From an optimization exercise on the open Yosys and OpenROAD flow, aimed at a short achievable clock period and few clock cycles; shortcuts taken in it are not production practice.
In this exercise RTL edits were held to simulation tests only and were not proved equivalent to the original.
The series may have gaps, and a smaller design here may also do less where the tests do not look.

==> flow/design.v <==
module regfile(clk,write,writenum,readnum,data_in,data_out);
  input clk,write;
  input [2:0] writenum, readnum;
  input [15:0] data_in;
  output [15:0] data_out;
  wire [7:0] readout, writeout;
  wire [15:0] R7, R6, R5, R4, R3, R2, R1, R0;
  dec #(3,8) read_num(readnum, readout);
  dec #(3,8) write_num(writenum, writeout);
  vDFFE #(16) write_reg0(clk, (write & writeout[0]), data_in, R0);
  vDFFE #(16) write_reg1(clk, (write & writeout[1]), data_in, R1);
  vDFFE #(16) write_reg2(clk, (write & writeout[2]), data_in, R2);
  vDFFE #(16) write_reg3(clk, (write & writeout[3]), data_in, R3);
  vDFFE #(16) write_reg4(clk, (write & writeout[4]), data_in, R4);
  vDFFE #(16) write_reg5(clk, (write & writeout[5]), data_in, R5);
  vDFFE #(16) write_reg6(clk, (write & writeout[6]), data_in, R6);
  vDFFE #(16) write_reg7(clk, (write & writeout[7]), data_in, R7);
  mux8 #(16) read_mux(R7, R6, R5, R4, R3, R2, R1, R0, readout, data_out);
endmodule
module dec(a,b);
  parameter n = 2;
  parameter m = 4;
  input [n-1:0] a;
  output [m-1:0] b;
  wire[m-1:0] b = 1<<a;
endmodule 
module vDFFE(clk,en,in,out);
  parameter n = 3;
  input clk, en;
  input [n-1:0] in;
  output reg [n-1:0] out;
  wire [n-1:0] nextout;
  assign nextout = en ? in:out;
  always @(posedge clk)
    out <= nextout;
  endmodule 
module mux8(r7, r6, r5, r4, r3, r2, r1, r0, s, b);
  parameter k = 1;
  input [k-1:0] r7, r6, r5, r4, r3, r2, r1, r0;
  input [7:0] s;
  output [k-1:0] b;
  wire [k-1:0] b = ({k{s[0]}} & r0) |
		   ({k{s[1]}} & r1) |    
		   ({k{s[2]}} & r2) |
		   ({k{s[3]}} & r3) | 
		   ({k{s[4]}} & r4) |
		   ({k{s[5]}} & r5) |
		   ({k{s[6]}} & r6) |
		   ({k{s[7]}} & r7) ;
endmodule
module shifter(shift,bin,out);
input [15:0] bin;
input [1:0] shift;
output reg [15:0] out;  
  always @(*) begin
    case(shift) 
      2'b01: out = bin << 1;  
      2'b10: out = bin >> 1;  
      2'b11: out = $signed(bin) >>> 1;  
      default: out = bin;  
    endcase 
  end 
endmodule 
module alu(ALUop,Ain,Bin,out,status);
  input [1:0] ALUop; 
  input [15:0] Ain, Bin;
  output reg [15:0] out;
  output [2:0] status;
  wire ovf;
  wire [15:0] sout;
  Addsub #(16) a(Ain, Bin, 1'b1, sout, ovf);
  assign status[2] = ((out == 16'b0) ? 1'b1:1'b0);  
  assign status[1] = ovf;  
  assign status[0] = out[15];  
  always @(*) begin
    case (ALUop)
      2'b00: out = Ain + Bin;
      2'b01: out = Ain - Bin; 
      2'b10: out = Ain & Bin;
      2'b11: out = ~Bin;
      default: out = 16'bx;
    endcase	
  end
endmodule
module Addsub(a,b,sub,s,ovf);
  parameter n = 8;
  input [n-1:0] a, b;  
  input sub ;  
  output [n-1:0] s;
  output ovf;   
  wire c1, c2;
  assign ovf = c1 ^ c2;  
  Adder1 #(n-1) ai(a[n-2:0],b[n-2:0]^{n-1{sub}},sub,c1,s[n-2:0]);
  Adder1 #(1) as(a[n-1],b[n-1]^sub,c1,c2,s[n-1]);
endmodule 
module Adder1(a,b,cin,cout,s);
  parameter n = 8;
  input [n-1:0] a, b;
  input cin ;
  output [n-1:0] s;
  output cout;
  assign {cout, s} = a + b + cin;
endmodule
module datapath(clk, readnum, vsel, loada, loadb, shift, asel, bsel,
		ALUop, loadc, loads, writenum, write, mdata, 
		status, C, sximm8, PC, sximm5, muxccontrol);
  input clk, loada, loadb, loadc, loads, asel, bsel, write, muxccontrol;
  input [1:0] vsel;
  input [1:0] shift, ALUop; 
  input [2:0] writenum, readnum;  
  input [15:0] mdata, sximm8, sximm5;
  input [8:0] PC;
  output wire [2:0] status;
  output wire [15:0] C;
  reg [15:0] data_in;
  wire [15:0] muxa, muxb, aout, bout, bout_shift, data_out, ALUout;
  wire [2:0] status_out;
  wire [15:0] muxc;
  always @(*)
    case(vsel)
      2'b00: data_in = C; 
      2'b01: data_in = {7'b0,PC};
      2'b10: data_in = sximm8;
      2'b11: data_in = mdata;
    endcase
  regfile REGFILE( .clk(clk), 
           		.write(write),
			.writenum(writenum),
			.readnum(readnum),
			.data_in(data_in),
			.data_out(data_out)
  );
  vDFFE #(16) reg_a(clk, loada, muxc, aout);
  vDFFE #(16) reg_b(clk, loadb, muxc, bout); 
  vDFFE #(16) reg_c(clk, loadc, ALUout, C);
  vDFFE #(3) status_block(.clk(clk), .en(loads), .in(status_out), .out(status));
  assign muxc = muxccontrol ? data_in:data_out;
  shifter shift_b(shift, bout, bout_shift);
  assign muxa = asel ? 16'b0:aout;
  assign muxb = bsel ? sximm5:bout_shift;
  alu ALU( .ALUop(ALUop), .Ain(muxa), .Bin(muxb), .out(ALUout), .status(status_out));
endmodule 
module FSM(clk, reset, opcode, op, cond, nsel,loada,loadb,loadc,vsel,write,loads,asel,bsel,reset_pc,load_pc,addr_sel,
		mem_cmd,load_ir,load_addr,muxccontrol,N,V,Z,PC_sel,halt);
  input clk, reset; 
  input [2:0] opcode;
  input [1:0] op;
  input [2:0] cond;
  input N,V,Z;  
  output reg load_ir;  
  output reg [2:0] nsel;
  output reg loada,loadb,loadc,loads,write,asel,bsel;
  output reg load_pc,reset_pc,addr_sel,load_addr;  
  output reg [1:0] vsel;
  output reg [1:0] mem_cmd;  
  output reg muxccontrol,PC_sel,halt;  
  wire [3:0] state;
  reg [3:0] next_state;
  assign state =  reset ? 4'b0000:next_state;
  always @(posedge clk) begin
    casex({reset,opcode,op,cond,state})
	{6'b1xxxxx,3'bx,4'b0000}: {nsel, next_state,loada,loadb,loadc,vsel,write,loads,asel,bsel,reset_pc,load_pc,addr_sel,load_ir,mem_cmd,load_addr,muxccontrol,PC_sel,halt} 
				<= {3'b000,4'b0101,1'b0,1'b0,1'b0,2'b00,1'b0,1'b0,1'b0,1'b0,1'b1,1'b1,1'b0,1'b0,2'b00,1'b0,1'b0,1'b0,1'b0};  
	{6'b0xxxxx,3'bx,4'b0101}: {nsel,next_state,loada,loadb,loadc,vsel,write,loads,asel,bsel,reset_pc,load_pc,addr_sel,load_ir,mem_cmd,load_addr,PC_sel,muxccontrol,halt}
				<= {3'b000,4'b0110,1'b0,1'b0,1'b0,2'b00,1'b0,1'b0,1'b0,1'b0,1'b0,1'b0,1'b1,1'b0,2'b01,1'b0,1'b0,1'b0,1'b0};  
	{6'b0xxxxx,3'bx,4'b0110}: {next_state,reset_pc,load_pc,addr_sel,load_ir,mem_cmd}
				<= {4'b0111,1'b0,1'b0,1'b1,1'b1,2'b01};  
        {6'b0xxxxx,3'bx,4'b0111}: {next_state,reset_pc,load_pc,addr_sel,load_ir,mem_cmd}
				<= {4'b1000,1'b0,1'b1,1'b0,1'b0,2'b00};  
        {6'b011010,3'bx,4'b1000}: {nsel, next_state,loada,loadb,loadc,vsel,write,loads,asel,bsel,load_pc,load_ir,PC_sel} 
				<= {3'b001,4'b0001,1'b0,1'b0,1'b0,2'b10,1'b1,1'b0,1'b0,1'b0,1'b0,1'b0,1'b0};  
	{6'b011010,3'bx,4'b0001}: {nsel, next_state,loada,loadb,loadc,vsel,write,loads,asel,bsel} 
				<= {3'b000,4'b0101,1'b0,1'b0,1'b0,2'b00,1'b0,1'b0,1'b0,1'b0};  
        {6'b011000,3'bx,4'b1000}: {nsel, next_state,loada,loadb,loadc,vsel,write,loads,asel,bsel,load_pc,load_ir,PC_sel} 
				<= {3'b100,4'b0001,1'b0,1'b1,1'b0,2'b00,1'b0,1'b0,1'b0,1'b1,1'b0,1'b0,1'b0};  
	{6'b011000,3'bx,4'b0001}: {nsel,next_state,loada,loadb,loadc,vsel,write,loads,asel,bsel}
				<= {3'b000,4'b0010,1'b0,1'b0,1'b1,2'b00,1'b0,1'b0,1'b1,1'b0};  
	{6'b011000,3'bx,4'b0010}: {nsel,next_state,loada,loadb,loadc,vsel,write,loads,asel,bsel}
				<= {3'b010,4'b0011,1'b0,1'b0,1'b0,2'b00,1'b1,1'b0,1'b0,1'b0};  
	{6'b011000,3'bx,4'b0011}: {nsel,next_state,loada,loadb,loadc,vsel,write,loads,asel,bsel}
				<= {3'b000,4'b0101,1'b0,1'b0,1'b0,2'b00,1'b0,1'b0,1'b0,1'b0};  
	{6'b010100,3'bx,4'b1000}: {nsel,next_state,loada,loadb,loadc,vsel,write,loads,asel,bsel,load_pc,load_ir,PC_sel}
				<= {3'b001,4'b0001,1'b1,1'b0,1'b0,2'b10,1'b0,1'b0,1'b0,1'b0,1'b0,1'b0,1'b0};  
	{6'b010100,3'bx,4'b0001}: {nsel,next_state,loada,loadb,loadc,vsel,write,loads,asel,bsel}
				<= {3'b100,4'b0010,1'b0,1'b1,1'b0,2'b10,1'b0,1'b0,1'b0,1'b0};  
	{6'b010100,3'bx,4'b0010}: {nsel,next_state,loada,loadb,loadc,vsel,write,loads,asel,bsel}
				<= {3'b000,4'b0011,1'b0,1'b0,1'b1,2'b00,1'b0,1'b0,1'b0,1'b0};  
	{6'b010100,3'bx,4'b0011}: {nsel,next_state,loada,loadb,loadc,vsel,write,loads,asel,bsel}
				<= {3'b010,4'b0100,1'b0,1'b0,1'b0,2'b00,1'b1,1'b0,1'b0,1'b0};  
	{6'b010100,3'bx,4'b0100}: {nsel,next_state,loada,loadb,loadc,vsel,write,loads,asel,bsel}
				<= {3'b000,4'b0101,1'b0,1'b0,1'b0,2'b00,1'b0,1'b0,1'b0,1'b0};  
	{6'b010101,3'bx,4'b1000}: {nsel,next_state,loada,loadb,loadc,vsel,write,loads,asel,bsel,load_pc,load_ir,PC_sel}
				<= {3'b001,4'b0001,1'b1,1'b0,1'b0,2'b10,1'b0,1'b0,1'b0,1'b0,1'b0,1'b0,1'b0};  
	{6'b010101,3'bx,4'b0001}: {nsel,next_state,loada,loadb,loadc,vsel,write,loads,asel,bsel}
				<= {3'b100,4'b0010,1'b0,1'b1,1'b0,2'b10,1'b0,1'b0,1'b0,1'b0};  
	{6'b010101,3'bx,4'b0010}: {nsel,next_state,loada,loadb,loadc,vsel,write,loads,asel,bsel}
				<= {3'b000,4'b0011,1'b0,1'b0,1'b0,2'b00,1'b0,1'b1,1'b0,1'b0};  
   	{6'b010101,3'bx,4'b0011}: {nsel,next_state,loada,loadb,loadc,vsel,write,loads,asel,bsel}
				<= {3'b000,4'b0101,1'b0,1'b0,1'b0,2'b00,1'b0,1'b0,1'b0,1'b0};  
	{6'b010110,3'bx,4'b1000}: {nsel,next_state,loada,loadb,loadc,vsel,write,loads,asel,bsel,load_pc,load_ir,PC_sel}
				<= {3'b001,4'b0001,1'b1,1'b0,1'b0,2'b10,1'b0,1'b0,1'b0,1'b0,1'b0,1'b0,1'b0};  
	{6'b010110,3'bx,4'b0001}: {nsel,next_state,loada,loadb,loadc,vsel,write,loads,asel,bsel}
				<= {3'b100,4'b0010,1'b0,1'b1,1'b0,2'b10,1'b0,1'b0,1'b0,1'b0};  
	{6'b010110,3'bx,4'b0010}: {nsel,next_state,loada,loadb,loadc,vsel,write,loads,asel,bsel}
				<= {3'b000,4'b0011,1'b0,1'b0,1'b1,2'b00,1'b0,1'b0,1'b0,1'b0};  
	{6'b010110,3'bx,4'b0011}: {nsel,next_state,loada,loadb,loadc,vsel,write,loads,asel,bsel}
				<= {3'b010,4'b0100,1'b0,1'b0,1'b0,2'b00,1'b1,1'b0,1'b0,1'b0};  
	{6'b010110,3'bx,4'b0100}: {nsel,next_state,loada,loadb,loadc,vsel,write,loads,asel,bsel}
				<= {3'b000,4'b0101,1'b0,1'b0,1'b0,2'b00,1'b0,1'b0,1'b0,1'b0};  
	{6'b010111,3'bx,4'b1000}: {nsel,next_state,loada,loadb,loadc,vsel,write,loads,asel,bsel,load_pc,load_ir,PC_sel}
				<= {3'b100,4'b0001,1'b0,1'b1,1'b0,2'b10,1'b0,1'b0,1'b1,1'b0,1'b0,1'b0,1'b0};  
	{6'b010111,3'bx,4'b0001}: {nsel,next_state,loada,loadb,loadc,vsel,write,loads,asel,bsel}
				<= {3'b000,4'b0010,1'b0,1'b0,1'b1,2'b00,1'b0,1'b0,1'b1,1'b0};  
	{6'b010111,3'bx,4'b0010}: {nsel,next_state,loada,loadb,loadc,vsel,write,loads,asel,bsel}
				<= {3'b010,4'b0011,1'b0,1'b0,1'b0,2'b00,1'b1,1'b0,1'b0,1'b0};  
	{6'b010111,3'bx,4'b0011}: {nsel,next_state,loada,loadb,loadc,vsel,write,loads,asel,bsel}
				<= {3'b000,4'b0101,1'b0,1'b0,1'b0,2'b00,1'b0,1'b0,1'b0,1'b0};  
	{6'b001100,3'bx,4'b1000}: {nsel,next_state,loada,loadb,loadc,vsel,write,loads,asel,bsel,load_pc,load_ir,PC_sel}
				<= {3'b001,4'b0001,1'b1,1'b0,1'b0,2'b10,1'b0,1'b0,1'b0,1'b0,1'b0,1'b0,1'b0};  
	{6'b001100,3'bx,4'b0001}: {nsel,next_state,loada,loadb,loadc,vsel,write,loads,asel,bsel}
				<= {3'b000,4'b0010,1'b0,1'b0,1'b1,2'b00,1'b0,1'b0,1'b0,1'b1};  
	{6'b001100,3'bx,4'b0010}: {next_state,load_addr} <= {4'b0011,1'b1};  
	{6'b001100,3'bx,4'b0011}: {next_state,addr_sel,mem_cmd} <= {4'b0100,1'b0,2'b01};  
	{6'b001100,3'bx,4'b0100}: {nsel,next_state,loada,loadb,loadc,vsel,write,loads,asel,bsel,load_addr}
				<= {3'b010,4'b1010,1'b0,1'b0,1'b0,2'b11,1'b1,1'b0,1'b0,1'b0,1'b0};  
	{6'b001100,3'bx,4'b1010}: {nsel,next_state,loada,loadb,loadc,vsel,write,loads,asel,bsel,addr_sel,mem_cmd}
				<= {3'b000,4'b0101,1'b0,1'b0,1'b0,2'b00,1'b0,1'b0,1'b0,1'b0,1'b1,2'b00};  
	{6'b010000,3'bx,4'b1000}: {nsel,next_state,loada,loadb,loadc,vsel,write,loads,asel,bsel,load_pc,load_ir,PC_sel}
				<= {3'b001,4'b0001,1'b1,1'b0,1'b0,2'b10,1'b0,1'b0,1'b0,1'b0,1'b0,1'b0,1'b0};  
	{6'b010000,3'bx,4'b0001}: {nsel,next_state,loada,loadb,loadc,vsel,write,loads,asel,bsel}
				<= {3'b000,4'b0010,1'b0,1'b0,1'b1,2'b00,1'b0,1'b0,1'b0,1'b1};  
	{6'b010000,3'bx,4'b0010}: {next_state,load_addr} <= {4'b0011,1'b1};  
        {6'b010000,3'bx,4'b0011}: {next_state,load_addr} <= {4'b0100,1'b0};  
        {6'b010000,3'bx,4'b0100}: {nsel,next_state,loada,loadb,loadc,vsel,write,loads,asel,bsel,load_pc}
				<= {3'b010,4'b1010,1'b0,1'b1,1'b0,2'b00,1'b0,1'b0,1'b0,1'b0,1'b0};  
	{6'b010000,3'bx,4'b1010}: {nsel,next_state,loada,loadb,loadc,vsel,write,loads,asel,bsel}
				<= {3'b000,4'b1011,1'b0,1'b0,1'b1,2'b00,1'b0,1'b0,1'b1,1'b0};  
	{6'b010000,3'bx,4'b1011}: {next_state,addr_sel,mem_cmd} <= {4'b0101,1'b0,2'b10};  
	{6'b011100,3'bx,4'b1000}: {next_state,load_pc,load_ir,halt,PC_sel} <= {4'b1001,1'b0,1'b0,1'b1,1'b0};  
	{6'b0xxxxx,3'bx,4'b1001}: {next_state} <= {4'b1001};  
        {6'b1xxxxx,3'bx,4'b1001}: {next_state,halt} <= {4'b0000,1'b0};
	{9'b000100000,4'b1000}: {nsel,next_state,loada,loadb,muxccontrol,loadc,vsel,write,loads,asel,bsel,load_ir,mem_cmd,load_addr,PC_sel,load_pc}
                  		<={3'b0,4'b0001,1'b1,1'b0,1'b1,1'b0,2'b10,1'b0,1'b0,1'b0,1'b0,1'b0,2'b00,1'b0,1'b0,1'b0};  
	{9'b000100xxx,4'b0001}: {nsel, next_state,loada,loadb,muxccontrol,loadc,vsel,write,loads,asel,bsel,load_addr,PC_sel}
                  		<={3'b0,4'b0010,1'b0,1'b1,1'b1,1'b0,2'b01,1'b0,1'b0,1'b0,1'b0,1'b0,1'b0};  
	{9'b000100xxx,4'b0010}: {nsel, next_state,loada,loadb,muxccontrol,loadc,vsel,write,loads,asel,bsel,load_addr, PC_sel}
                   		<={3'b0,4'b0011,1'b0,1'b0,1'b0,1'b1,2'b00,1'b0,1'b0,1'b0,1'b0,1'b0,1'b1};  
	{9'b000100xxx,4'b0011}: {nsel, next_state,loada,loadb,muxccontrol,loadc,vsel,write,loads,asel,bsel,load_addr,PC_sel}
                   		<={3'b0,4'b1100,1'b0,1'b0,1'b0,1'b0,2'b00,1'b0,1'b0,1'b0,1'b0,1'b0,1'b1};  
	{6'b0xxxxx,3'bx,4'b1100}: {nsel,next_state,loada,loadb,loadc,vsel,write,loads,asel,bsel,reset_pc,load_pc,addr_sel,load_ir,mem_cmd,load_addr,PC_sel,muxccontrol,halt}
				<= {3'b000,4'b1101,1'b0,1'b0,1'b0,2'b00,1'b0,1'b0,1'b0,1'b0,1'b0,1'b0,1'b1,1'b0,2'b01,1'b0,1'b1,1'b0,1'b0};  
	{6'b0xxxxx,3'bx,4'b1101}: {next_state,reset_pc,load_pc,addr_sel,load_ir,mem_cmd}
				<= {4'b1111,1'b0,1'b0,1'b1,1'b1,2'b01};  
        {6'b0xxxxx,3'bx,4'b1111}:{next_state,reset_pc,load_pc,addr_sel,load_ir,mem_cmd}
				<= {4'b1000,1'b0,1'b1,1'b0,1'b0,2'b00};  
	{9'b000100001,4'b1000}: if(Z ==1'b1) 
				{nsel,next_state,loada,loadb,muxccontrol,loadc,vsel,write,loads,asel,bsel,load_ir,mem_cmd,load_pc,load_addr,PC_sel}
                  		<={3'b0,4'b0001,1'b1,1'b0,1'b1,1'b0,2'b10,1'b0,1'b0,1'b0,1'b0,1'b0,2'b00,1'b0,1'b0,1'b0};  
                   	     else {next_state,load_pc} <= {4'b0101,1'b0};  
	{9'b000100010,4'b1000}: if(Z ==1'b0) 
				{nsel,next_state,loada,loadb,muxccontrol,loadc,vsel,write,loads,asel,bsel,load_ir,mem_cmd,load_addr,PC_sel,load_pc}
                  		<={3'b0,4'b0001,1'b1,1'b0,1'b1,1'b0,2'b10,1'b0,1'b0,1'b0,1'b0,1'b0,2'b00,1'b0,1'b0,1'b0};  
                   	     else {next_state,load_pc} <= {4'b0101,1'b0};  
	{9'b000100011,4'b1000}: if(N != V) 
				{nsel,next_state,loada,loadb,muxccontrol,loadc,vsel,write,loads,asel,bsel,load_ir,mem_cmd,load_addr,PC_sel,load_pc}
                  		<={3'b0,4'b0001,1'b1,1'b0,1'b1,1'b0,2'b10,1'b0,1'b0,1'b0,1'b0,1'b0,2'b00,1'b0,1'b0,1'b0};  
                  	    else {next_state,load_pc} <= {4'b0101,1'b0};   
	{9'b000100100,4'b1000}: if(N != V || Z == 1'b1) 
				{nsel,next_state,loada,loadb,muxccontrol,loadc,vsel,write,loads,asel,bsel,load_ir,mem_cmd,load_addr,PC_sel,load_pc}
                  		<={3'b0,4'b0001,1'b1,1'b0,1'b1,1'b0,2'b10,1'b0,1'b0,1'b0,1'b0,1'b0,2'b00,1'b0,1'b0,1'b0};  
                  	    else {next_state,load_pc} <= {4'b0101,1'b0};   
	{6'b001011,3'bx,4'b1000}: {nsel,next_state,loada,loadb,muxccontrol,loadc,vsel,write,loads,asel,bsel,load_ir,mem_cmd,load_addr,PC_sel,load_pc}
				<={3'b001,4'b0001,1'b0,1'b0,1'b0,1'b0,2'b01,1'b1,1'b0,1'b0,1'b0,1'b0,2'b00,1'b0,1'b0,1'b0};  
	{6'b001011,3'bx,4'b0001}:{nsel, next_state,loada,loadb,muxccontrol,loadc,vsel,write,loads,asel,bsel,load_addr,PC_sel}
                  		<={3'b0,4'b0010,1'b0,1'b1,1'b1,1'b0,2'b01,1'b0,1'b0,1'b0,1'b0,1'b0,1'b0};  
	{6'b001011,3'bx,4'b0010}:{nsel, next_state,loada,loadb,muxccontrol,loadc,vsel,write,loads,asel,bsel,load_addr,PC_sel}
                  		<={3'b0,4'b0011,1'b1,1'b0,1'b1,1'b0,2'b10,1'b0,1'b0,1'b0,1'b0,1'b0,1'b0}; 
	{6'b001011,3'bx,4'b0011}:{nsel, next_state,loada,loadb,muxccontrol,loadc,vsel,write,loads,asel,bsel,load_addr, PC_sel}
                   		<={3'b0,4'b0100,1'b0,1'b0,1'b0,1'b1,2'b00,1'b0,1'b0,1'b0,1'b0,1'b0,1'b1}; 
	{6'b001011,3'bx,4'b0100}:{nsel, next_state,loada,loadb,muxccontrol,loadc,vsel,write,loads,asel,bsel,load_addr,PC_sel}
                   		<={3'b0,4'b1100,1'b0,1'b0,1'b0,1'b0,2'b00,1'b0,1'b0,1'b0,1'b0,1'b0,1'b1};   
	{6'b001000,3'bx,4'b1000}:{nsel,next_state,loada,loadb,muxccontrol,loadc,vsel,write,loads,asel,bsel,load_ir,mem_cmd,load_addr,PC_sel,load_pc}
				<={3'b010,4'b0001,1'b0,1'b1,1'b0,1'b0,2'b00,1'b0,1'b0,1'b1,1'b0,1'b0,2'b00,1'b0,1'b0,1'b0};  
	{6'b001000,3'bx,4'b0001}:{next_state,loadb,loadc,PC_sel} <= {4'b0010,1'b0,1'b1,1'b1};  
	{6'b001000,3'bx,4'b0010}:{next_state,loadc,asel} <= {4'b1100,1'b0,1'b0};  
	{6'b001010,3'bx,4'b1000}:{nsel,next_state,loada,loadb,muxccontrol,loadc,vsel,write,loads,asel,bsel,load_ir,mem_cmd,load_addr,PC_sel,load_pc}
				<={3'b001,4'b0001,1'b0,1'b0,1'b0,1'b0,2'b01,1'b1,1'b0,1'b0,1'b0,1'b0,2'b00,1'b0,1'b0,1'b0};  
	{6'b001010,3'bx,4'b0001}:{nsel,next_state,loada,loadb,muxccontrol,loadc,vsel,write,loads,asel,bsel,load_addr,PC_sel}
				<={3'b010,4'b0010,1'b0,1'b1,1'b0,1'b0,2'b00,1'b0,1'b0,1'b1,1'b0,1'b0,1'b0};  
	{6'b001010,3'bx,4'b0010}:{nsel,next_state,loada,loadb,muxccontrol,loadc,vsel,write,loads,asel,bsel,load_addr,PC_sel}
				<={3'b000,4'b0011,1'b0,1'b0,1'b0,1'b1,2'b00,1'b0,1'b0,1'b1,1'b0,1'b0,1'b1};  
	{6'b001010,3'bx,4'b0011}:{nsel,next_state,loada,loadb,muxccontrol,loadc,vsel,write,loads,asel,bsel,load_addr,PC_sel}
				<={3'b000,4'b1100,1'b0,1'b0,1'b0,1'b0,2'b00,1'b0,1'b0,1'b0,1'b0,1'b0,1'b1}; 
	default: {nsel,next_state,loada,loadb,loadc,vsel,write,loads,asel,bsel,reset_pc,load_pc,addr_sel,load_ir,mem_cmd,load_addr,PC_sel,muxccontrol,load_pc}
				<= {3'b000,4'b0000,1'b0,1'b0,1'b0,2'b00,1'b0,1'b0,1'b0,1'b0,1'b0,1'b0,1'b0,1'b0,2'b00,1'b0,1'b0,1'b0,1'b0};  
   endcase
  end
endmodule 
module cpu(clk,reset,in,out,N,V,Z,mem_cmd,mem_addr,halt);
  input clk, reset;
  input [15:0] in;  
  output [15:0] out;  
  output [1:0] mem_cmd;
  output [8:0] mem_addr;
  output N, V, Z; 
  wire load_ir;  
  wire [15:0] instruction_out;
  wire loada,loadb,loads,loadc,write,asel,bsel;
  wire [2:0] status;
  wire [1:0] op, ALUop, shift, vsel;
  wire [2:0] opcode, readnum, writenum, nsel;  
  wire [15:0] sximm5, sximm8; 
  wire addr_sel; 
  wire load_pc; 
  wire reset_pc; 
  wire load_addr;
  wire [8:0] output_from_data_address;
  wire [2:0] cond;
  wire [8:0] PC_out;		
  wire PC_sel;		
  wire muxccontrol;
  output halt;
  wire [8:0] next_pc;
  wire [8:0] PC; 
  vDFFE #(16) instruct_reg(clk, load_ir, in, instruction_out); 
  instruct_decoder decoder(   .instruction_out(instruction_out),
			        .nsel(nsel),
				.opcode(opcode),
				.op(op),
				.ALUop(ALUop),
				.sximm5(sximm5),
				.sximm8(sximm8),
				.shift(shift),
				.readnum(readnum),
				.writenum(writenum),
				.cond(cond)
  );
  FSM FSM(    .clk(clk),
			.reset(reset),
			.opcode(opcode),
			.op(op),
			.nsel(nsel),
			.loada(loada),
			.loadb(loadb),
			.loadc(loadc),
			.loads(loads),
			.vsel(vsel),
			.write(write),
			.asel(asel),
		        .bsel(bsel),
		        .reset_pc(reset_pc),
		        .load_pc(load_pc),
		        .addr_sel(addr_sel),
		        .mem_cmd(mem_cmd),
		        .load_ir(load_ir),
		        .load_addr(load_addr),
			.cond(cond),
			.N(N),
			.V(V),
			.Z(Z),
			.PC_sel(PC_sel),
			.muxccontrol(muxccontrol),
			.halt(halt)
  );
  datapath DP(          .clk(clk),
			.readnum(readnum),
			.writenum(writenum),
			.write(write),
			.vsel(vsel),
			.loada(loada),
			.loadb(loadb),
			.loadc(loadc),
			.loads(loads),
			.shift(shift),
			.ALUop(ALUop),
			.asel(asel),
			.bsel(bsel),
			.mdata(in),
			.status(status),
			.C(out),
			.sximm8(sximm8),
			.sximm5(sximm5),
			.PC(PC_out),
			.muxccontrol(muxccontrol)
  );	
  vDFFE #(9) Program_counter(clk,load_pc,next_pc,PC_out);
  assign next_pc = reset_pc ? 9'b0:(PC+1'b1);
  vDFFE #(9) Data_address(clk,load_addr,out[8:0],output_from_data_address);
  assign mem_addr = addr_sel ? PC:output_from_data_address;
  assign PC = PC_sel ? out[8:0]:PC_out;
  assign N = status[0];
  assign V = status[1]; 
  assign Z = status[2];  
endmodule
module instruct_decoder( instruction_out, 
			 nsel, 
			 opcode,
			 op,
			 ALUop, 
			 sximm5, 
			 sximm8, 
			 shift,
			 readnum,
			 writenum,
			 cond);
  input [15:0] instruction_out;
  input [2:0] nsel;
  output [2:0] opcode,cond;
  output reg [2:0] readnum, writenum;
  output [1:0] shift, ALUop, op;
  output [15:0] sximm5, sximm8;
  wire [2:0] Rn, Rd, Rm;
  wire [4:0] imm5;
  wire [7:0] imm8;
  setval retval(instruction_out,opcode,op,cond,ALUop,imm5,imm8,shift,Rn,Rd,Rm);
  assign sximm5 = imm5[4] ? {11'b11111111111,imm5}:{11'b00000000000,imm5}; 
  assign sximm8 = imm8[7] ? {8'b11111111,imm8}:{8'b00000000,imm8};
  always @(*) 
    case(nsel)
      3'b001: {readnum,writenum} = {Rn,Rn};  
      3'b010: {readnum,writenum} = {Rd,Rd};  
      3'b100: {readnum,writenum} = {Rm,Rm};  
      default: {readnum,writenum} = 6'bx;  
    endcase
endmodule
module setval(instruction_out,opcode,op,cond,ALUop,imm5,imm8,shift,Rn,Rd,Rm);
  input [15:0] instruction_out;
  output reg [2:0] opcode,cond,Rn,Rd,Rm;
  output reg [1:0] op, ALUop, shift;
  output reg [4:0] imm5;
  output reg [7:0] imm8;
  always @(*) begin 
    cond = instruction_out[10:8];  
    casex(instruction_out)
	{5'b11010,11'bx}: {opcode,op,ALUop,Rn,imm8,imm5,Rd,shift,Rm} = {instruction_out[15:13],2'b10,2'b0,instruction_out[10:8],instruction_out[7:0],
						5'b0,3'b0,2'b0,3'b0}; 
	{8'b11000000,8'bx}: {opcode,op,ALUop,Rn,imm8,imm5,Rd,shift,Rm} = {instruction_out[15:13],2'b0,2'b0,3'b0,8'b0,5'b0, instruction_out[7:5],
						instruction_out[4:3],instruction_out[2:0]}; 
	{5'b10100,11'bx}: {opcode,op,ALUop,Rn,imm8,imm5,Rd,shift,Rm} = {instruction_out[15:13],2'b0,2'b0,instruction_out[10:8],
						8'b0,5'b0,instruction_out[7:5],instruction_out[4:3],instruction_out[2:0]}; 
	{5'b10101,11'bx}: {opcode,op,ALUop,Rn,imm8,imm5,Rd,shift,Rm} = {instruction_out[15:13],2'b01,2'b01,instruction_out[10:8],
						8'b0,5'b0,3'b0, instruction_out[4:3], instruction_out[2:0]}; 
 	{5'b10110,11'bx}: {opcode,op,ALUop,Rn,imm8,imm5,Rd,shift,Rm} = {instruction_out[15:13],2'b10,2'b10,instruction_out[10:8],
						8'b0,5'b0,instruction_out[7:5],instruction_out[4:3],instruction_out[2:0]}; 
	{5'b10111,11'bx}: {opcode,op,ALUop,Rn,imm8,imm5,Rd,shift,Rm} = {instruction_out[15:13],2'b11,2'b11,3'b0,
						8'b0,5'b0,instruction_out[7:5],instruction_out[4:3],instruction_out[2:0]}; 
	{5'b01100,11'bx}: {opcode,op,ALUop,Rn,imm8,imm5,Rd,shift,Rm} = {instruction_out[15:13],2'b0,2'b0,instruction_out[10:8],
						8'b0,instruction_out[4:0],instruction_out[7:5],2'b0,3'b0};  
	{5'b10000,11'bx}: {opcode,op,ALUop,Rn,imm8,imm5,Rd,shift,Rm} = {instruction_out[15:13],2'b0,2'b0,instruction_out[10:8],
						8'b0,instruction_out[4:0],instruction_out[7:5],2'b0,3'b0};  
	{3'b111,13'bx}: {opcode,op,ALUop,Rn,imm8,imm5,Rd,shift,Rm} = {instruction_out[15:13],2'b0,2'b0,3'b0,
						8'b0,5'b0,3'b0,2'b0,3'b0};  
	{5'b00100,11'bx}:{opcode,op,cond,ALUop,Rn,imm8,imm5,Rd,shift,Rm} = {instruction_out[15:13],instruction_out[12:11],instruction_out[10:8],
						2'b0,3'b0,instruction_out[7:0],5'b0,3'b0,2'b0,3'b0};  
	{3'b010,13'bx}:{opcode,op,ALUop,Rn,imm8,imm5,Rd,shift,Rm} = {instruction_out[15:13],instruction_out[12:11],2'b0,
						instruction_out[10:8],instruction_out[7:0],5'b0,instruction_out[7:5],2'b0,3'b0};  
	default: {opcode,op,cond,ALUop,Rn,imm8,imm5,Rd,shift,Rm} = {3'bx,2'bx,3'bx,2'bx,3'bx,8'bx,5'bx,3'bx,2'bx,3'bx};  
    endcase
end
endmodule
==> flow/run.sh <==
#!/bin/bash
# synth_recipe.tcl (not shown) runs the flow's synth.tcl, then flattens the netlist and writes it again
# the make line also repeats each setting of config.mk as NAME=value (left out here)
make -C /OpenROAD-flow-scripts/flow DESIGN_CONFIG=/design/flow/config.mk WORK_HOME=/design/flow/orfs CLKGATE_MAP_FILE= SYNTH_SCRIPT=/design/flow/synth_recipe.tcl finish
==> flow/config.mk <==
export PLATFORM = sky130hd
export DESIGN_NAME = cpu
export DESIGN_NICKNAME = cpu
export VERILOG_FILES = /design/flow/design.v
export SDC_FILE = /design/flow/constraint.sdc
export NUM_CORES = 4
export LEC_CHECK = 0
export CAP_MARGIN = 20
export CORE_MARGIN = 2
export CORE_UTILIZATION = 40
export PLACE_DENSITY = 0.6
export SLEW_MARGIN = 20
==> flow/constraint.sdc <==
create_clock -name core_clock -period 6.0 [get_ports {clk}]
set_input_delay 1.2000 -clock core_clock [delete_from_list [all_inputs] [get_ports {clk}]]
set_output_delay 1.2000 -clock core_clock [all_outputs]
set_load 0.01 [all_outputs]
Figure 1. Hierarchy map of the flops (run 1).
Bar = 50 um.
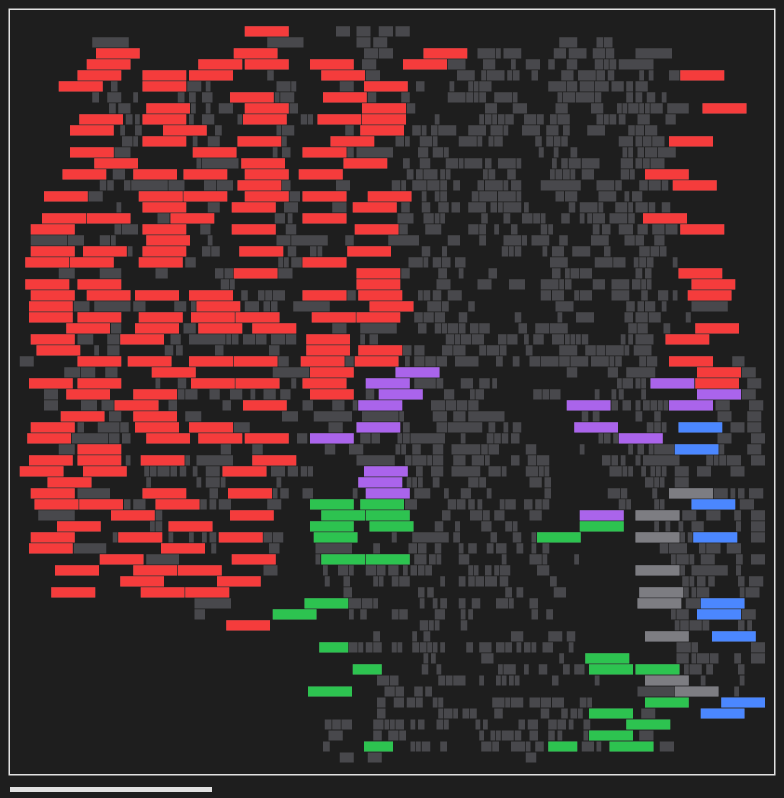
- red: DP (sequential cells 179)
- blue: Data_address (sequential cells 9; where south-east)
- green: FSM (sequential cells 26; where south)
- purple: instruct_reg (sequential cells 16; where centre)
- not coloured: 9
post-layout util: 45.7%
die area: 0.0357 mm2

Figure 2. Clock nets (run 1).
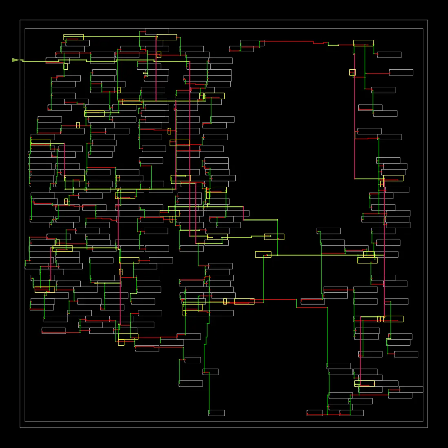
FFs & Latches: 239
total CTS buffers: 25
Worst Skew: 0.0249 ns
clkbuf count: 34

==> impl_metrics.tcl, run 1 <==
set metrics [dict create \
    status "timing/DRC/antenna clean" \
    gr-total-overflow 0 \
    wl_met2_mm 19.5 \
    grt_antenna_before_repair 1 \
    rows 67 \
    tns_ns 0 \
    grtUsageMet1_pct 33.9 \
    ys.flop_type "edfxtp_1" \
    finalWirelength_mm 43.1 \
    syn_avg_cell_area_um2 10.8 \
    drt_iter0_drc 963 \
    grt.busiest_layer "met2" \
    yosysSeqAreaShare_pct 52.2 \
    worstMarginPinSlew_ns 1.12 \
    area_growth_pct 12.5 \
    syn_inst 1271 \
    top_layer "met4" \
    maxSlewViolCount 0 \
    gr-usage-met3_pct 3.78 \
    yosysMostFrequentCell "edfxtp_1" \
    fin_hold_ws_ns 0.560 \
    netlist_area_mm2 0.0137 \
    fmaxAchievable_ghz 0.176 \
    grt_pass1_vias 10300 \
    synth.distinct_cells 98 \
]
Testbench counts for the RTL of run 1, summed over its fixed seeds: cycles 150,650.
Figure 3. A small window of the routed layout (run 1).
Region (32, 32) to (62, 62) um. Cells in grey, sequential cells in the stronger grey; small squares are vias.
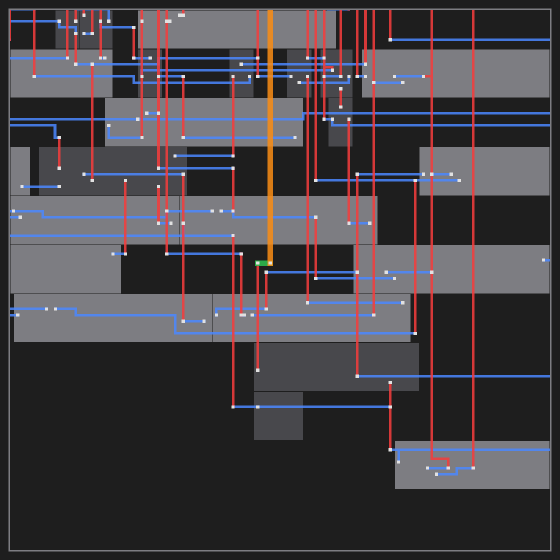
- blue: M1
- orange: M4
- red: M2
- green: M3
- netlist names of flops here include: DP.REGFILE.write_reg5.out (3), DP.REGFILE.write_reg1.out (2), DP.REGFILE.write_reg3.out (2)
- cells with their middle in the window: 22
- most frequent: edfxtp_1 (12), nand2_1 (5), a21oi_1 (2)
- sequential cells in the window: 12

==> run 1: worst max-delay path, stage by stage, from the launching register on <==
cell and delay [ns]:
edfxtp_1 0.50, or4b_1 0.75, o21ai_4 0.27, a21oi_1 0.09, o31a_1 0.38, ha_1 0.33
nor2_1 0.10, a21oi_1 0.08, fa_1 0.43, nand2b_1 0.20, a21oi_1 0.24, o221ai_1 0.27
o311a_1 0.19, or3_1 0.39, or3b_1 0.39, nor4_2 0.16, o2111ai_1 0.17, nand4b_4 0.22
a2111oi_2 0.33
==> run 1: area by class of cell <==
| cell class | count | area (um2) |
|---|---|---|
| fillers | 3110 | 18200 |
| repair buffers | 76 | 691 |
| well taps | 448 | 561 |
| clock inverters | 11 | 70.1 |
| multi-input cells | 921 | 6110 |
| diodes | 1 | 2.50 |
| flip-flops and latches | 239 | 7140 |
| clock buffers | 34 | 669 |
| inverters | 37 | 139 |
==> run 1: path summary, 6_finish.rpt <==
kind	start	end	depth (start not counted)	slack (ns)
setup / recovery	instruct_reg.out[10]$_DFFE_PP_	DP.status_block.out[2]$_DFFE_PP_	18	0.32
hold / removal	DP.reg_c.out[1]$_DFFE_PP_	Data_address.out[1]$_DFFE_PP_	0	0.56
setup reg to reg	instruct_reg.out[10]$_DFFE_PP_	DP.status_block.out[2]$_DFFE_PP_	18	0.32
hold reg to reg	DP.reg_c.out[1]$_DFFE_PP_	Data_address.out[1]$_DFFE_PP_	0	0.56
==> run 1: timing repair <==
item	CTS	global route
endpoints found under the setup margin	0	1
hold endpoints to repair	0	0
hold buffers	0	0
resized for setup	0	2
==> run 1: metrics by stage <==
step | cell area [um2] | setup WS, ns | util [%] | std cells
2_1_floorplan | 13700 | 0.872 | - | 1271
3_3_place_gp | 14600 | 0.549 | 43.5 | 1721
3_5_place_dp | 14600 | 0.388 | 43.5 | 1721
4_1_cts | 15400 | 0.334 | 45.7 | 1766
5_1_grt | 15400 | 0.0286 | 45.7 | 1766
6_report | 15400 | 0.320 | 45.7 | 1767
==> run 2: a larger rewrite; changed files in full <==
==> flow/design.v <==
module cpu(clk,reset,in,out,N,V,Z,mem_cmd,mem_addr,halt);
  input clk, reset;
  input [15:0] in;
  output [15:0] out;
  output N, V, Z;
  output [1:0] mem_cmd;
  output [8:0] mem_addr;
  output halt;
  reg [15:0] R0, R1, R2, R3, R4, R5, R6, R7;
  reg fN, fV, fZ;
  reg halted;
  reg [8:0] fpc;         
  reg       fv;          
  reg [8:0] fpn;         
  reg [2:0]  qv;
  reg [15:0] qi0, qi1, qi2;
  reg [8:0]  qp0, qp1, qp2;    
  reg [8:0]  qt0, qt1, qt2;    
  reg       mld, mst;
  reg [8:0] maddr;
  reg [15:0] mdata;
  reg [2:0] mrd;         
  reg       lv;          
  reg [2:0] lrd;
  wire [15:0] x = qi0;
  wire xv = qv[0];
  wire [2:0] op3 = x[15:13];
  wire [1:0] op2 = x[12:11];
  wire [2:0] rn = x[10:8], rd = x[7:5], rm = x[2:0];
  wire [1:0] sh = x[4:3];
  wire i_movi = op3 == 3'b110 &  op2[1];
  wire i_movr = op3 == 3'b110 & ~op2[1];
  wire i_alu  = op3 == 3'b101;
  wire i_add  = i_alu & op2 == 2'b00;
  wire i_cmp  = i_alu & op2 == 2'b01;
  wire i_and  = i_alu & op2 == 2'b10;
  wire i_mvn  = i_alu & op2 == 2'b11;
  wire i_ldr  = op3 == 3'b011;
  wire i_str  = op3 == 3'b100;
  wire i_b    = op3 == 3'b001;
  wire i_bx   = op3 == 3'b010 & op2 == 2'b00;
  wire i_blx  = op3 == 3'b010 & op2 == 2'b10;
  wire i_bl   = op3 == 3'b010 & op2 == 2'b11;
  wire i_halt = op3 == 3'b111;
  wire rd_rn = i_alu & ~i_mvn | i_ldr | i_str;
  wire rd_rm = i_movr | i_alu;
  wire rd_rd = i_str | i_bx | i_blx;
  wire wr_rn = i_movi | i_bl | i_blx;
  wire wr_rd = i_movr | i_alu & ~i_cmp;
  wire hz_m = mld & (rd_rn & rn == mrd | rd_rm & rm == mrd | rd_rd & rd == mrd |
                     wr_rn & rn == mrd | wr_rd & rd == mrd);
  wire hz_l = lv  & (rd_rn & rn == lrd | rd_rm & rm == lrd | rd_rd & rd == lrd);
  wire hz_h = i_halt & mst;
  wire go = xv & ~halted & ~(hz_m | hz_l | hz_h);
  function [15:0] rsel;
    input [2:0] s;
    input [15:0] a0, a1, a2, a3, a4, a5, a6, a7;
    case (s)
      3'd0: rsel = a0; 3'd1: rsel = a1; 3'd2: rsel = a2; 3'd3: rsel = a3;
      3'd4: rsel = a4; 3'd5: rsel = a5; 3'd6: rsel = a6; default: rsel = a7;
    endcase
  endfunction
  wire [15:0] vn = rsel(rn, R0, R1, R2, R3, R4, R5, R6, R7);
  wire [15:0] vm = rsel(rm, R0, R1, R2, R3, R4, R5, R6, R7);
  wire [15:0] vd = rsel(rd, R0, R1, R2, R3, R4, R5, R6, R7);
  reg [15:0] vs;
  always @(*)
    case (sh)
      2'b00: vs = vm;
      2'b01: vs = {vm[14:0], 1'b0};
      2'b10: vs = {1'b0, vm[15:1]};
      default: vs = {vm[15], vm[15:1]};
    endcase
  wire [15:0] sum = vn + vs;
  wire [15:0] dif = vn - vs;
  wire cN = dif[15];
  wire cZ = vn == vs;
  wire cV = (vn[15] ^ vs[15]) & (dif[15] ^ vn[15]);
  reg [15:0] res;
  always @(*) begin
    res = {{8{x[7]}}, x[7:0]};
    if (i_movr) res = vs;
    if (i_add)  res = sum;
    if (i_and)  res = vn & vs;
    if (i_mvn)  res = ~vs;
    if (i_bl | i_blx) res = {7'b0, qp0};
  end
  wire [2:0] wsel = wr_rn ? rn : rd;
  wire we = go & (wr_rn | wr_rd);
  reg ctake;
  always @(*)
    case (rn)
      3'd0: ctake = 1'b1;
      3'd1: ctake = fZ;
      3'd2: ctake = ~fZ;
      3'd3: ctake = fN ^ fV;
      3'd4: ctake = (fN ^ fV) | fZ;
      default: ctake = 1'b0;
    endcase
  wire take_imm = i_b & ctake | i_bl;
  wire take_reg = i_bx | i_blx;
  wire redir = go & (take_imm | take_reg);
  wire [8:0] rtgt = (i_blx & rd == rn) ? qp0 : vd[8:0];
  wire [8:0] tgt = take_reg ? rtgt : qt0;
  wire hnow = xv & ~halted & i_halt & ~mst;
  wire mbusy = mld | mst;
  wire arr = fv & ~redir;
  wire room = ~qv[2] & ~(qv[1] & arr);
  wire fetch = ~mbusy & ~halted & ~hnow & (redir | room);
  wire [8:0] faddr = redir ? tgt : fpc;
  assign mem_addr = mbusy ? maddr : faddr;
  assign mem_cmd = mld ? 2'b01 : mst ? 2'b10 : fetch ? 2'b01 : 2'b00;
  assign out = mdata;
  assign halt = halted | hnow;
  assign N = fN; assign V = fV; assign Z = fZ;
  wire [8:0] aaddr = vn[8:0] + {{4{x[4]}}, x[4:0]};
  wire pop = go;
  wire [33:0] e0 = {qi0, qp0, qt0};
  wire [33:0] e1 = {qi1, qp1, qt1};
  wire [33:0] e2 = {qi2, qp2, qt2};
  wire [33:0] ea = {in, fpn, fpn + {in[7], in[7:0]}};
  wire [2:0] sv = pop ? {1'b0, qv[2:1]} : qv;
  wire [33:0] s0 = pop ? e1 : e0;
  wire [33:0] s1 = pop ? e2 : e1;
  reg [33:0] n0, n1, n2;
  reg [2:0] nv;
  always @(*) begin
    n0 = s0; n1 = s1; n2 = e2; nv = sv;
    if (arr) begin
      if (~sv[0]) begin n0 = ea; nv[0] = 1'b1; end
      else if (~sv[1]) begin n1 = ea; nv[1] = 1'b1; end
      else begin n2 = ea; nv[2] = 1'b1; end
    end
    if (redir) nv = 3'b000;
  end
  always @(posedge clk) begin
    {qi0, qp0, qt0} <= n0;
    {qi1, qp1, qt1} <= n1;
    {qi2, qp2, qt2} <= n2;
    fpn <= faddr + 9'd1;
    if (fetch) fpc <= faddr + 9'd1;
    else if (redir) fpc <= tgt;
    lrd <= mrd;
    if (go & (i_ldr | i_str)) maddr <= aaddr;
    if (go & i_str) mdata <= vd;
    if (go & i_ldr) mrd <= rd;
    if (go & i_cmp) begin fN <= cN; fV <= cV; fZ <= cZ; end
    if (reset) begin
      qv <= 3'b000; fv <= 1'b0; fpc <= 9'd0; mld <= 1'b0; mst <= 1'b0;
      lv <= 1'b0; halted <= 1'b0;
    end else begin
      qv <= nv; fv <= fetch; mld <= go & i_ldr; mst <= go & i_str;
      lv <= mld;
      if (hnow) halted <= 1'b1;
    end
  end
  always @(posedge clk) begin
    if (we & wsel == 3'd0) R0 <= res; else if (lv & lrd == 3'd0) R0 <= in;
    if (we & wsel == 3'd1) R1 <= res; else if (lv & lrd == 3'd1) R1 <= in;
    if (we & wsel == 3'd2) R2 <= res; else if (lv & lrd == 3'd2) R2 <= in;
    if (we & wsel == 3'd3) R3 <= res; else if (lv & lrd == 3'd3) R3 <= in;
    if (we & wsel == 3'd4) R4 <= res; else if (lv & lrd == 3'd4) R4 <= in;
    if (we & wsel == 3'd5) R5 <= res; else if (lv & lrd == 3'd5) R5 <= in;
    if (we & wsel == 3'd6) R6 <= res; else if (lv & lrd == 3'd6) R6 <= in;
    if (we & wsel == 3'd7) R7 <= res; else if (lv & lrd == 3'd7) R7 <= in;
  end
endmodule
Figure 4. Routing congestion (run 2).
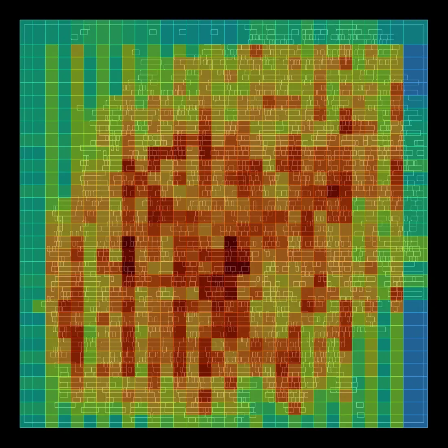
WL/cell: 26.6 um
met3 Resource Use GR: 5.82%

Figure 5. Cells coloured by class (run 2).
Fill, decap, tap and diode cells in grey.
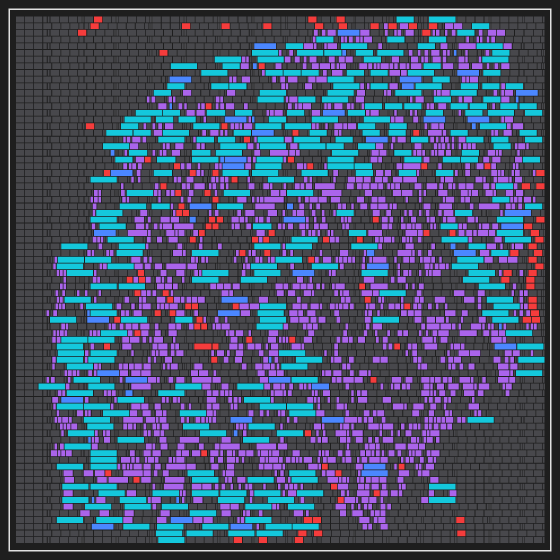
- red: remaining buffers and delay cells (cells 125)
- blue: clock drivers and dummy loads (cells 61)
- purple: remaining logic cells (cells 1,563)
- cyan: registers (cells 290)
Seq area share: 37.0%
CORE AREA: 0.0464 mm2
post-layout util: 45.2%
final instance area: 0.0209 mm2
std cell rows: 79

Figure 6. Metal layers overlaid (run 2).
Bar = 50 um.
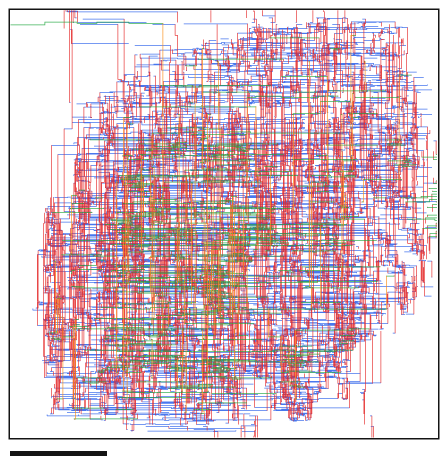
- red: M2 (wire length 31.0 mm)
- blue: M1 (wire length 29.1 mm)
- green: M3 (wire length 6,900 um)
- orange: M4 (wire length 3,440 um)
Vias: 16,500
All-Layer GR Usage: 29.2%
final wirelength: 70.4 mm

==> run 2 against run 1 <==
Against the previous run: cell count increased by 50%; synthesized area increased by 37%; hold slack got worse by 0.084 ns; die area grew 36%; non-clock buffer count grew 49; critical path depth down 9; count of clock-buffer cells in the layout grew 5; core utilization shrank 0.59 points; first-iteration DRC count is 140% higher; global-route usage grew 5.3 points.
==> impl_metrics.tcl, run 2 <==
set metrics [dict create \
    dp_slack_ns 0.863 \
    syn_avg_cell_area_um2 9.28 \
    status "timing/DRC/antenna clean" \
    syn_inst 2012 \
    netlist_area_mm2 0.0187 \
    hp-start "qp1[4]$_DFF_P_" \
    drt_iter0_drc 2272 \
    crit_path_max_incr_delay_ns 0.78 \
    yosysSeqAreaShare_pct 41.4 \
    finClkSkew_ns 0.0159 \
    fmaxAchievable_ghz 0.179 \
    gr-total-overflow 0 \
    yosysMostFrequentCell "nand2_1" \
    crit_chain "nor2b_1 > o21ai_1 > or4_1 > o211a_1 > o211ai_2 > a311oi_1 > a21oi_1 > o21ai_0 > clkdlybuf4s50_1" \
    postCtsHoldBufs 0 \
    place_inst 2585 \
    grt_pass1_vias 15500 \
    crit-reg2reg-launch "qi0[0]$_DFF_P_" \
    fillers 4488 \
    die_area_mm2 0.0484 \
    worstMarginPinSlew_ns 1.20 \
    slowest_stage "dfxtp_1" \
    grt_antenna_before_repair 1 \
    numCtsBuffers 34 \
    setup_slack_ns 0.405 \
    tns_ns 0 \
    instances_no_fill 2646 \
    synth.distinct_cells 90 \
]
Testbench counts for the RTL of run 2, summed over its fixed seeds: cycles 29,089.
run 2: stage by stage:
stage	instance area [um2]	hold slack [ns]
6_report	20900	0.476
5_1_grt	20900	0.514
3_3_place_gp	19800	0.464
3_5_place_dp	19800	0.472
2_1_floorplan	18700	0.403
4_1_cts	20900	0.483
run 2: critical path, delay by kind of cell, from the launching register on:
kind | cells | cell delay [ns]
flip-flops | 1 | 0.78
AND/OR/NAND/NOR | 2 | 0.90
AO/OA/AOI/OAI | 6 | 1.65
buffers and inverters | 1 | 0.50
run 2: metal layers:
layer	up-vias	part of all wire, %	GRT usage [%]
li1	7395	-	-
met1	7940	41	39.8
met2	944	44	44.5
met3	176	9.8	5.82
met4	0	4.9	13.4
met5	-	0	0
run 2: logic make-up (layout without fill, tap and decap cells):
| group | Yosys count | after routing | share of synthesized area, % |
|---|---|---|---|
| and+or+nand+nor | 634 | 634 | 15.5 |
| adders and majority gates | 51 | 51 | 3.54 |
| muxes | 182 | 182 | 11.4 |
| buffers and inverters | 213 | 240 | 5.12 |
| AOI/OAI and AO/OA | 583 | 583 | 20.2 |
| xor gates and xnor gates | 59 | 59 | 2.85 |
| DFF | 290 | 290 | 41.4 |
run 2: layout make-up:
cell class                      count  area, um2  share of cell area (%)
Inverter                           54        203                   0.968
Clock inverter                     22        205                   0.980
Timing Repair Buffer              125       1070                    5.12
Multi-Input combinational cell   1509      10000                    48.0
Clock buffer                       39        901                    4.30
Sequential cell                   290       7750                    37.0
Tap cell                          607        759                    3.63
run 2: path summary, 6_finish.rpt:
path         slack (ns)          endpoint  cells after the start
max                0.41       mem_addr[8]                      9
min reg2reg        0.48    qp0[4]$_DFF_P_                      2
max reg2reg        0.70  R1[11]$_DFFE_PP_                     17
min                0.48    qp0[4]$_DFF_P_                      2
--- run 3 (changed files replaced; the others as in run 2) ---
==> flow/design.v <==
module cpu(clk,reset,in,out,N,V,Z,mem_cmd,mem_addr,halt);
  input clk, reset;
  input [15:0] in;
  output [15:0] out;
  output N, V, Z;
  output [1:0] mem_cmd;
  output [8:0] mem_addr;
  output halt;
  reg [15:0] R0, R1, R2, R3, R4, R5, R6, R7;
  reg fN, fV, fZ;
  reg halted;
  reg [8:0]  pa;
  reg        pf, pl, ps, pr;    
  reg [15:0] md;
  reg [2:0]  plrd;              
  reg        lv;                
  reg [2:0]  lrd;
  reg [8:0] fpc;         
  reg       fv;          
  reg [8:0] fa, fa1;     
  reg [8:0] fnp;         
  reg [8:0] fno;         
  reg       fhit;        
  reg [31:0] bv, bret, bcall;
  reg [3:0]  btag [0:31];
  reg [8:0]  btgt [0:31];
  reg [8:0]  ras;
  reg [2:0]  qv;
  reg [15:0] qi0, qi1, qi2;    
  reg [8:0]  qc0, qc1, qc2;    
  reg [8:0]  qp0, qp1, qp2;    
  reg [8:0]  qt0, qt1, qt2;    
  reg [8:0]  qn0, qn1, qn2;    
  reg        qa0, qa1, qa2;    
  reg        qb0, qb1, qb2;    
  reg        qh0, qh1, qh2;    
  wire [15:0] x = qi0;
  wire [2:0] op3 = x[15:13];
  wire [1:0] op2 = x[12:11];
  wire [2:0] rn = x[10:8], rd = x[7:5], rm = x[2:0];
  wire [1:0] sh = x[4:3];
  wire i_movi = op3 == 3'b110 &  op2[1];
  wire i_movr = op3 == 3'b110 & ~op2[1];
  wire i_alu  = op3 == 3'b101;
  wire i_add  = i_alu & op2 == 2'b00;
  wire i_cmp  = i_alu & op2 == 2'b01;
  wire i_and  = i_alu & op2 == 2'b10;
  wire i_mvn  = i_alu & op2 == 2'b11;
  wire i_ldr  = op3 == 3'b011;
  wire i_str  = op3 == 3'b100;
  wire i_b    = op3 == 3'b001;
  wire i_bx   = op3 == 3'b010 & op2 == 2'b00;
  wire i_blx  = op3 == 3'b010 & op2 == 2'b10;
  wire i_bl   = op3 == 3'b010 & op2 == 2'b11;
  wire rd_rn = i_alu & ~i_mvn | i_ldr | i_str;
  wire rd_rm = i_movr | i_alu;
  wire rd_rd = i_str | i_bx | i_blx;
  wire wr_rn = i_movi | i_bl | i_blx;
  wire wr_rd = i_movr | i_alu & ~i_cmp;
  wire hz_m = pl & (rd_rn & rn == plrd | rd_rm & rm == plrd | rd_rd & rd == plrd |
                    wr_rn & rn == plrd | wr_rd & rd == plrd);
  wire hz_l = lv & (rd_rn & rn == lrd | rd_rm & rm == lrd | rd_rd & rd == lrd);
  wire hnow = qv[0] & qh0 & ~ps & ~halted;
  wire go = qv[0] & ~qh0 & ~halted & ~hz_m & ~hz_l;
  function [15:0] rsel;
    input [2:0] s;
    input [15:0] a0, a1, a2, a3, a4, a5, a6, a7;
    case (s)
      3'd0: rsel = a0; 3'd1: rsel = a1; 3'd2: rsel = a2; 3'd3: rsel = a3;
      3'd4: rsel = a4; 3'd5: rsel = a5; 3'd6: rsel = a6; default: rsel = a7;
    endcase
  endfunction
  wire [15:0] vn = rsel(rn, R0, R1, R2, R3, R4, R5, R6, R7);
  wire [15:0] vm = rsel(rm, R0, R1, R2, R3, R4, R5, R6, R7);
  wire [15:0] vd = rsel(rd, R0, R1, R2, R3, R4, R5, R6, R7);
  reg [15:0] vs;
  always @(*)
    case (sh)
      2'b00: vs = vm;
      2'b01: vs = {vm[14:0], 1'b0};
      2'b10: vs = {1'b0, vm[15:1]};
      default: vs = {vm[15], vm[15:1]};
    endcase
  wire [15:0] sum = vn + vs;
  wire [15:0] dif = vn - vs;
  wire cN = dif[15];
  wire cZ = vn == vs;
  wire cV = (vn[15] ^ vs[15]) & (dif[15] ^ vn[15]);
  reg [15:0] res;
  always @(*) begin
    res = {{8{x[7]}}, x[7:0]};
    if (i_movr) res = vs;
    if (i_add)  res = sum;
    if (i_and)  res = vn & vs;
    if (i_mvn)  res = ~vs;
    if (i_bl | i_blx) res = {7'b0, qp0};
  end
  wire [2:0] wsel = wr_rn ? rn : rd;
  wire we = go & (wr_rn | wr_rd);
  reg ctake;
  always @(*)
    case (rn)
      3'd0: ctake = 1'b1;
      3'd1: ctake = fZ;
      3'd2: ctake = ~fZ;
      3'd3: ctake = fN ^ fV;
      3'd4: ctake = (fN ^ fV) | fZ;
      default: ctake = 1'b0;
    endcase
  wire take_imm = i_b & ctake | i_bl;
  wire take_reg = i_bx | i_blx;
  wire [8:0] rtgt = (i_blx & rd == rn) ? qp0 : vd[8:0];
  wire [8:0] xt = take_imm ? qt0 : take_reg ? rtgt : qp0;    
  wire xred = go & (take_imm ? ~qb0 : take_reg ? rtgt != qn0 : ~qa0);
  wire a_b   = in[15:11] == 5'b00100;
  wire a_bal = a_b & in[10:8] == 3'b000;
  wire a_bl  = in[15:11] == 5'b01011;
  wire a_bx  = in[15:11] == 5'b01000;
  wire [8:0] aimm = {in[7], in[7:0]};
  wire [8:0] atg = fa1 + aimm;
  wire [8:0] roff = ras - fa1;
  wire dred = fv & ~fhit & ~xred & (a_bal | a_bl | a_b & in[7] | a_bx);
  wire [8:0] dtg = a_bx ? ras : atg;
  wire ea_a = ~fv ? 1'b0 : dred ? (a_bx ? ras == fa1 : aimm == 9'd0) : fnp == fa1;
  wire ea_b = ~fv ? 1'b0 : dred ? (a_bx ? roff == aimm : 1'b1) : fno == aimm;
  wire [8:0] ea_n = dred ? dtg : fnp;
  wire ea_h = in[15:13] == 3'b111;
  wire [4:0] bi = pa[4:0];
  wire hit = bv[bi] & btag[bi] == pa[8:5];
  wire [8:0] pa1 = pa + 9'd1;
  wire [8:0] pn = hit ? (bret[bi] ? ras : btgt[bi]) : pa1;
  wire pop = go;
  wire [79:0] e0 = {qi0, qc0, qp0, qt0, qn0, qa0, qb0, qh0};
  wire [79:0] e1 = {qi1, qc1, qp1, qt1, qn1, qa1, qb1, qh1};
  wire [79:0] e2 = {qi2, qc2, qp2, qt2, qn2, qa2, qb2, qh2};
  wire [79:0] ea = {in, fa, fa1, atg, ea_n, ea_a, ea_b, ea_h};
  wire [2:0] sv = pop ? {1'b0, qv[2:1]} : qv;
  wire [79:0] s0 = pop ? e1 : e0;
  wire [79:0] s1 = pop ? e2 : e1;
  reg [79:0] n0, n1, n2;
  reg [2:0] nv;
  always @(*) begin
    n0 = s0; n1 = s1; n2 = e2; nv = sv;
    if (fv) begin
      if (~sv[0]) begin n0 = ea; nv[0] = 1'b1; end
      else if (~sv[1]) begin n1 = ea; nv[1] = 1'b1; end
      else begin n2 = ea; nv[2] = 1'b1; end
    end
    if (xred) nv = 3'b000;
  end
  wire dop = go & (i_ldr | i_str);
  wire [8:0] aaddr = vn[8:0] + {{4{x[4]}}, x[4:0]};
  wire [8:0] nfa = xred ? xt : dred ? dtg : pf ? pn : fpc;
  wire nfv = pf & ~xred & ~dred;                  
  wire room = ~nv[2] & ~(nv[1] & nfv);
  wire nfetch = ~dop & ~hnow & ~halted & room;
  always @(posedge clk) begin
    {qi0, qc0, qp0, qt0, qn0, qa0, qb0, qh0} <= n0;
    {qi1, qc1, qp1, qt1, qn1, qa1, qb1, qh1} <= n1;
    {qi2, qc2, qp2, qt2, qn2, qa2, qb2, qh2} <= n2;
    fpc <= nfa;
    pa <= dop ? aaddr : nfa;
    fa <= pa; fa1 <= pa1; fnp <= pn; fno <= pn - pa1; fhit <= hit;
    if (go & i_str) md <= vd;
    if (go & i_ldr) plrd <= rd;
    lrd <= plrd;
    if (go & i_cmp) begin fN <= cN; fV <= cV; fZ <= cZ; end
    if (xred & (i_bl | i_blx)) ras <= qp0;
    else if (dred & a_bl) ras <= fa1;
    else if (nfv & hit & bcall[bi]) ras <= pa1;
    if (go & (i_b | i_bl | i_bx | i_blx) & xt != qp0) begin
      btag[qc0[4:0]] <= qc0[8:5];
      btgt[qc0[4:0]] <= xt;
      bret[qc0[4:0]] <= i_bx;
      bcall[qc0[4:0]] <= i_bl | i_blx;
    end
    if (reset) begin
      qv <= 3'b000; fv <= 1'b0; lv <= 1'b0; halted <= 1'b0; bv <= 32'd0;
      pa <= 9'd0; pf <= 1'b1; pr <= 1'b1; pl <= 1'b0; ps <= 1'b0;
      ras <= 9'd0;
    end else begin
      qv <= nv;
      fv <= nfv;
      pf <= nfetch;
      pl <= go & i_ldr;
      ps <= go & i_str;
      pr <= nfetch | go & i_ldr;
      lv <= pl;
      if (hnow) halted <= 1'b1;
      if (go & (i_b | i_bl | i_bx | i_blx) & xt != qp0) bv[qc0[4:0]] <= 1'b1;
      else if (xred) bv[qc0[4:0]] <= 1'b0;
    end
  end
  always @(posedge clk) begin
    if (we & wsel == 3'd0) R0 <= res; else if (lv & lrd == 3'd0) R0 <= in;
    if (we & wsel == 3'd1) R1 <= res; else if (lv & lrd == 3'd1) R1 <= in;
    if (we & wsel == 3'd2) R2 <= res; else if (lv & lrd == 3'd2) R2 <= in;
    if (we & wsel == 3'd3) R3 <= res; else if (lv & lrd == 3'd3) R3 <= in;
    if (we & wsel == 3'd4) R4 <= res; else if (lv & lrd == 3'd4) R4 <= in;
    if (we & wsel == 3'd5) R5 <= res; else if (lv & lrd == 3'd5) R5 <= in;
    if (we & wsel == 3'd6) R6 <= res; else if (lv & lrd == 3'd6) R6 <= in;
    if (we & wsel == 3'd7) R7 <= res; else if (lv & lrd == 3'd7) R7 <= in;
  end
  assign mem_addr = pa;
  assign mem_cmd = {ps, pr};
  assign out = md;
  assign halt = halted | hnow;
  assign N = fN; assign V = fV; assign Z = fZ;
endmodule
==> flow/config.mk <==
export PLATFORM = sky130hd
export DESIGN_NAME = cpu
export DESIGN_NICKNAME = cpu
export VERILOG_FILES = /design/flow/design.v
export SDC_FILE = /design/flow/constraint.sdc
export NUM_CORES = 4
export LEC_CHECK = 0
export ABC_CLOCK_PERIOD_IN_PS = 2500
export CAP_MARGIN = 20
export CORE_MARGIN = 2
export CORE_UTILIZATION = 40
export PLACE_DENSITY = 0.6
export SETUP_SLACK_MARGIN = 3.5
export SLEW_MARGIN = 20
export TNS_END_PERCENT = 100
Figure 7. A small window of the routed layout (run 3).
Region (70, 70) to (100, 100) um. Cells in grey, sequential cells in the stronger grey; small squares are vias.
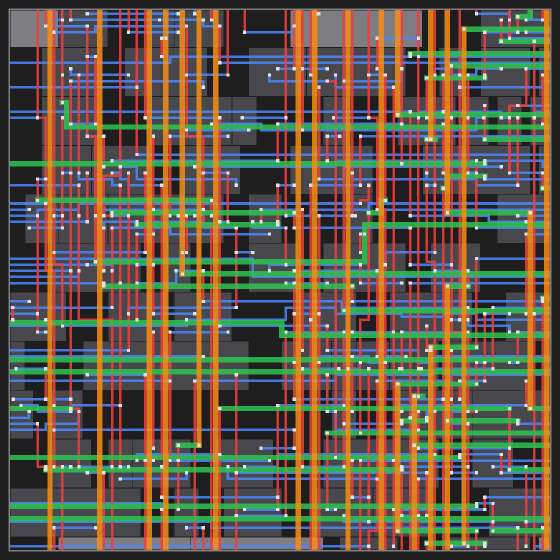
- green: M3
- orange: M4
- blue: M1
- red: M2
- sequential cells in the window: 1
- netlist names of flops here include: fno (1)
- most frequent: xnor2_1 (9), inv_1 (8)
- cells with their middle in the window: 68

Figure 8. Routing congestion (run 3).
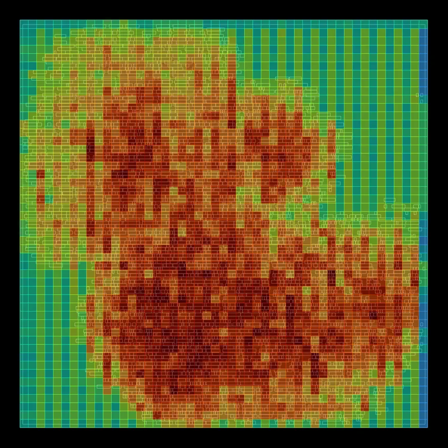
post-layout util: 58.6%
global routing's busiest layer: met2
All-Layer GR Usage: 31.1%
WL/cell: 32.0 um
met2 Use GR: 46.4%

Figure 9. Metal layers overlaid (run 3).
Bar = 100 um.
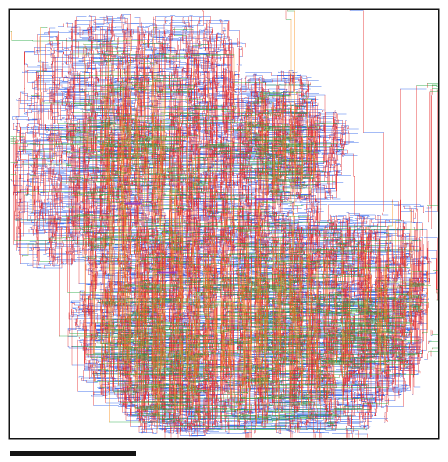
- red: M2 (wire length 83.1 mm)
- purple: M5 (wire length 39.6 um)
- blue: M1 (wire length 69.1 mm)
- green: M3 (wire length 24.8 mm)
- orange: M4 (wire length 16,200 um)
Vias: 38,500
final wirelength: 193 mm

==> run 3 against run 2 <==
Against the previous run: still clean on timing, DRC and antenna; hold slack got worse by 0.0034 ns; register-to-register slack better by 1.1 ns; highest routed layer is now met5; die area rose by 140%; via count grew 130%; critical path depth up 16; wire length grew to 2.7 times the previous value; flip-flop and latch count is 614 higher.
==> impl_metrics.tcl, run 3 <==
set metrics [dict create \
    syn_avg_cell_area_um2 11.9 \
    slowest_stage "dfxtp_4" \
    grt_antenna_before_repair 5 \
    grt_pass1_vias 35500 \
    netlist_area_mm2 0.0447 \
    tns_ns 0 \
    postCtsHoldBufs 0 \
    rows 122 \
    status "timing/DRC/antenna clean" \
    syn_inst 3742 \
    core_mm2 0.111 \
    finClkSkew_ns 0.0584 \
    crit_cells 25 \
    yosysMostFrequentCell "edfxtp_1" \
    synth.distinct_cells 88 \
    cp.buffers_inverters 10 \
    worstMarginPinSlew_ns 1.13 \
    r2r_cells 25 \
    gr-total-overflow 0 \
]
Testbench counts for the RTL of run 3, summed over its fixed seeds: cycles 27,003.
run 3: metal layers:
| layer | routed length [um] | GRT usage [%] | vias up |
|---|---|---|---|
| li1 | - | - | 15700 |
| met1 | 69100 | 39.6 | 19000 |
| met2 | 83100 | 46.4 | 2966 |
| met3 | 24800 | 8.95 | 857 |
| met4 | 16200 | 20.3 | 6 |
| met5 | 39 | 0 | - |
run 3: cell type report:
cell class / count / area, um2
antenna: 3 / 7.51
fill: 8265 / 45900
multi-input combinational: 2475 / 22200
clock inverter: 61 / 609
tap: 1488 / 1860
sequential: 904 / 25100
inverter: 109 / 465
clock buffer: 125 / 2730
timing repair buffer: 873 / 12000
timing repair inverter: 2 / 16.3
run 3: worst min path at each step:
stage | start | to | slack, ns | cells after the start
floorplan | pa[1]$_SDFF_PP0_ | fa[1]$_DFF_P_ | 0.39 | 0
detailed placement | fa[5]$_DFF_P_ | qc2[5]$_DFFE_PP_ | 0.44 | 0
global placement | fa[7]$_DFF_P_ | qc2[7]$_DFFE_PP_ | 0.44 | 0
CTS | fa[5]$_DFF_P_ | qc2[5]$_DFFE_PP_ | 0.46 | 0
finish | fa[6]$_DFF_P_ | qc2[6]$_DFFE_PP_ | 0.47 | 0
global route | fa[4]$_DFF_P_ | qc2[4]$_DFFE_PP_ | 0.48 | 0
run 3: metrics by stage:
step	hold slack [ns]	utilization [%]	setup WS (ns)	cells
6_report	0.473	58.6	1.76	6040
5_1_grt	0.484	58.6	1.58	6037
3_3_place_gp	0.439	43.4	0.972	5116
4_1_cts	0.457	55.5	1.89	5858
2_1_floorplan	0.393	-	2.25	3742
3_5_place_dp	0.442	43.4	0.994	5116
run 3: cells by family (layout without fill, tap and decap cells):
logic type	count (synthesis)	count (layout)	synth area share [%]
flip-flops	904	904	55.8
AO/OA/AOI/OAI	899	909	12.7
adder cells (fa/ha/maj)	73	73	2.13
XOR/XNOR	124	125	2.43
other	0	3	0
AND/OR/NAND/NOR	904	913	9.15
buffers and inverters	383	1170	3.82
multiplexers	455	455	14.0
run 3: repair_timing:
item	4_1_cts	5_1_grt
pin swaps	177	144
gates cloned	107	24
gates resized for setup	985	412
endpoints found under the setup margin	1419	1380
setup buffers	449	155
--- run 4 (changed files replaced; the others as in run 3) ---
==> flow/design.v <==
module cpu(clk,reset,in,out,N,V,Z,mem_cmd,mem_addr,halt);
  input clk, reset;
  input [15:0] in;
  output [15:0] out;
  output N, V, Z;
  output [1:0] mem_cmd;
  output [8:0] mem_addr;
  output halt;
  function [15:0] add16;
    input [15:0] a, b;
    input cin;
    reg [15:0] g, p, G, P;
    integer i, d;
    begin
      g = a & b; p = a ^ b;
      G = g; P = p;
      G[0] = g[0] | (p[0] & cin);
      for (d = 1; d < 16; d = d * 2)
        for (i = 15; i >= d; i = i - 1) begin
          G[i] = G[i] | (P[i] & G[i-d]);
          P[i] = P[i] & P[i-d];
        end
      add16 = p ^ {G[14:0], cin};
    end
  endfunction
  reg [15:0] R0, R1, R2, R3, R4, R5, R6, R7;
  reg fN, fV, fZ;
  reg halted;
  reg [8:0]  pa;
  reg        pf, pl, ps, pr;    
  reg [15:0] md;
  reg [2:0]  plrd;              
  reg        lv;                
  reg [2:0]  lrd;
  reg       gv;          
  reg [8:0] ga;          
  reg       fv;          
  reg       fc;          
  reg       fr;          
  reg [15:0] cw;
  reg [8:0] fa, fa1;     
  reg [8:0] fnp;         
  reg [8:0] fno;         
  reg       fhit;        
  reg [31:0] bv, bret, bcall;
  reg [3:0]  btag [0:31];
  reg [8:0]  btgt [0:31];
  reg [8:0]  ras;
  reg [31:0] cv;
  reg [3:0]  ctag [0:31];
  reg [15:0] cdat [0:31];
  wire chit = cv[ga[4:0]] & ctag[ga[4:0]] == ga[8:5];
  wire gok = gv & (pf | chit);
  reg [2:0]  qv;
  reg [15:0] qi0, qi1, qi2;    
  reg [8:0]  qc0, qc1, qc2;    
  reg [8:0]  qp0, qp1, qp2;    
  reg [8:0]  qt0, qt1, qt2;    
  reg [8:0]  qn0, qn1, qn2;    
  reg        qa0, qa1, qa2;    
  reg        qb0, qb1, qb2;    
  reg        qh0, qh1, qh2;    
  reg        xv;
  reg        xadd, xand, xmvn, xcmp, xldr, xstr, xbc, xbl, xbx, xblx, xhalt, xsame;
  reg        xwe;
  reg [2:0]  xws, xrd, xcond;
  reg [4:0]  xim;
  reg [15:0] xA, xB, xD;
  reg [8:0]  xc, xp, xt, xn;
  reg        xqa, xqb;
  wire [15:0] sum = add16(xA, xB, 1'b0);
  wire [15:0] dif = add16(xA, ~xB, 1'b1);
  wire [15:0] xres = xadd ? sum : xand ? (xA & xB) : xmvn ? ~xB : xB;
  wire cN = dif[15];
  wire cZ = xA == xB;
  wire cV = (xA[15] ^ xB[15]) & (dif[15] ^ xA[15]);
  wire xw = xv & xwe;
  reg ctake;
  always @(*)
    case (xcond)
      3'd0: ctake = 1'b1;
      3'd1: ctake = fZ;
      3'd2: ctake = ~fZ;
      3'd3: ctake = fN ^ fV;
      3'd4: ctake = (fN ^ fV) | fZ;
      default: ctake = 1'b0;
    endcase
  wire take_imm = xbc & ctake | xbl;
  wire take_reg = xbx | xblx;
  wire [8:0] rtgt = xsame ? xp : xD[8:0];
  wire [8:0] xnext = take_imm ? xt : take_reg ? rtgt : xp;    
  wire xred = xv & (take_imm ? ~xqb : take_reg ? rtgt != xn : ~xqa);
  wire hnow = xv & xhalt & ~ps & ~halted;
  wire xstuck = xv & xhalt;
  wire dop = xv & (xldr | xstr);
  wire [8:0] aaddr = xA[8:0] + {{4{xim[4]}}, xim};
  wire xtrain = xv & (xbc | xbl | xbx | xblx) & xnext != xp;
  wire [15:0] d = qi0;
  wire [2:0] dop3 = d[15:13];
  wire [1:0] dop2 = d[12:11];
  wire [2:0] rn = d[10:8], rd = d[7:5], rm = d[2:0];
  wire [1:0] sh = d[4:3];
  wire i_movi = dop3 == 3'b110 &  dop2[1];
  wire i_movr = dop3 == 3'b110 & ~dop2[1];
  wire i_alu  = dop3 == 3'b101;
  wire i_add  = i_alu & dop2 == 2'b00;
  wire i_cmp  = i_alu & dop2 == 2'b01;
  wire i_and  = i_alu & dop2 == 2'b10;
  wire i_mvn  = i_alu & dop2 == 2'b11;
  wire i_ldr  = dop3 == 3'b011;
  wire i_str  = dop3 == 3'b100;
  wire i_b    = dop3 == 3'b001;
  wire i_bx   = dop3 == 3'b010 & dop2 == 2'b00;
  wire i_blx  = dop3 == 3'b010 & dop2 == 2'b10;
  wire i_bl   = dop3 == 3'b010 & dop2 == 2'b11;
  wire rd_rn = i_alu & ~i_mvn | i_ldr | i_str;
  wire rd_rm = i_movr | i_alu;
  wire rd_rd = i_str | i_bx | i_blx;
  wire wr_rn = i_movi | i_bl | i_blx;
  wire wr_rd = i_movr | i_alu & ~i_cmp;
  wire hz_x = xv & xldr & (rd_rn & rn == xrd | rd_rm & rm == xrd | rd_rd & rd == xrd |
                           wr_rn & rn == xrd | wr_rd & rd == xrd);
  wire hz_p = pl & (rd_rn & rn == plrd | rd_rm & rm == plrd | rd_rd & rd == plrd);
  wire dgo = qv[0] & ~hz_x & ~hz_p & ~xstuck & ~xred;
  function [15:0] rsel;
    input [2:0] s;
    input [15:0] a0, a1, a2, a3, a4, a5, a6, a7;
    case (s)
      3'd0: rsel = a0; 3'd1: rsel = a1; 3'd2: rsel = a2; 3'd3: rsel = a3;
      3'd4: rsel = a4; 3'd5: rsel = a5; 3'd6: rsel = a6; default: rsel = a7;
    endcase
  endfunction
  wire [15:0] rfn = rsel(rn, R0, R1, R2, R3, R4, R5, R6, R7);
  wire [15:0] rfm = rsel(rm, R0, R1, R2, R3, R4, R5, R6, R7);
  wire [15:0] rfd = rsel(rd, R0, R1, R2, R3, R4, R5, R6, R7);
  wire [15:0] vn = xw & xws == rn ? xres : lv & lrd == rn ? in : rfn;
  wire [15:0] vm = xw & xws == rm ? xres : lv & lrd == rm ? in : rfm;
  wire [15:0] vd = xw & xws == rd ? xres : lv & lrd == rd ? in : rfd;
  reg [15:0] vs;
  always @(*)
    case (sh)
      2'b00: vs = vm;
      2'b01: vs = {vm[14:0], 1'b0};
      2'b10: vs = {1'b0, vm[15:1]};
      default: vs = {vm[15], vm[15:1]};
    endcase
  wire [15:0] dB = i_movi ? {{8{d[7]}}, d[7:0]} : (i_bl | i_blx) ? {7'b0, qp0} : vs;
  wire [15:0] w = fc ? cw : in;
  wire a_b   = w[15:11] == 5'b00100;
  wire a_bal = a_b & w[10:8] == 3'b000;
  wire a_bl  = w[15:11] == 5'b01011;
  wire a_bx  = w[15:11] == 5'b01000;
  wire [8:0] aimm = {w[7], w[7:0]};
  wire [8:0] atg = fa1 + aimm;
  wire [8:0] roff = ras - fa1;
  wire dred = fv & ~fhit & ~xred & (a_bal | a_bl | a_b & w[7] | a_bx);
  wire [8:0] dtg = a_bx ? ras : atg;
  wire ea_a = ~fv ? 1'b0 : dred ? (a_bx ? ras == fa1 : aimm == 9'd0) : fnp == fa1;
  wire ea_b = ~fv ? 1'b0 : dred ? (a_bx ? roff == aimm : 1'b1) : fno == aimm;
  wire [8:0] ea_n = dred ? dtg : fnp;
  wire ea_h = w[15:13] == 3'b111;
  wire [4:0] bi = ga[4:0];
  wire hit = bv[bi] & btag[bi] == ga[8:5];
  wire [8:0] pa1 = ga + 9'd1;
  wire [8:0] pn = hit ? (bret[bi] ? ras : btgt[bi]) : pa1;
  wire pop = dgo;
  wire [79:0] e0 = {qi0, qc0, qp0, qt0, qn0, qa0, qb0, qh0};
  wire [79:0] e1 = {qi1, qc1, qp1, qt1, qn1, qa1, qb1, qh1};
  wire [79:0] e2 = {qi2, qc2, qp2, qt2, qn2, qa2, qb2, qh2};
  wire [79:0] ea = {w, fa, fa1, atg, ea_n, ea_a, ea_b, ea_h};
  wire [2:0] sv = pop ? {1'b0, qv[2:1]} : qv;
  wire [79:0] s0 = pop ? e1 : e0;
  wire [79:0] s1 = pop ? e2 : e1;
  reg [79:0] n0, n1, n2;
  reg [2:0] nv;
  always @(*) begin
    n0 = s0; n1 = s1; n2 = e2; nv = sv;
    if (fv) begin
      if (~sv[0]) begin n0 = ea; nv[0] = 1'b1; end
      else if (~sv[1]) begin n1 = ea; nv[1] = 1'b1; end
      else begin n2 = ea; nv[2] = 1'b1; end
    end
    if (xred) nv = 3'b000;
  end
  wire [8:0] nfa = xred ? xnext : dred ? dtg : gok ? pn : ga;
  wire nfv = gok & ~xred & ~dred;                 
  wire room = ~nv[2] & ~(nv[1] & nfv);
  wire ngv = ~hnow & ~xstuck & ~halted & room;
  wire nfetch = ~dop & ngv;
  always @(posedge clk) begin
    {qi0, qc0, qp0, qt0, qn0, qa0, qb0, qh0} <= n0;
    {qi1, qc1, qp1, qt1, qn1, qa1, qb1, qh1} <= n1;
    {qi2, qc2, qp2, qt2, qn2, qa2, qb2, qh2} <= n2;
    ga <= nfa;
    pa <= dop ? aaddr : nfa;
    cw <= cdat[ga[4:0]];
    fa <= ga; fa1 <= pa1; fnp <= pn; fno <= pn - pa1; fhit <= hit;
    if (xv & xstr) md <= xD;
    if (xv & xldr) plrd <= xrd;
    lrd <= plrd;
    if (xv & xcmp) begin fN <= cN; fV <= cV; fZ <= cZ; end
    if (~xstuck) begin
      xadd <= i_add; xand <= i_and; xmvn <= i_mvn; xcmp <= i_cmp;
      xldr <= i_ldr; xstr <= i_str; xbc <= i_b; xbl <= i_bl; xbx <= i_bx; xblx <= i_blx;
      xhalt <= qh0; xsame <= i_blx & rd == rn;
      xwe <= wr_rn | wr_rd;
      xws <= wr_rn ? rn : rd;
      xrd <= rd; xcond <= rn; xim <= d[4:0];
      xA <= vn; xB <= dB; xD <= vd;
      xc <= qc0; xp <= qp0; xt <= qt0; xn <= qn0; xqa <= qa0; xqb <= qb0;
    end
    if (xred & (xbl | xblx)) ras <= xp;
    else if (dred & a_bl) ras <= fa1;
    else if (nfv & hit & bcall[bi]) ras <= pa1;
    if (fr) begin ctag[fa[4:0]] <= fa[8:5]; cdat[fa[4:0]] <= in; end
    if (xtrain) begin
      btag[xc[4:0]] <= xc[8:5];
      btgt[xc[4:0]] <= xnext;
      bret[xc[4:0]] <= xbx;
      bcall[xc[4:0]] <= xbl | xblx;
    end
    if (reset) begin
      qv <= 3'b000; xv <= 1'b0; fv <= 1'b0; lv <= 1'b0; halted <= 1'b0;
      bv <= 32'd0; cv <= 32'd0; fr <= 1'b0; fc <= 1'b0; gv <= 1'b1; ga <= 9'd0;
      pa <= 9'd0; pf <= 1'b1; pr <= 1'b1; pl <= 1'b0; ps <= 1'b0;
      ras <= 9'd0;
    end else begin
      qv <= nv;
      if (~xstuck) xv <= dgo;
      fv <= nfv;
      fc <= ~pf;
      fr <= pf;
      gv <= ngv;
      if (fr) cv[fa[4:0]] <= 1'b1;
      if (ps) cv[pa[4:0]] <= 1'b0;
      pf <= nfetch;
      pl <= xv & xldr;
      ps <= xv & xstr;
      pr <= nfetch | xv & xldr;
      lv <= pl;
      if (hnow) halted <= 1'b1;
      if (xtrain) bv[xc[4:0]] <= 1'b1;
      else if (xred) bv[xc[4:0]] <= 1'b0;
    end
  end
  always @(posedge clk) begin
    if (xw & xws == 3'd0) R0 <= xres; else if (lv & lrd == 3'd0) R0 <= in;
    if (xw & xws == 3'd1) R1 <= xres; else if (lv & lrd == 3'd1) R1 <= in;
    if (xw & xws == 3'd2) R2 <= xres; else if (lv & lrd == 3'd2) R2 <= in;
    if (xw & xws == 3'd3) R3 <= xres; else if (lv & lrd == 3'd3) R3 <= in;
    if (xw & xws == 3'd4) R4 <= xres; else if (lv & lrd == 3'd4) R4 <= in;
    if (xw & xws == 3'd5) R5 <= xres; else if (lv & lrd == 3'd5) R5 <= in;
    if (xw & xws == 3'd6) R6 <= xres; else if (lv & lrd == 3'd6) R6 <= in;
    if (xw & xws == 3'd7) R7 <= xres; else if (lv & lrd == 3'd7) R7 <= in;
  end
  assign mem_addr = pa;
  assign mem_cmd = {ps, pr};
  assign out = md;
  assign halt = halted | hnow;
  assign N = fN; assign V = fV; assign Z = fZ;
endmodule
Figure 10. Cells coloured by class (run 4).
Fill, decap, tap and diode cells in grey.
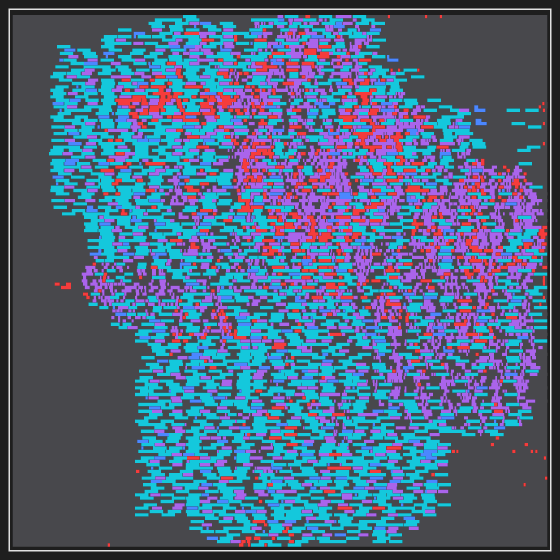
- blue: clock drivers and dummy loads (cells 325)
- purple: remaining logic cells (cells 3,205)
- cyan: registers (cells 1,709)
- red: remaining buffers and delay cells (cells 790)
CORE AREA: 0.188 mm2
Seq area share: 50.0%
final instance area: 0.0974 mm2
std cell rows: 159

Figure 11. Clock nets (run 4).
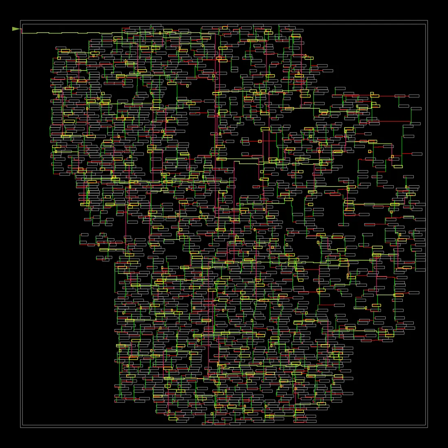
FFs & Latches: 1,709

Figure 12. A small window of the routed layout (run 4).
Region (95, 95) to (125, 125) um. Cells in grey, sequential cells in the stronger grey; small squares are vias.
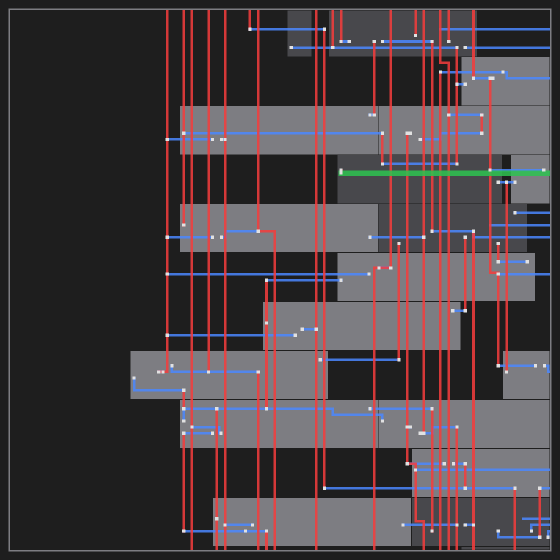
- red: M2
- green: M3
- blue: M1
- cells with their middle in the window: 15
- sequential cells in the window: 10
- most frequent: edfxtp_1 (10), mux4_2 (3)
- netlist names of flops here include: cdat (10)

==> run 4 against run 3 <==
Against the previous run: critical endpoint is now fno[8]$_DFF_P_; critical path type unchanged; non-clock buffer count is 83 lower; synthesized area increased by 69%; sequential share of layout area up 11 points; die area up 69%; register-to-register slack worse by 0.04 ns; count of clock-buffer cells in the layout rose by 116; highest routed layer is now met4; design area increased by 50%; worst setup slack got worse by 0.037 ns; now fails the layout checks on max-capacitance violations, max-slew violations; flip-flop and latch count rose by 805.
==> impl_metrics.tcl, run 4 <==
set metrics [dict create \
    final_util_pct 51.8 \
    grt_antenna_before_repair 5 \
    whs_endpoint "md[15]$_DFFE_PP_" \
    synth_top_family_by_area "multiplexers" \
    syn_avg_cell_area_um2 14.5 \
    maxSlewViolCount 6 \
    synthAdderAreaFrac_pct 1.40 \
    syn_inst 5241 \
    grtUsageMet1_pct 34.7 \
    status "finished with violations" \
    grt.busiest_layer "met2" \
    worstMarginPinSlew_ns 1.53 \
    tns_ns 0 \
    n_antenna_cell 0 \
    check.faults "max-capacitance violations, max-slew violations" \
    gr-total-overflow 0 \
    finClkSkew_ns 0.0713 \
    grt_pass1_vias 49400 \
    hp-start "xD[15]$_DFFE_PN_" \
    num_vias 51700 \
    synth.distinct_cells 86 \
    multi_input_comb_area_mm2 0.0292 \
    drv_cap 1 \
]
Testbench counts for the RTL of run 4, summed over its fixed seeds: cycles 26,769.
-- run 4: final cells by class --
cell class,instances,share of cell area (%)
multi-input combinational,3092,30.0
timing repair inverter,1,0.00771
timing repair buffer,790,10.3
clock inverter,84,0.959
clock buffer,241,5.00
inverter,112,0.459
sequential,1709,50.0
tap,2495,3.21
-- run 4: worst max-delay path, delay by kind of cell, from the launching register on --
| kind | cells | cell delay (ns) |
|---|---|---|
| adder cells (fa/ha/maj) | 1 | 0.40 |
| buffers and inverters | 6 | 0.79 |
| flip-flops | 1 | 0.37 |
| multiplexers | 4 | 1.44 |
| XOR/XNOR | 1 | 0.13 |
| AND/OR/NAND/NOR | 1 | 0.09 |
| AO/OA/AOI/OAI | 7 | 0.99 |
-- run 4: worst max-delay path by stage --
| stage | start | end | slack (ns) | depth (start not counted) |
|---|---|---|---|---|
| CTS | ga[1]$_SDFF_PP0_ | fno[8]$_DFF_P_ | 1.75 | 19 |
| global placement | ga[1]$_SDFF_PP0_ | pr$_SDFF_PP1_ | 1.01 | 11 |
| floorplan | fV$_DFFE_PP_ | btag[14][0]$_DFFE_PP_ | 1.09 | 10 |
| global route | ga[0]$_SDFF_PP0_ | fno[8]$_DFF_P_ | 1.61 | 17 |
| finish | ga[0]$_SDFF_PP0_ | fno[8]$_DFF_P_ | 1.72 | 20 |
| detailed placement | ga[1]$_SDFF_PP0_ | pr$_SDFF_PP1_ | 0.94 | 11 |
-- run 4: per-layer routing --
metal	share of wire [%]	routed length, um	vias up
met5	0	0	-
met2	47	118000	3026
met4	4.7	12100	0
met1	39	99200	26400
met3	9.7	24600	622
li1	-	-	21700
-- run 4: through the flow --
step | instances | setup slack, ns | hold slack, ns
after floorplan | 5241 | 1.09 | 0.326
after global routing | 8524 | 1.61 | 0.436
final | 8524 | 1.72 | 0.427
after global placement | 7619 | 1.01 | 0.412
after CTS | 8349 | 1.75 | 0.428
after detailed placement | 7619 | 0.944 | 0.407
-- run 4: repair_timing --
action	4_1_cts	5_1_grt
pin swaps	160	145
setup buffers	315	142
gates cloned	90	32
resized for setup	1019	474
setup endpoints to repair	1790	1371
==> inputs of run 5 (changes only) <==
--- a/flow/design.v
+++ b/flow/design.v
@@ -47,2 +47,3 @@
   reg [8:0]  btgt [0:31];
+  reg [8:0]  boff [0:31];      
   reg [8:0]  ras;
@@ -67,2 +68,4 @@
   reg [4:0]  xim;
+  reg [8:0]  xoff;
+  reg        xzero;
   reg [15:0] xA, xB, xD;
@@ -96,3 +99,3 @@
   wire [8:0] aaddr = xA[8:0] + {{4{xim[4]}}, xim};
-  wire xtrain = xv & (xbc | xbl | xbx | xblx) & xnext != xp;
+  wire xtrain = xv & (take_imm & ~xzero | take_reg & ~xsame);
   wire [15:0] d = qi0;
@@ -123,3 +126,3 @@
   wire hz_p = pl & (rd_rn & rn == plrd | rd_rm & rm == plrd | rd_rd & rd == plrd);
-  wire dgo = qv[0] & ~hz_x & ~hz_p & ~xstuck & ~xred;
+  wire dgo = qv[0] & ~hz_x & ~hz_p & ~xstuck;
   function [15:0] rsel;
@@ -196,3 +199,3 @@
     cw <= cdat[ga[4:0]];
-    fa <= ga; fa1 <= pa1; fnp <= pn; fno <= pn - pa1; fhit <= hit;
+    fa <= ga; fa1 <= pa1; fnp <= pn; fno <= hit ? boff[bi] : 9'd0; fhit <= hit;
     if (xv & xstr) md <= xD;
@@ -208,2 +211,3 @@
       xrd <= rd; xcond <= rn; xim <= d[4:0];
+      xoff <= {d[7], d[7:0]}; xzero <= d[7:0] == 8'd0;
       xA <= vn; xB <= dB; xD <= vd;
@@ -213,3 +217,3 @@
     else if (dred & a_bl) ras <= fa1;
-    else if (nfv & hit & bcall[bi]) ras <= pa1;
+    else if (gok & hit & bcall[bi]) ras <= pa1;
     if (fr) begin ctag[fa[4:0]] <= fa[8:5]; cdat[fa[4:0]] <= in; end
@@ -218,2 +222,3 @@
       btgt[xc[4:0]] <= xnext;
+      boff[xc[4:0]] <= xoff;
       bret[xc[4:0]] <= xbx;
@@ -228,3 +233,3 @@
       qv <= nv;
-      if (~xstuck) xv <= dgo;
+      if (~xstuck) xv <= dgo & ~xred;
       fv <= nfv;
Figure 13. Clock nets (run 5).
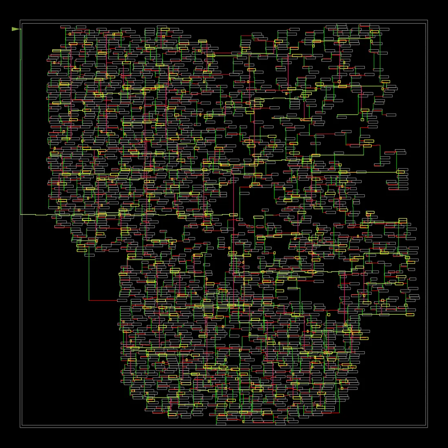
Worst Skew: 0.0564 ns
Sink Count: 1,965

Figure 14. A small window of the routed layout (run 5).
Region (102, 102) to (132, 132) um. Cells in grey, sequential cells in the stronger grey; small squares are vias.
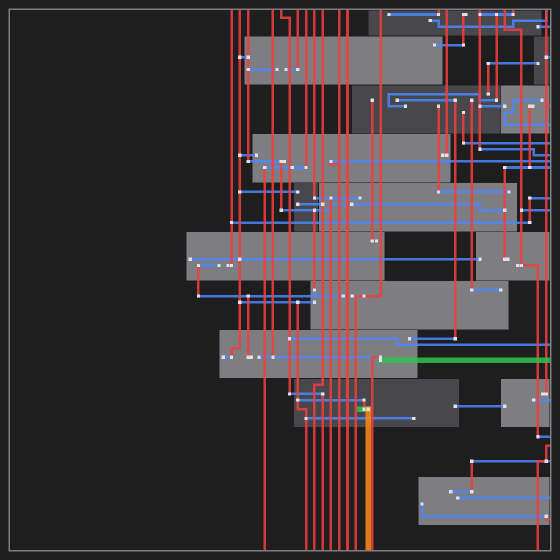
- red: M2
- orange: M4
- green: M3
- blue: M1
- most frequent: edfxtp_1 (7)
- netlist names of flops here include: btag (6), boff (1)
- sequential cells in the window: 7
- cells with their middle in the window: 11

Figure 15. Metal layers overlaid (run 5).
Bar = 100 um.
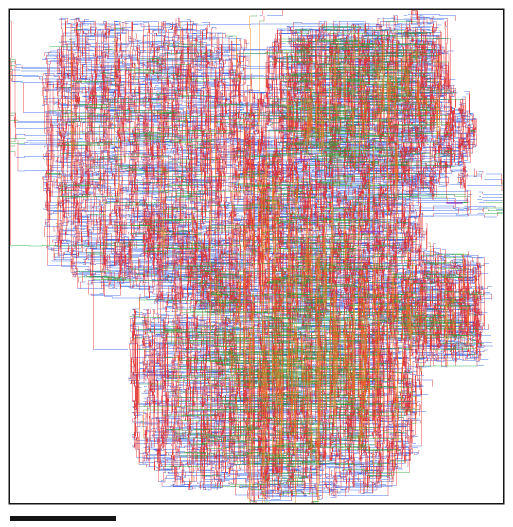
- blue: M1 (wire length 113 mm)
- purple: M5 (wire length 46.0 um)
- orange: M4 (wire length 17,500 um)
- green: M3 (wire length 36.1 mm)
- red: M2 (wire length 135 mm)
final wirelength: 302 mm
All-Layer GR Usage: 26.3%
Vias: 58,000

==> run 5 against run 4 <==
Against the previous run: the run now finishes clean; count of clock-buffer cells in the layout grew 28; die area grew 13%; critical path type unchanged.
==> impl_metrics.tcl, run 5 <==
set metrics [dict create \
    status "timing/DRC/antenna clean" \
    fillers 16500 \
    gp_congestion 0.892 \
    crit_chain "buf_12 > buf_16 > buf_12 > mux4_2 > mux2i_1 > mux4_2 > or3_1 > or4_4 > clkinv_8 > mux2i_4 > nor2_4 > or3_1 > a311oi_2" \
    drv_cap 0 \
    regArea_mm2 0.0564 \
    final_nets 6513 \
    maxSlewViolCount 0 \
    finalCritPeriodShare_pct 64.1 \
    syn_avg_cell_area_um2 15.3 \
    grt_antenna_before_repair 11 \
    dr.pass1.iters 9 \
    final_common_cell "edfxtp_1" \
    place_inst 8279 \
    worstMarginPinSlew_ns 1.44 \
    cp-start-kind "register" \
    gr-total-overflow 0 \
    fin_hold_ws_ns 0.415 \
    rows 169 \
    setup_slack_ns 2.15 \
    grt_max_degree 77 \
    core_mm2 0.212 \
    instances_no_fill 9418 \
    fin_area_mm2 0.113 \
    final_util_pct 53.0 \
    multi_input_comb_area_mm2 0.0316 \
    syn_inst 5598 \
    grt_pass1_vias 54900 \
    tns_ns 0 \
    hold_viol 0 \
    critical_path_required_ns 6.79 \
    dp_slack_ns 1.14 \
    die_y_um 466 \
    yosysMostFrequentCell "edfxtp_1" \
    finalCriticalPeriod_ns 3.85 \
    synth.distinct_cells 94 \
]
Testbench counts for the RTL of run 5, summed over its fixed seeds: cycles 26,769.
==> run 5: changes by cell type after synthesis, moves of 24 or more <==
cell,delta
edfxtp_1,+257
a22o_1,-24
buf_1,+29
nand4_1,+28
mux4_2,+74
o21ai_0,+81
o22ai_1,-41
buf_2,-31
nand2_1,+53
nor2_1,-44
==> run 5: area by class of cell <==
class,instances,area share (%)
flip-flops and latches,1965,50.1
repair buffers,969,12.3
diodes,4,0.00889
multi-input cells,3183,28.1
clock inverters,102,1.01
inverters,105,0.408
clock buffers,269,4.92
well taps,2821,3.13
==> run 5: final timing paths <==
check	startpoint	to	slack (ns)
min	xD[15]$_DFFE_PN_	md[15]$_DFFE_PP_	0.41
min reg2reg	xD[15]$_DFFE_PN_	md[15]$_DFFE_PP_	0.41
max reg2reg	ga[0]$_SDFF_PP0_	ga[8]$_SDFF_PP0_	2.15
max	ga[0]$_SDFF_PP0_	ga[8]$_SDFF_PP0_	2.15
==> run 5: logic make-up (layout without fill, tap and decap cells) <==
| group | Yosys count | in the layout | share of synthesized area, % |
|---|---|---|---|
| simple gates | 1221 | 1252 | 6.32 |
| other cells | 0 | 4 | 0 |
| fa+ha+maj | 73 | 73 | 1.10 |
| xor+xnor | 147 | 147 | 1.52 |
| flops | 1965 | 1965 | 65.9 |
| buf+inv | 485 | 1445 | 2.46 |
| compound gates | 927 | 931 | 6.63 |
| mux | 780 | 780 | 16.1 |
==> run 5: worst max-delay path, delay by kind of cell (launching register included) <==
family / cells / cell delay, ns
multiplexers: 4 / 1.34
AND/OR/NAND/NOR: 4 / 1.25
buffers and inverters: 4 / 0.53
flip-flops: 1 / 0.36
AO/OA/AOI/OAI: 1 / 0.24
==> run 5: repair_timing <==
action	CTS	global route
buffers inserted	447	143
pin swaps	207	184
endpoints found under the setup margin	1695	1638
cloned	131	43
resized for setup	978	539
hold endpoints to repair	0	0
==> run 5: layer usage <==
layer / global-route usage (%) / share of wire (%)
met1: 35.8 / 38
met2: 40.0 / 45
met3: 6.42 / 12
met4: 11.4 / 5.8
met5: 0 / 0.015
==> inputs of run 6 (changes only) <==
--- a/flow/design.v
+++ b/flow/design.v
@@ -28,2 +28,3 @@
   reg halted;
+  reg hreg;              
   reg [8:0]  pa;
@@ -36,2 +37,3 @@
   reg [8:0] ga;          
+  reg [31:0] goh;        
   reg       fv;          
@@ -41,2 +43,3 @@
   reg [8:0] fa, fa1;     
+  reg [31:0] fa1_oh;
   reg [8:0] fnp;         
@@ -49,2 +52,3 @@
   reg [8:0]  ras;
+  reg [31:0] ras_oh;
   reg [31:0] cv;
@@ -52,3 +56,12 @@
   reg [15:0] cdat [0:31];
-  wire chit = cv[ga[4:0]] & ctag[ga[4:0]] == ga[8:5];
+  reg chit;
+  reg [15:0] cword;
+  integer k;
+  always @(*) begin
+    chit = 1'b0; cword = 16'd0;
+    for (k = 0; k < 32; k = k + 1) begin
+      chit = chit | goh[k] & cv[k] & ctag[k] == ga[8:5];
+      cword = cword | {16{goh[k]}} & cdat[k];
+    end
+  end
   wire gok = gv & (pf | chit);
@@ -123,5 +136,5 @@
   wire wr_rd = i_movr | i_alu & ~i_cmp;
-  wire hz_x = xv & xldr & (rd_rn & rn == xrd | rd_rm & rm == xrd | rd_rd & rd == xrd |
-                           wr_rn & rn == xrd | wr_rd & rd == xrd);
-  wire hz_p = pl & (rd_rn & rn == plrd | rd_rm & rm == plrd | rd_rd & rd == plrd);
+  reg hz_x, hz_p;           
+  reg fxn, fxm, fxd;        
+  reg fln, flm, fld;        
   wire dgo = qv[0] & ~hz_x & ~hz_p & ~xstuck;
@@ -138,5 +151,5 @@
   wire [15:0] rfd = rsel(rd, R0, R1, R2, R3, R4, R5, R6, R7);
-  wire [15:0] vn = xw & xws == rn ? xres : lv & lrd == rn ? in : rfn;
-  wire [15:0] vm = xw & xws == rm ? xres : lv & lrd == rm ? in : rfm;
-  wire [15:0] vd = xw & xws == rd ? xres : lv & lrd == rd ? in : rfd;
+  wire [15:0] vn = fxn ? xres : fln ? in : rfn;
+  wire [15:0] vm = fxm ? xres : flm ? in : rfm;
+  wire [15:0] vd = fxd ? xres : fld ? in : rfd;
   reg [15:0] vs;
@@ -151,11 +164,25 @@
   wire [15:0] w = fc ? cw : in;
-  wire a_b   = w[15:11] == 5'b00100;
-  wire a_bal = a_b & w[10:8] == 3'b000;
-  wire a_bl  = w[15:11] == 5'b01011;
-  wire a_bx  = w[15:11] == 5'b01000;
+  function [3:0] bdec;      
+    input [15:0] v;
+    reg b, bal, bl, bx;
+    begin
+      b = v[15:11] == 5'b00100; bal = b & v[10:8] == 3'b000;
+      bl = v[15:11] == 5'b01011; bx = v[15:11] == 5'b01000;
+      bdec = {bal | bl | b & v[7] | bx, bl, bx, ~bx};
+    end
+  endfunction
+  wire [3:0] bd_i = bdec(in), bd_c = bdec(cw);
+  wire [3:0] bd = fc ? bd_c : bd_i;
+  wire a_bl = bd[2];
+  wire a_bx = bd[1];
   wire [8:0] aimm = {w[7], w[7:0]};
-  wire [8:0] atg = fa1 + aimm;
+  wire [8:0] atg_i = fa1 + {in[7], in[7:0]};
+  wire [8:0] atg_c = fa1 + {cw[7], cw[7:0]};
+  wire [8:0] atg = fc ? atg_c : atg_i;
+  wire [31:0] atg_oh = fc ? (32'd1 << atg_c[4:0]) : (32'd1 << atg_i[4:0]);
   wire [8:0] roff = ras - fa1;
-  wire dred = fv & ~fhit & ~xred & (a_bal | a_bl | a_b & w[7] | a_bx);
+  wire dq = fv & ~fhit & bd[3];
+  wire dred = dq & ~xred;
   wire [8:0] dtg = a_bx ? ras : atg;
+  wire [31:0] dtg_oh = a_bx ? ras_oh : atg_oh;
   wire ea_a = ~fv ? 1'b0 : dred ? (a_bx ? ras == fa1 : aimm == 9'd0) : fnp == fa1;
@@ -164,6 +191,16 @@
   wire ea_h = w[15:13] == 3'b111;
-  wire [4:0] bi = ga[4:0];
-  wire hit = bv[bi] & btag[bi] == ga[8:5];
+  reg hit, hret, hcall;
+  reg [8:0] htgt, hoff;
+  always @(*) begin
+    hit = 1'b0; hret = 1'b0; hcall = 1'b0; htgt = 9'd0; hoff = 9'd0;
+    for (k = 0; k < 32; k = k + 1) begin
+      hit = hit | goh[k] & bv[k] & btag[k] == ga[8:5];
+      hret = hret | goh[k] & bret[k];
+      hcall = hcall | goh[k] & bcall[k];
+      htgt = htgt | {9{goh[k]}} & btgt[k];
+      hoff = hoff | {9{goh[k]}} & boff[k];
+    end
+  end
   wire [8:0] pa1 = ga + 9'd1;
-  wire [8:0] pn = hit ? (bret[bi] ? ras : btgt[bi]) : pa1;
+  wire [8:0] pn = hit ? (hret ? ras : htgt) : pa1;
   wire pop = dgo;
@@ -187,5 +224,28 @@
   end
-  wire [8:0] nfa = xred ? xnext : dred ? dtg : gok ? pn : ga;
+  wire [15:0] ni = n0[54:39];
+  wire [2:0] nrn = ni[10:8], nrd = ni[7:5], nrm = ni[2:0];
+  wire n_alu = ni[15:13] == 3'b101;
+  wire n_mvn = n_alu & ni[12:11] == 2'b11;
+  wire n_cmp = n_alu & ni[12:11] == 2'b01;
+  wire n_ldr = ni[15:13] == 3'b011;
+  wire n_str = ni[15:13] == 3'b100;
+  wire n_br  = ni[15:13] == 3'b010;
+  wire n_mov = ni[15:13] == 3'b110;
+  wire n_rdn = n_alu & ~n_mvn | n_ldr | n_str;
+  wire n_rdm = n_mov & ~ni[12] | n_alu;
+  wire n_rdd = n_str | n_br & ~ni[11];
+  wire n_wrn = n_mov & ni[12] | n_br & ni[12];
+  wire n_wrd = n_mov & ~ni[12] | n_alu & ~n_cmp;
+  wire dnext = pop & ~xred;                  
+  wire [2:0] dws = wr_rn ? rn : rd;
+  wire dwr = dnext & (wr_rn | wr_rd);
+  wire xl = xv & xldr;                       
+  wire [31:0] goh1 = {goh[30:0], goh[31]};
+  wire [31:0] pn_oh = hit ? (hret ? ras_oh : (32'd1 << htgt[4:0])) : goh1;
+  wire [8:0] nfb = xred ? xnext : gok ? pn : ga;
+  wire [31:0] nob = xred ? (32'd1 << xnext[4:0]) : gok ? pn_oh : goh;
+  wire [8:0] nfa = dred ? dtg : nfb;
+  wire [31:0] noh = dred ? dtg_oh : nob;
   wire nfv = gok & ~xred & ~dred;                 
-  wire room = ~nv[2] & ~(nv[1] & nfv);
+  wire room = ~nv[2] & (~nv[1] | ~gok | xred | dred);
   wire ngv = ~hnow & ~xstuck & ~halted & room;
@@ -197,5 +257,6 @@
     ga <= nfa;
+    goh <= noh;
     pa <= dop ? aaddr : nfa;
-    cw <= cdat[ga[4:0]];
-    fa <= ga; fa1 <= pa1; fnp <= pn; fno <= hit ? boff[bi] : 9'd0; fhit <= hit;
+    cw <= cword;
+    fa <= ga; fa1 <= pa1; fnp <= pn; fno <= hit ? hoff : 9'd0; fhit <= hit;
     if (xv & xstr) md <= xD;
@@ -204,2 +265,7 @@
     if (xv & xcmp) begin fN <= cN; fV <= cV; fZ <= cZ; end
+    hz_x <= dnext & i_ldr & (n_rdn & nrn == rd | n_rdm & nrm == rd | n_rdd & nrd == rd |
+                             n_wrn & nrn == rd | n_wrd & nrd == rd);
+    hz_p <= xl & (n_rdn & nrn == xrd | n_rdm & nrm == xrd | n_rdd & nrd == xrd);
+    fxn <= dwr & nrn == dws; fxm <= dwr & nrm == dws; fxd <= dwr & nrd == dws;
+    fln <= pl & nrn == plrd; flm <= pl & nrm == plrd; fld <= pl & nrd == plrd;
     if (~xstuck) begin
@@ -215,5 +281,6 @@
     end
-    if (xred & (xbl | xblx)) ras <= xp;
-    else if (dred & a_bl) ras <= fa1;
-    else if (gok & hit & bcall[bi]) ras <= pa1;
+    if (dred & a_bl) begin ras <= fa1; ras_oh <= fa1_oh; end
+    else if (xred & (xbl | xblx)) begin ras <= xp; ras_oh <= 32'd1 << xp[4:0]; end
+    else if (gok & hit & hcall) begin ras <= pa1; ras_oh <= goh1; end
+    fa1_oh <= goh1;
     if (fr) begin ctag[fa[4:0]] <= fa[8:5]; cdat[fa[4:0]] <= in; end
@@ -227,6 +294,6 @@
     if (reset) begin
-      qv <= 3'b000; xv <= 1'b0; fv <= 1'b0; lv <= 1'b0; halted <= 1'b0;
-      bv <= 32'd0; cv <= 32'd0; fr <= 1'b0; fc <= 1'b0; gv <= 1'b1; ga <= 9'd0;
+      qv <= 3'b000; xv <= 1'b0; fv <= 1'b0; lv <= 1'b0; halted <= 1'b0; hreg <= 1'b0;
+      bv <= 32'd0; cv <= 32'd0; fr <= 1'b0; fc <= 1'b0; gv <= 1'b1; ga <= 9'd0; goh <= 32'd1;
       pa <= 9'd0; pf <= 1'b1; pr <= 1'b1; pl <= 1'b0; ps <= 1'b0;
-      ras <= 9'd0;
+      ras <= 9'd0; ras_oh <= 32'd1;
     end else begin
@@ -246,2 +313,4 @@
       if (hnow) halted <= 1'b1;
+      hreg <= halted | hnow |
+              ~(xv & xstr) & (xstuck ? 1'b1 : dgo & ~xred & qh0);
       if (xtrain) bv[xc[4:0]] <= 1'b1;
@@ -263,3 +332,3 @@
   assign out = md;
-  assign halt = halted | hnow;
+  assign halt = hreg;
   assign N = fN; assign V = fV; assign Z = fZ;
--- a/flow/config.mk
+++ b/flow/config.mk
@@ -8,3 +8,3 @@
 export ABC_CLOCK_PERIOD_IN_PS = 2500
-export CAP_MARGIN = 20
+export CAP_MARGIN = 30
 export CORE_MARGIN = 2
@@ -13,3 +13,3 @@
 export SETUP_SLACK_MARGIN = 3.5
-export SLEW_MARGIN = 20
+export SLEW_MARGIN = 30
 export TNS_END_PERCENT = 100
Figure 16. Metal layers overlaid (run 6).
Bar = 100 um.
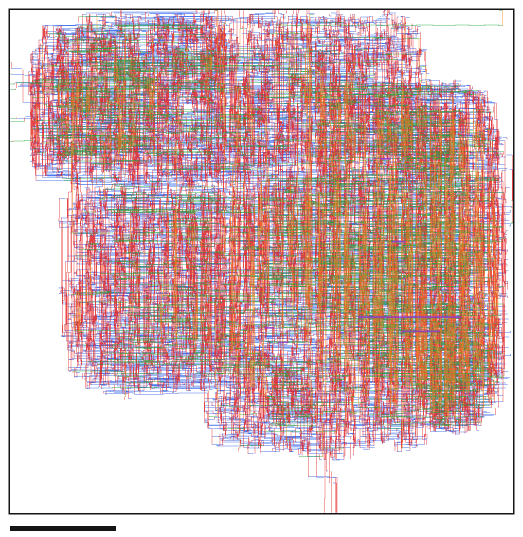
- purple: M5 (wire length 165 um)
- orange: M4 (wire length 30.8 mm)
- green: M3 (wire length 50.1 mm)
- blue: M1 (wire length 133 mm)
- red: M2 (wire length 160 mm)
WL/cell: 34.8 um
All-Layer GR Usage: 31.0%
Vias: 70,700

Figure 17. Clock nets (run 6).
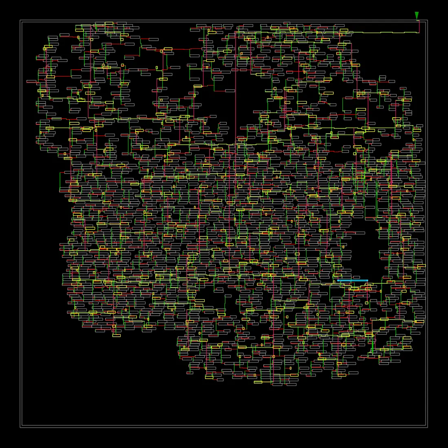
total CTS buffers: 208
clkbuf count: 305
FFs & Latches: 2,070
Sink Count: 2,070
clock latency on the worst-skew pair: 0.94 ns

Figure 18. Routing congestion (run 6).
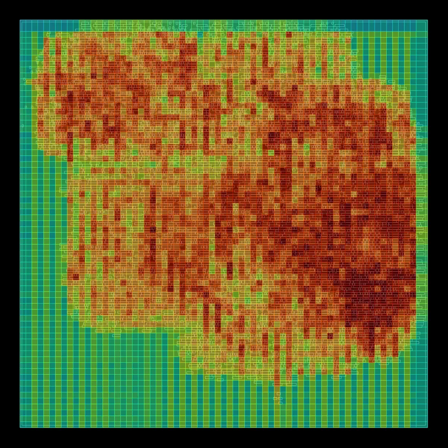
post-layout util: 52.1%
met3 Resource Use GR: 7.69%
M1 GR Usage: 40.6%
met2 Use GR: 46.7%

==> run 6 against run 5 <==
Against the previous run: synthesized area grew 4.1%; worst setup slack gained 0.42 ns; clock skew grew 0.021 ns; flip-flop and latch count grew 105; sequential share of layout area grew 0.63 points; critical path depth grew 1; die area grew 4.1%; first-iteration DRC count grew 35%.
==> impl_metrics.tcl, run 6 <==
set metrics [dict create \
    status "timing/DRC/antenna clean" \
    crit_chain "buf_12 > inv_12 > o2111ai_1 > nor3_1 > or4_4 > nor4_4 > buf_6 > buf_12 > nand2_8 > buf_6 > buf_6 > mux2i_4 > a221o_1 > nor3_2" \
    ctsResizeCount 1189 \
    worstMarginPinSlew_ns 0.925 \
    hold_viol 0 \
    finalWirelength_mm 375 \
    setup_viol 0 \
    grt_max_degree 66 \
    tritoncts "built" \
    syn-num-nets 6968 \
    fillers 18000 \
    drt_iter0_drc 11300 \
    final_nets 7684 \
    rsz0062_at_grt "true" \
    core_mm2 0.222 \
    ys_ff_latch 2070 \
    yosys_warnings 1 \
    finalCriticalPeriod_ns 3.43 \
    synth_top_cell_area_share_pct 57.2 \
    postCtsSetupBuffers 400 \
    grt_pass1_vias 64700 \
    final_common_cell "edfxtp_1" \
    die_y_um 476 \
    synth-edff-count 1695 \
    finClkSkew_ns 0.0777 \
    yosysMostFrequentCell "edfxtp_1" \
    gr-total-overflow 0 \
    gp_congestion 0.948 \
    endpoint_kind "register" \
    syn_inst 6869 \
    synth.distinct_cells 89 \
    dr.pass1.iters 10 \
    cp-start-kind "register" \
    cp.buffers_inverters 6 \
    critical_path_required_ns 6.80 \
    fin_hold_ws_ns 0.419 \
    yosysSeqAreaShare_pct 65.6 \
    root_buffer "clkbuf_16" \
    drv_cap 0 \
    syn_avg_cell_area_um2 13.0 \
    finalCritPeriodShare_pct 57.2 \
    grt_antenna_before_repair 20 \
    rows 173 \
    tns_ns 0 \
    crit_family "simple AND/OR/NAND/NOR gates" \
    maxSlewHeadroom_pct 36.6 \
    maxSlewViolCount 0 \
]
Testbench counts for the RTL of run 6, summed over its fixed seeds: cycles 26,769.
## run 6: changes by cell type in the layout (fill, tap and decap cells not counted), sizes merged, moves of 105 or more
cell,before,now
a22o,12,158
a22oi,17,425
dfxtp,270,375
mux4,460,35
nand4,42,180
xor2,67,200
## run 6: cell families (layout without fill, tap and decap cells)
| group | after synthesis | in the layout | share of synthesized area, % |
|---|---|---|---|
| AO/OA/AOI/OAI | 1853 | 1856 | 14.4 |
| XOR/XNOR | 337 | 337 | 3.32 |
| adder cells (fa/ha/maj) | 81 | 81 | 1.18 |
| buffers and inverters | 659 | 1552 | 2.92 |
| flip-flops | 2070 | 2070 | 65.6 |
| multiplexers | 321 | 323 | 4.22 |
| other | 0 | 12 | 0 |
| AND/OR/NAND/NOR | 1548 | 1554 | 8.31 |
## run 6: worst paths after layout
check                   startpoint                to  slack [ns]  cells after the start
setup / recovery  ga[7]$_SDFF_PP0_  ga[2]$_SDFF_PP0_        2.57                     14
hold / removal      qc0[4]$_DFF_P_   xc[4]$_DFFE_PN_        0.42                      0
setup reg to reg  ga[7]$_SDFF_PP0_  ga[2]$_SDFF_PP0_        2.57                     14
hold reg to reg     qc0[4]$_DFF_P_   xc[4]$_DFFE_PN_        0.42                      0
## run 6: metal layers
metal | global-route usage, % | wire length [um]
met5 | 0 | 164
met4 | 18.1 | 30800
met3 | 7.69 | 50100
met2 | 46.7 | 160000
met1 | 40.6 | 133000
## run 6: stage by stage
stage / setup WS (ns) / std cells / instance area (um2)
floorplan: 0.789 / 6869 / 89200
global placement: 1.06 / 9669 / 93900
detailed placement: 1.03 / 9691 / 94400
CTS: 2.73 / 10600 / 111000
global route: 2.53 / 10800 / 115000
finish: 2.57 / 10800 / 115000
## run 6: final cells by class
cell class / count / area, um2 / area share [%]
Clock buffer: 305 / 5850 / 5.07
Clock inverter: 93 / 1080 / 0.933
Sequential cell: 2070 / 58600 / 50.7
Timing Repair inverter: 2 / 15.0 / 0.0130
Inverter: 172 / 709 / 0.614
Timing Repair Buffer: 980 / 12800 / 11.1
Multi-Input combinational cell: 4151 / 32700 / 28.3
Tap cell: 2975 / 3720 / 3.22
Antenna cell: 12 / 30.0 / 0.0260
==> inputs of run 7 (changes only) <==
--- a/flow/design.v
+++ b/flow/design.v
@@ -56,9 +56,12 @@
   reg [15:0] cdat [0:31];
-  reg chit;
+  reg chit_r;
   reg [15:0] cword;
+  reg dflag;             
+  reg [31:0] gohd;       
+  wire chit = chit_r & ~dflag;
   integer k;
   always @(*) begin
-    chit = 1'b0; cword = 16'd0;
+    chit_r = 1'b0; cword = 16'd0;
     for (k = 0; k < 32; k = k + 1) begin
-      chit = chit | goh[k] & cv[k] & ctag[k] == ga[8:5];
+      chit_r = chit_r | goh[k] & cv[k] & ctag[k] == ga[8:5];
       cword = cword | {16{goh[k]}} & cdat[k];
@@ -137,5 +140,6 @@
   reg hz_x, hz_p;           
+  reg hz_s;                 
   reg fxn, fxm, fxd;        
   reg fln, flm, fld;        
-  wire dgo = qv[0] & ~hz_x & ~hz_p & ~xstuck;
+  wire dgo = qv[0] & ~hz_x & ~hz_p & ~hz_s & ~xstuck;
   function [15:0] rsel;
@@ -152,3 +156,3 @@
   wire [15:0] vn = fxn ? xres : fln ? in : rfn;
-  wire [15:0] vm = fxm ? xres : flm ? in : rfm;
+  wire [15:0] vm = flm ? in : rfm;
   wire [15:0] vd = fxd ? xres : fld ? in : rfd;
@@ -162,3 +166,3 @@
     endcase
-  wire [15:0] dB = i_movi ? {{8{d[7]}}, d[7:0]} : (i_bl | i_blx) ? {7'b0, qp0} : vs;
+  wire [15:0] dB = fxm ? xres : i_movi ? {{8{d[7]}}, d[7:0]} : (i_bl | i_blx) ? {7'b0, qp0} : vs;
   wire [15:0] w = fc ? cw : in;
@@ -187,2 +191,5 @@
   wire [31:0] dtg_oh = a_bx ? ras_oh : atg_oh;
+  reg rpend;             
+  reg [8:0] rpv;
+  reg [31:0] rpoh;
   wire ea_a = ~fv ? 1'b0 : dred ? (a_bx ? ras == fa1 : aimm == 9'd0) : fnp == fa1;
@@ -191,8 +198,8 @@
   wire ea_h = w[15:13] == 3'b111;
-  reg hit, hret, hcall;
+  reg hit_r, hret, hcall;
   reg [8:0] htgt, hoff;
   always @(*) begin
-    hit = 1'b0; hret = 1'b0; hcall = 1'b0; htgt = 9'd0; hoff = 9'd0;
+    hit_r = 1'b0; hret = 1'b0; hcall = 1'b0; htgt = 9'd0; hoff = 9'd0;
     for (k = 0; k < 32; k = k + 1) begin
-      hit = hit | goh[k] & bv[k] & btag[k] == ga[8:5];
+      hit_r = hit_r | goh[k] & bv[k] & btag[k] == ga[8:5];
       hret = hret | goh[k] & bret[k];
@@ -204,2 +211,3 @@
   wire [8:0] pa1 = ga + 9'd1;
+  wire hit = hit_r & ~dflag;
   wire [8:0] pn = hit ? (hret ? ras : htgt) : pa1;
@@ -242,8 +250,8 @@
   wire xl = xv & xldr;                       
-  wire [31:0] goh1 = {goh[30:0], goh[31]};
+  wire [31:0] gohe = dflag ? gohd : goh;
+  wire [31:0] goh1 = {gohe[30:0], gohe[31]};
   wire [31:0] pn_oh = hit ? (hret ? ras_oh : (32'd1 << htgt[4:0])) : goh1;
   wire [8:0] nfb = xred ? xnext : gok ? pn : ga;
-  wire [31:0] nob = xred ? (32'd1 << xnext[4:0]) : gok ? pn_oh : goh;
+  wire [31:0] nob = xred ? (32'd1 << xnext[4:0]) : gok ? pn_oh : gohe;
   wire [8:0] nfa = dred ? dtg : nfb;
-  wire [31:0] noh = dred ? dtg_oh : nob;
   wire nfv = gok & ~xred & ~dred;                 
@@ -257,3 +265,4 @@
     ga <= nfa;
-    goh <= noh;
+    goh <= nob;
+    gohd <= dtg_oh;
     pa <= dop ? aaddr : nfa;
@@ -268,3 +277,4 @@
     hz_p <= xl & (n_rdn & nrn == xrd | n_rdm & nrm == xrd | n_rdd & nrd == xrd);
-    fxn <= dwr & nrn == dws; fxm <= dwr & nrm == dws; fxd <= dwr & nrd == dws;
+    fxn <= dwr & nrn == dws; fxm <= dwr & n_rdm & nrm == dws;
+    hz_s <= dwr & n_rdm & nrm == dws & ni[4:3] != 2'b00; fxd <= dwr & nrd == dws;
     fln <= pl & nrn == plrd; flm <= pl & nrm == plrd; fld <= pl & nrd == plrd;
@@ -281,5 +291,6 @@
     end
-    if (dred & a_bl) begin ras <= fa1; ras_oh <= fa1_oh; end
-    else if (xred & (xbl | xblx)) begin ras <= xp; ras_oh <= 32'd1 << xp[4:0]; end
+    if (xred & (xbl | xblx)) begin ras <= xp; ras_oh <= 32'd1 << xp[4:0]; end
+    else if (rpend) begin ras <= rpv; ras_oh <= rpoh; end
     else if (gok & hit & hcall) begin ras <= pa1; ras_oh <= goh1; end
+    rpv <= fa1; rpoh <= fa1_oh;
     fa1_oh <= goh1;
@@ -297,5 +308,7 @@
       pa <= 9'd0; pf <= 1'b1; pr <= 1'b1; pl <= 1'b0; ps <= 1'b0;
-      ras <= 9'd0; ras_oh <= 32'd1;
+      ras <= 9'd0; ras_oh <= 32'd1; dflag <= 1'b0; rpend <= 1'b0;
     end else begin
       qv <= nv;
+      dflag <= dred;
+      rpend <= dred & a_bl;
       if (~xstuck) xv <= dgo & ~xred;
Figure 19. A small window of the routed layout (run 7).
Region (105, 105) to (135, 135) um. Cells in grey, sequential cells in the stronger grey; small squares are vias.
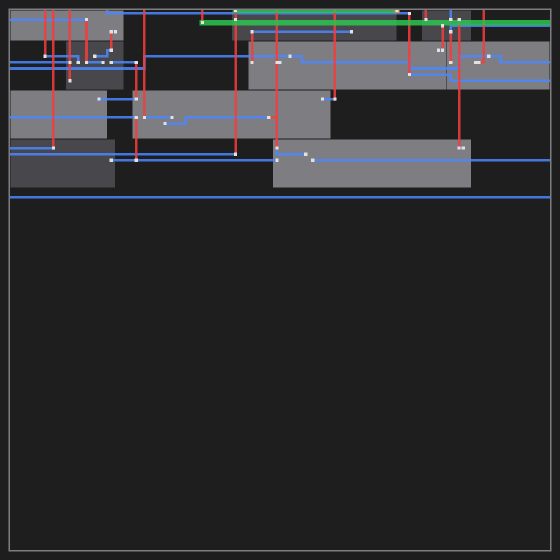
- green: M3
- orange: M4
- blue: M1
- red: M2
- most frequent: edfxtp_1 (5), clkbuf_16 (2)
- sequential cells in the window: 5
- cells with their middle in the window: 9
- netlist names of flops here include: cdat (5)

Figure 20. Routing congestion (run 7).
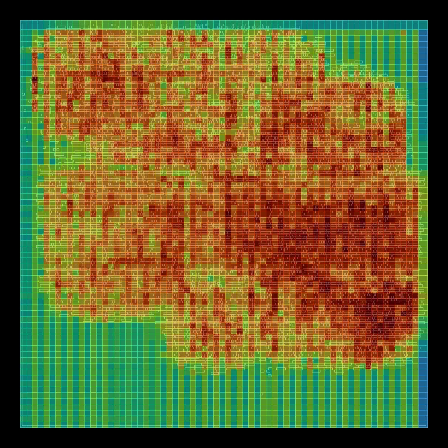
WL/cell: 34.7 um
met3 Resource Use GR: 7.16%
All-Layer GR Usage: 30.9%

Figure 21. Cells coloured by class (run 7).
Fill, decap, tap and diode cells in grey.
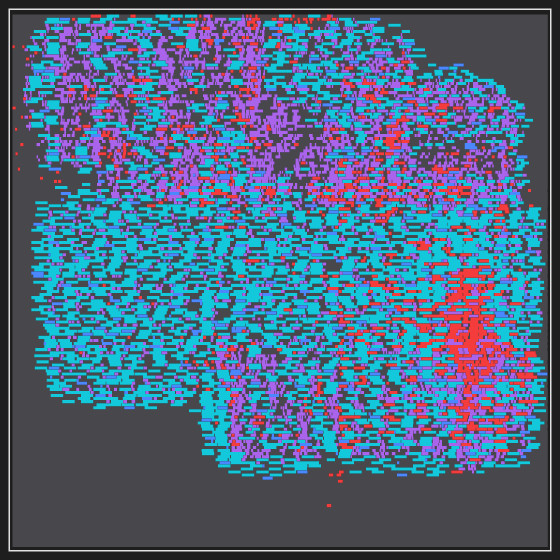
- purple: remaining logic cells (cells 4,439)
- red: remaining buffers and delay cells (cells 963)
- blue: clock drivers and dummy loads (cells 403)
- cyan: registers (cells 2,146)
post-layout util: 52.2%
std cell rows: 174

==> run 7 against run 6 <==
Against the previous run: flip-flop and latch count is 76 higher; design area is 1.8% higher; synthesized area is 1.9% higher; worst setup slack better by 0.11 ns; register-to-register slack better by 0.11 ns; global-route usage hardly changed; wire length is 1.3% higher.
==> impl_metrics.tcl, run 7 <==
set metrics [dict create \
    syn_inst 7072 \
    drv_cap 0 \
    status "timing/DRC/antenna clean" \
    yosys_warnings 1 \
    synthXorXnorAreaFrac_pct 3.54 \
    num_vias 71400 \
    placed_area_mm2 0.0964 \
    hold_depth 0 \
    die_y_um 480 \
    yosysSeqAreaShare_pct 66.1 \
    drt_iter0_drc 12600 \
    viasPerCell 6.51 \
    root_buffer "clkbuf_16" \
    grt_max_degree 80 \
    grt_pass1_vias 65400 \
    postCtsHoldBufs 0 \
    rsz0062_at_grt "true" \
    instances_no_fill 11000 \
    setup_viol 0 \
    gr-total-overflow 0 \
    synthAdderAreaFrac_pct 1.16 \
    maxSlewViolCount 0 \
    finalWirelength_mm 380 \
    syn_avg_cell_area_um2 12.8 \
    fin_area_mm2 0.118 \
    r2r_cells 9 \
    ys.flop_type "edfxtp_1" \
    finalCriticalPeriod_ns 3.32 \
    fillers 18200 \
    endpoint_kind "register" \
    critical_path_required_ns 6.75 \
    finClkSkew_ns 0.102 \
    synth_top_family_by_area "compound AO/OA/AOI/OAI gates" \
    core_mm2 0.225 \
    synth.area.top_cells "edfxtp_1 56%, dfxtp_1 10%, a22oi_1 3.6%" \
    synth_top_cell_area_share_pct 56.1 \
    synth_mux_area_share_pct 3.71 \
    fin_hold_ws_ns 0.318 \
    yosysMostFrequentCell "edfxtp_1" \
    synth-edff-count 1695 \
    final_nets 7860 \
    grt_antenna_before_repair 15 \
    synth-simple-area-share_pct 9.13 \
    syn-num-nets 7171 \
    synth-compound-area-share_pct 13.3 \
    synth.distinct_cells 93 \
    final_common_cell "edfxtp_1" \
    gp_congestion 0.924 \
    place_hpwl_mm 212 \
    worstMarginPinSlew_ns 1.20 \
    dr.pass1.iters 8 \
    tns_ns 0 \
    cp-start-kind "register" \
    numCtsBuffers 211 \
    tritoncts "built" \
    insertion_delay_ns 0.94 \
    area_growth_pct 29.6 \
]
Testbench counts for the RTL of run 7, summed over its fixed seeds: cycles 27,257.
==> run 7: changes by cell type in the layout (fill, tap and decap cells not counted), sizes merged, moves of 19 or more <==
cell	change
a211oi	-50
a21oi	-61
a221oi	-19
a222oi	-22
a31oi	+66
clkbuf	-29
clkinv	+19
dfxtp	+76
mux2i	-32
nand2	+210
nand3	+37
nor2	-34
nor3	+29
o21ai	-31
==> run 7: final cells by class <==
| type | instances | area (um2) | area share, % |
|---|---|---|---|
| repair buffers | 963 | 13000 | 11.0 |
| clock buffers | 288 | 5840 | 4.97 |
| multi-input cells | 4273 | 33000 | 28.0 |
| clock inverters | 115 | 1200 | 1.02 |
| inverters | 163 | 644 | 0.548 |
| diodes | 16 | 40.0 | 0.0341 |
| repair inverters | 3 | 20.0 | 0.0170 |
| well taps | 2992 | 3740 | 3.18 |
| flip-flops and latches | 2146 | 60100 | 51.2 |
==> run 7: timing repair <==
action | CTS | global route
endpoints found under the setup margin | 2005 | 1660
pin swaps | 248 | 231
resized for setup | 1084 | 506
setup buffers | 420 | 128
gates cloned | 93 | 22
==> run 7: critical path, stage by stage, from the launching register on <==
cell,delay [ns]
dfxtp_4,0.54
a22oi_2,0.44
nand4_1,0.21
or4_4,0.70
nor2b_2,0.19
buf_6,0.20
a21oi_1,0.07
mux2_4,0.28
and3_4,0.20
o41a_1,0.30
==> run 7: per-layer routing <==
| layer | GRT usage [%] | share of wire (%) | up-vias | wire, um |
|---|---|---|---|---|
| li1 | - | - | 28600 | - |
| met1 | 41.4 | 36 | 35500 | 138000 |
| met2 | 46.4 | 43 | 5796 | 164000 |
| met3 | 7.16 | 13 | 1383 | 50900 |
| met4 | 16.9 | 7.1 | 8 | 26800 |
| met5 | 0.290 | 0.034 | - | 131 |
==> run 7: path summary, 6_finish.rpt <==
path                       from                to  slack, ns
max          goh[17]$_SDFF_PP0_  pa[4]$_SDFF_PP0_       2.68
min          fa1_oh[20]$_DFF_P_  rpoh[20]$_DFF_P_       0.32
max reg2reg  goh[17]$_SDFF_PP0_  pa[4]$_SDFF_PP0_       2.68
min reg2reg  fa1_oh[20]$_DFF_P_  rpoh[20]$_DFF_P_       0.32

static timing again, ports no longer ideal:
The results above use ideal ports. As a check the final layouts listed here were re-extracted and re-timed, cells and wires unchanged.
Step 1 (the two cells are an assumption about what drives the block):
set clk [get_ports {clk}]
set_driving_cell -lib_cell sky130_fd_sc_hd__clkbuf_16 $clk
set_driving_cell -lib_cell sky130_fd_sc_hd__buf_2 [delete_from_list [all_inputs] $clk]
Step 2 times the ports against the registers' clock, not the clock port: input delays grow and output delays shrink by t, the midpoint of the rising clock arrivals with the driver on.
Three values: ideal ports, drivers, drivers and shift; two values: the first two.
| run | t (ns) | setup slack, ns | pins driven straight from the clock port |
|---|---|---|---|
| run 1 | 0.607 | 0.320 / 0.320 / 0.320 | 1 |
| run 2 | 0.613 | 0.405 / 0.346 / 0.703 | 1 |
| run 3 | 0.778 | 1.759 / 1.759 / 1.603 | 1 |
| run 4 | 0.916 | 1.721 / 1.721 / 1.476 | 1 |
| run 5 | 0.957 | 2.152 / 2.152 / 1.715 | 1 |
| run 6 | 0.990 | 2.567 / 2.567 / 1.921 | 1 |
| run 7 | 0.976 | 2.678 / 2.678 / 1.997 | 1 |
The setup slack of run 7, which loses most, moves by 0.000 ns with the drivers and by -0.681 ns with both steps.
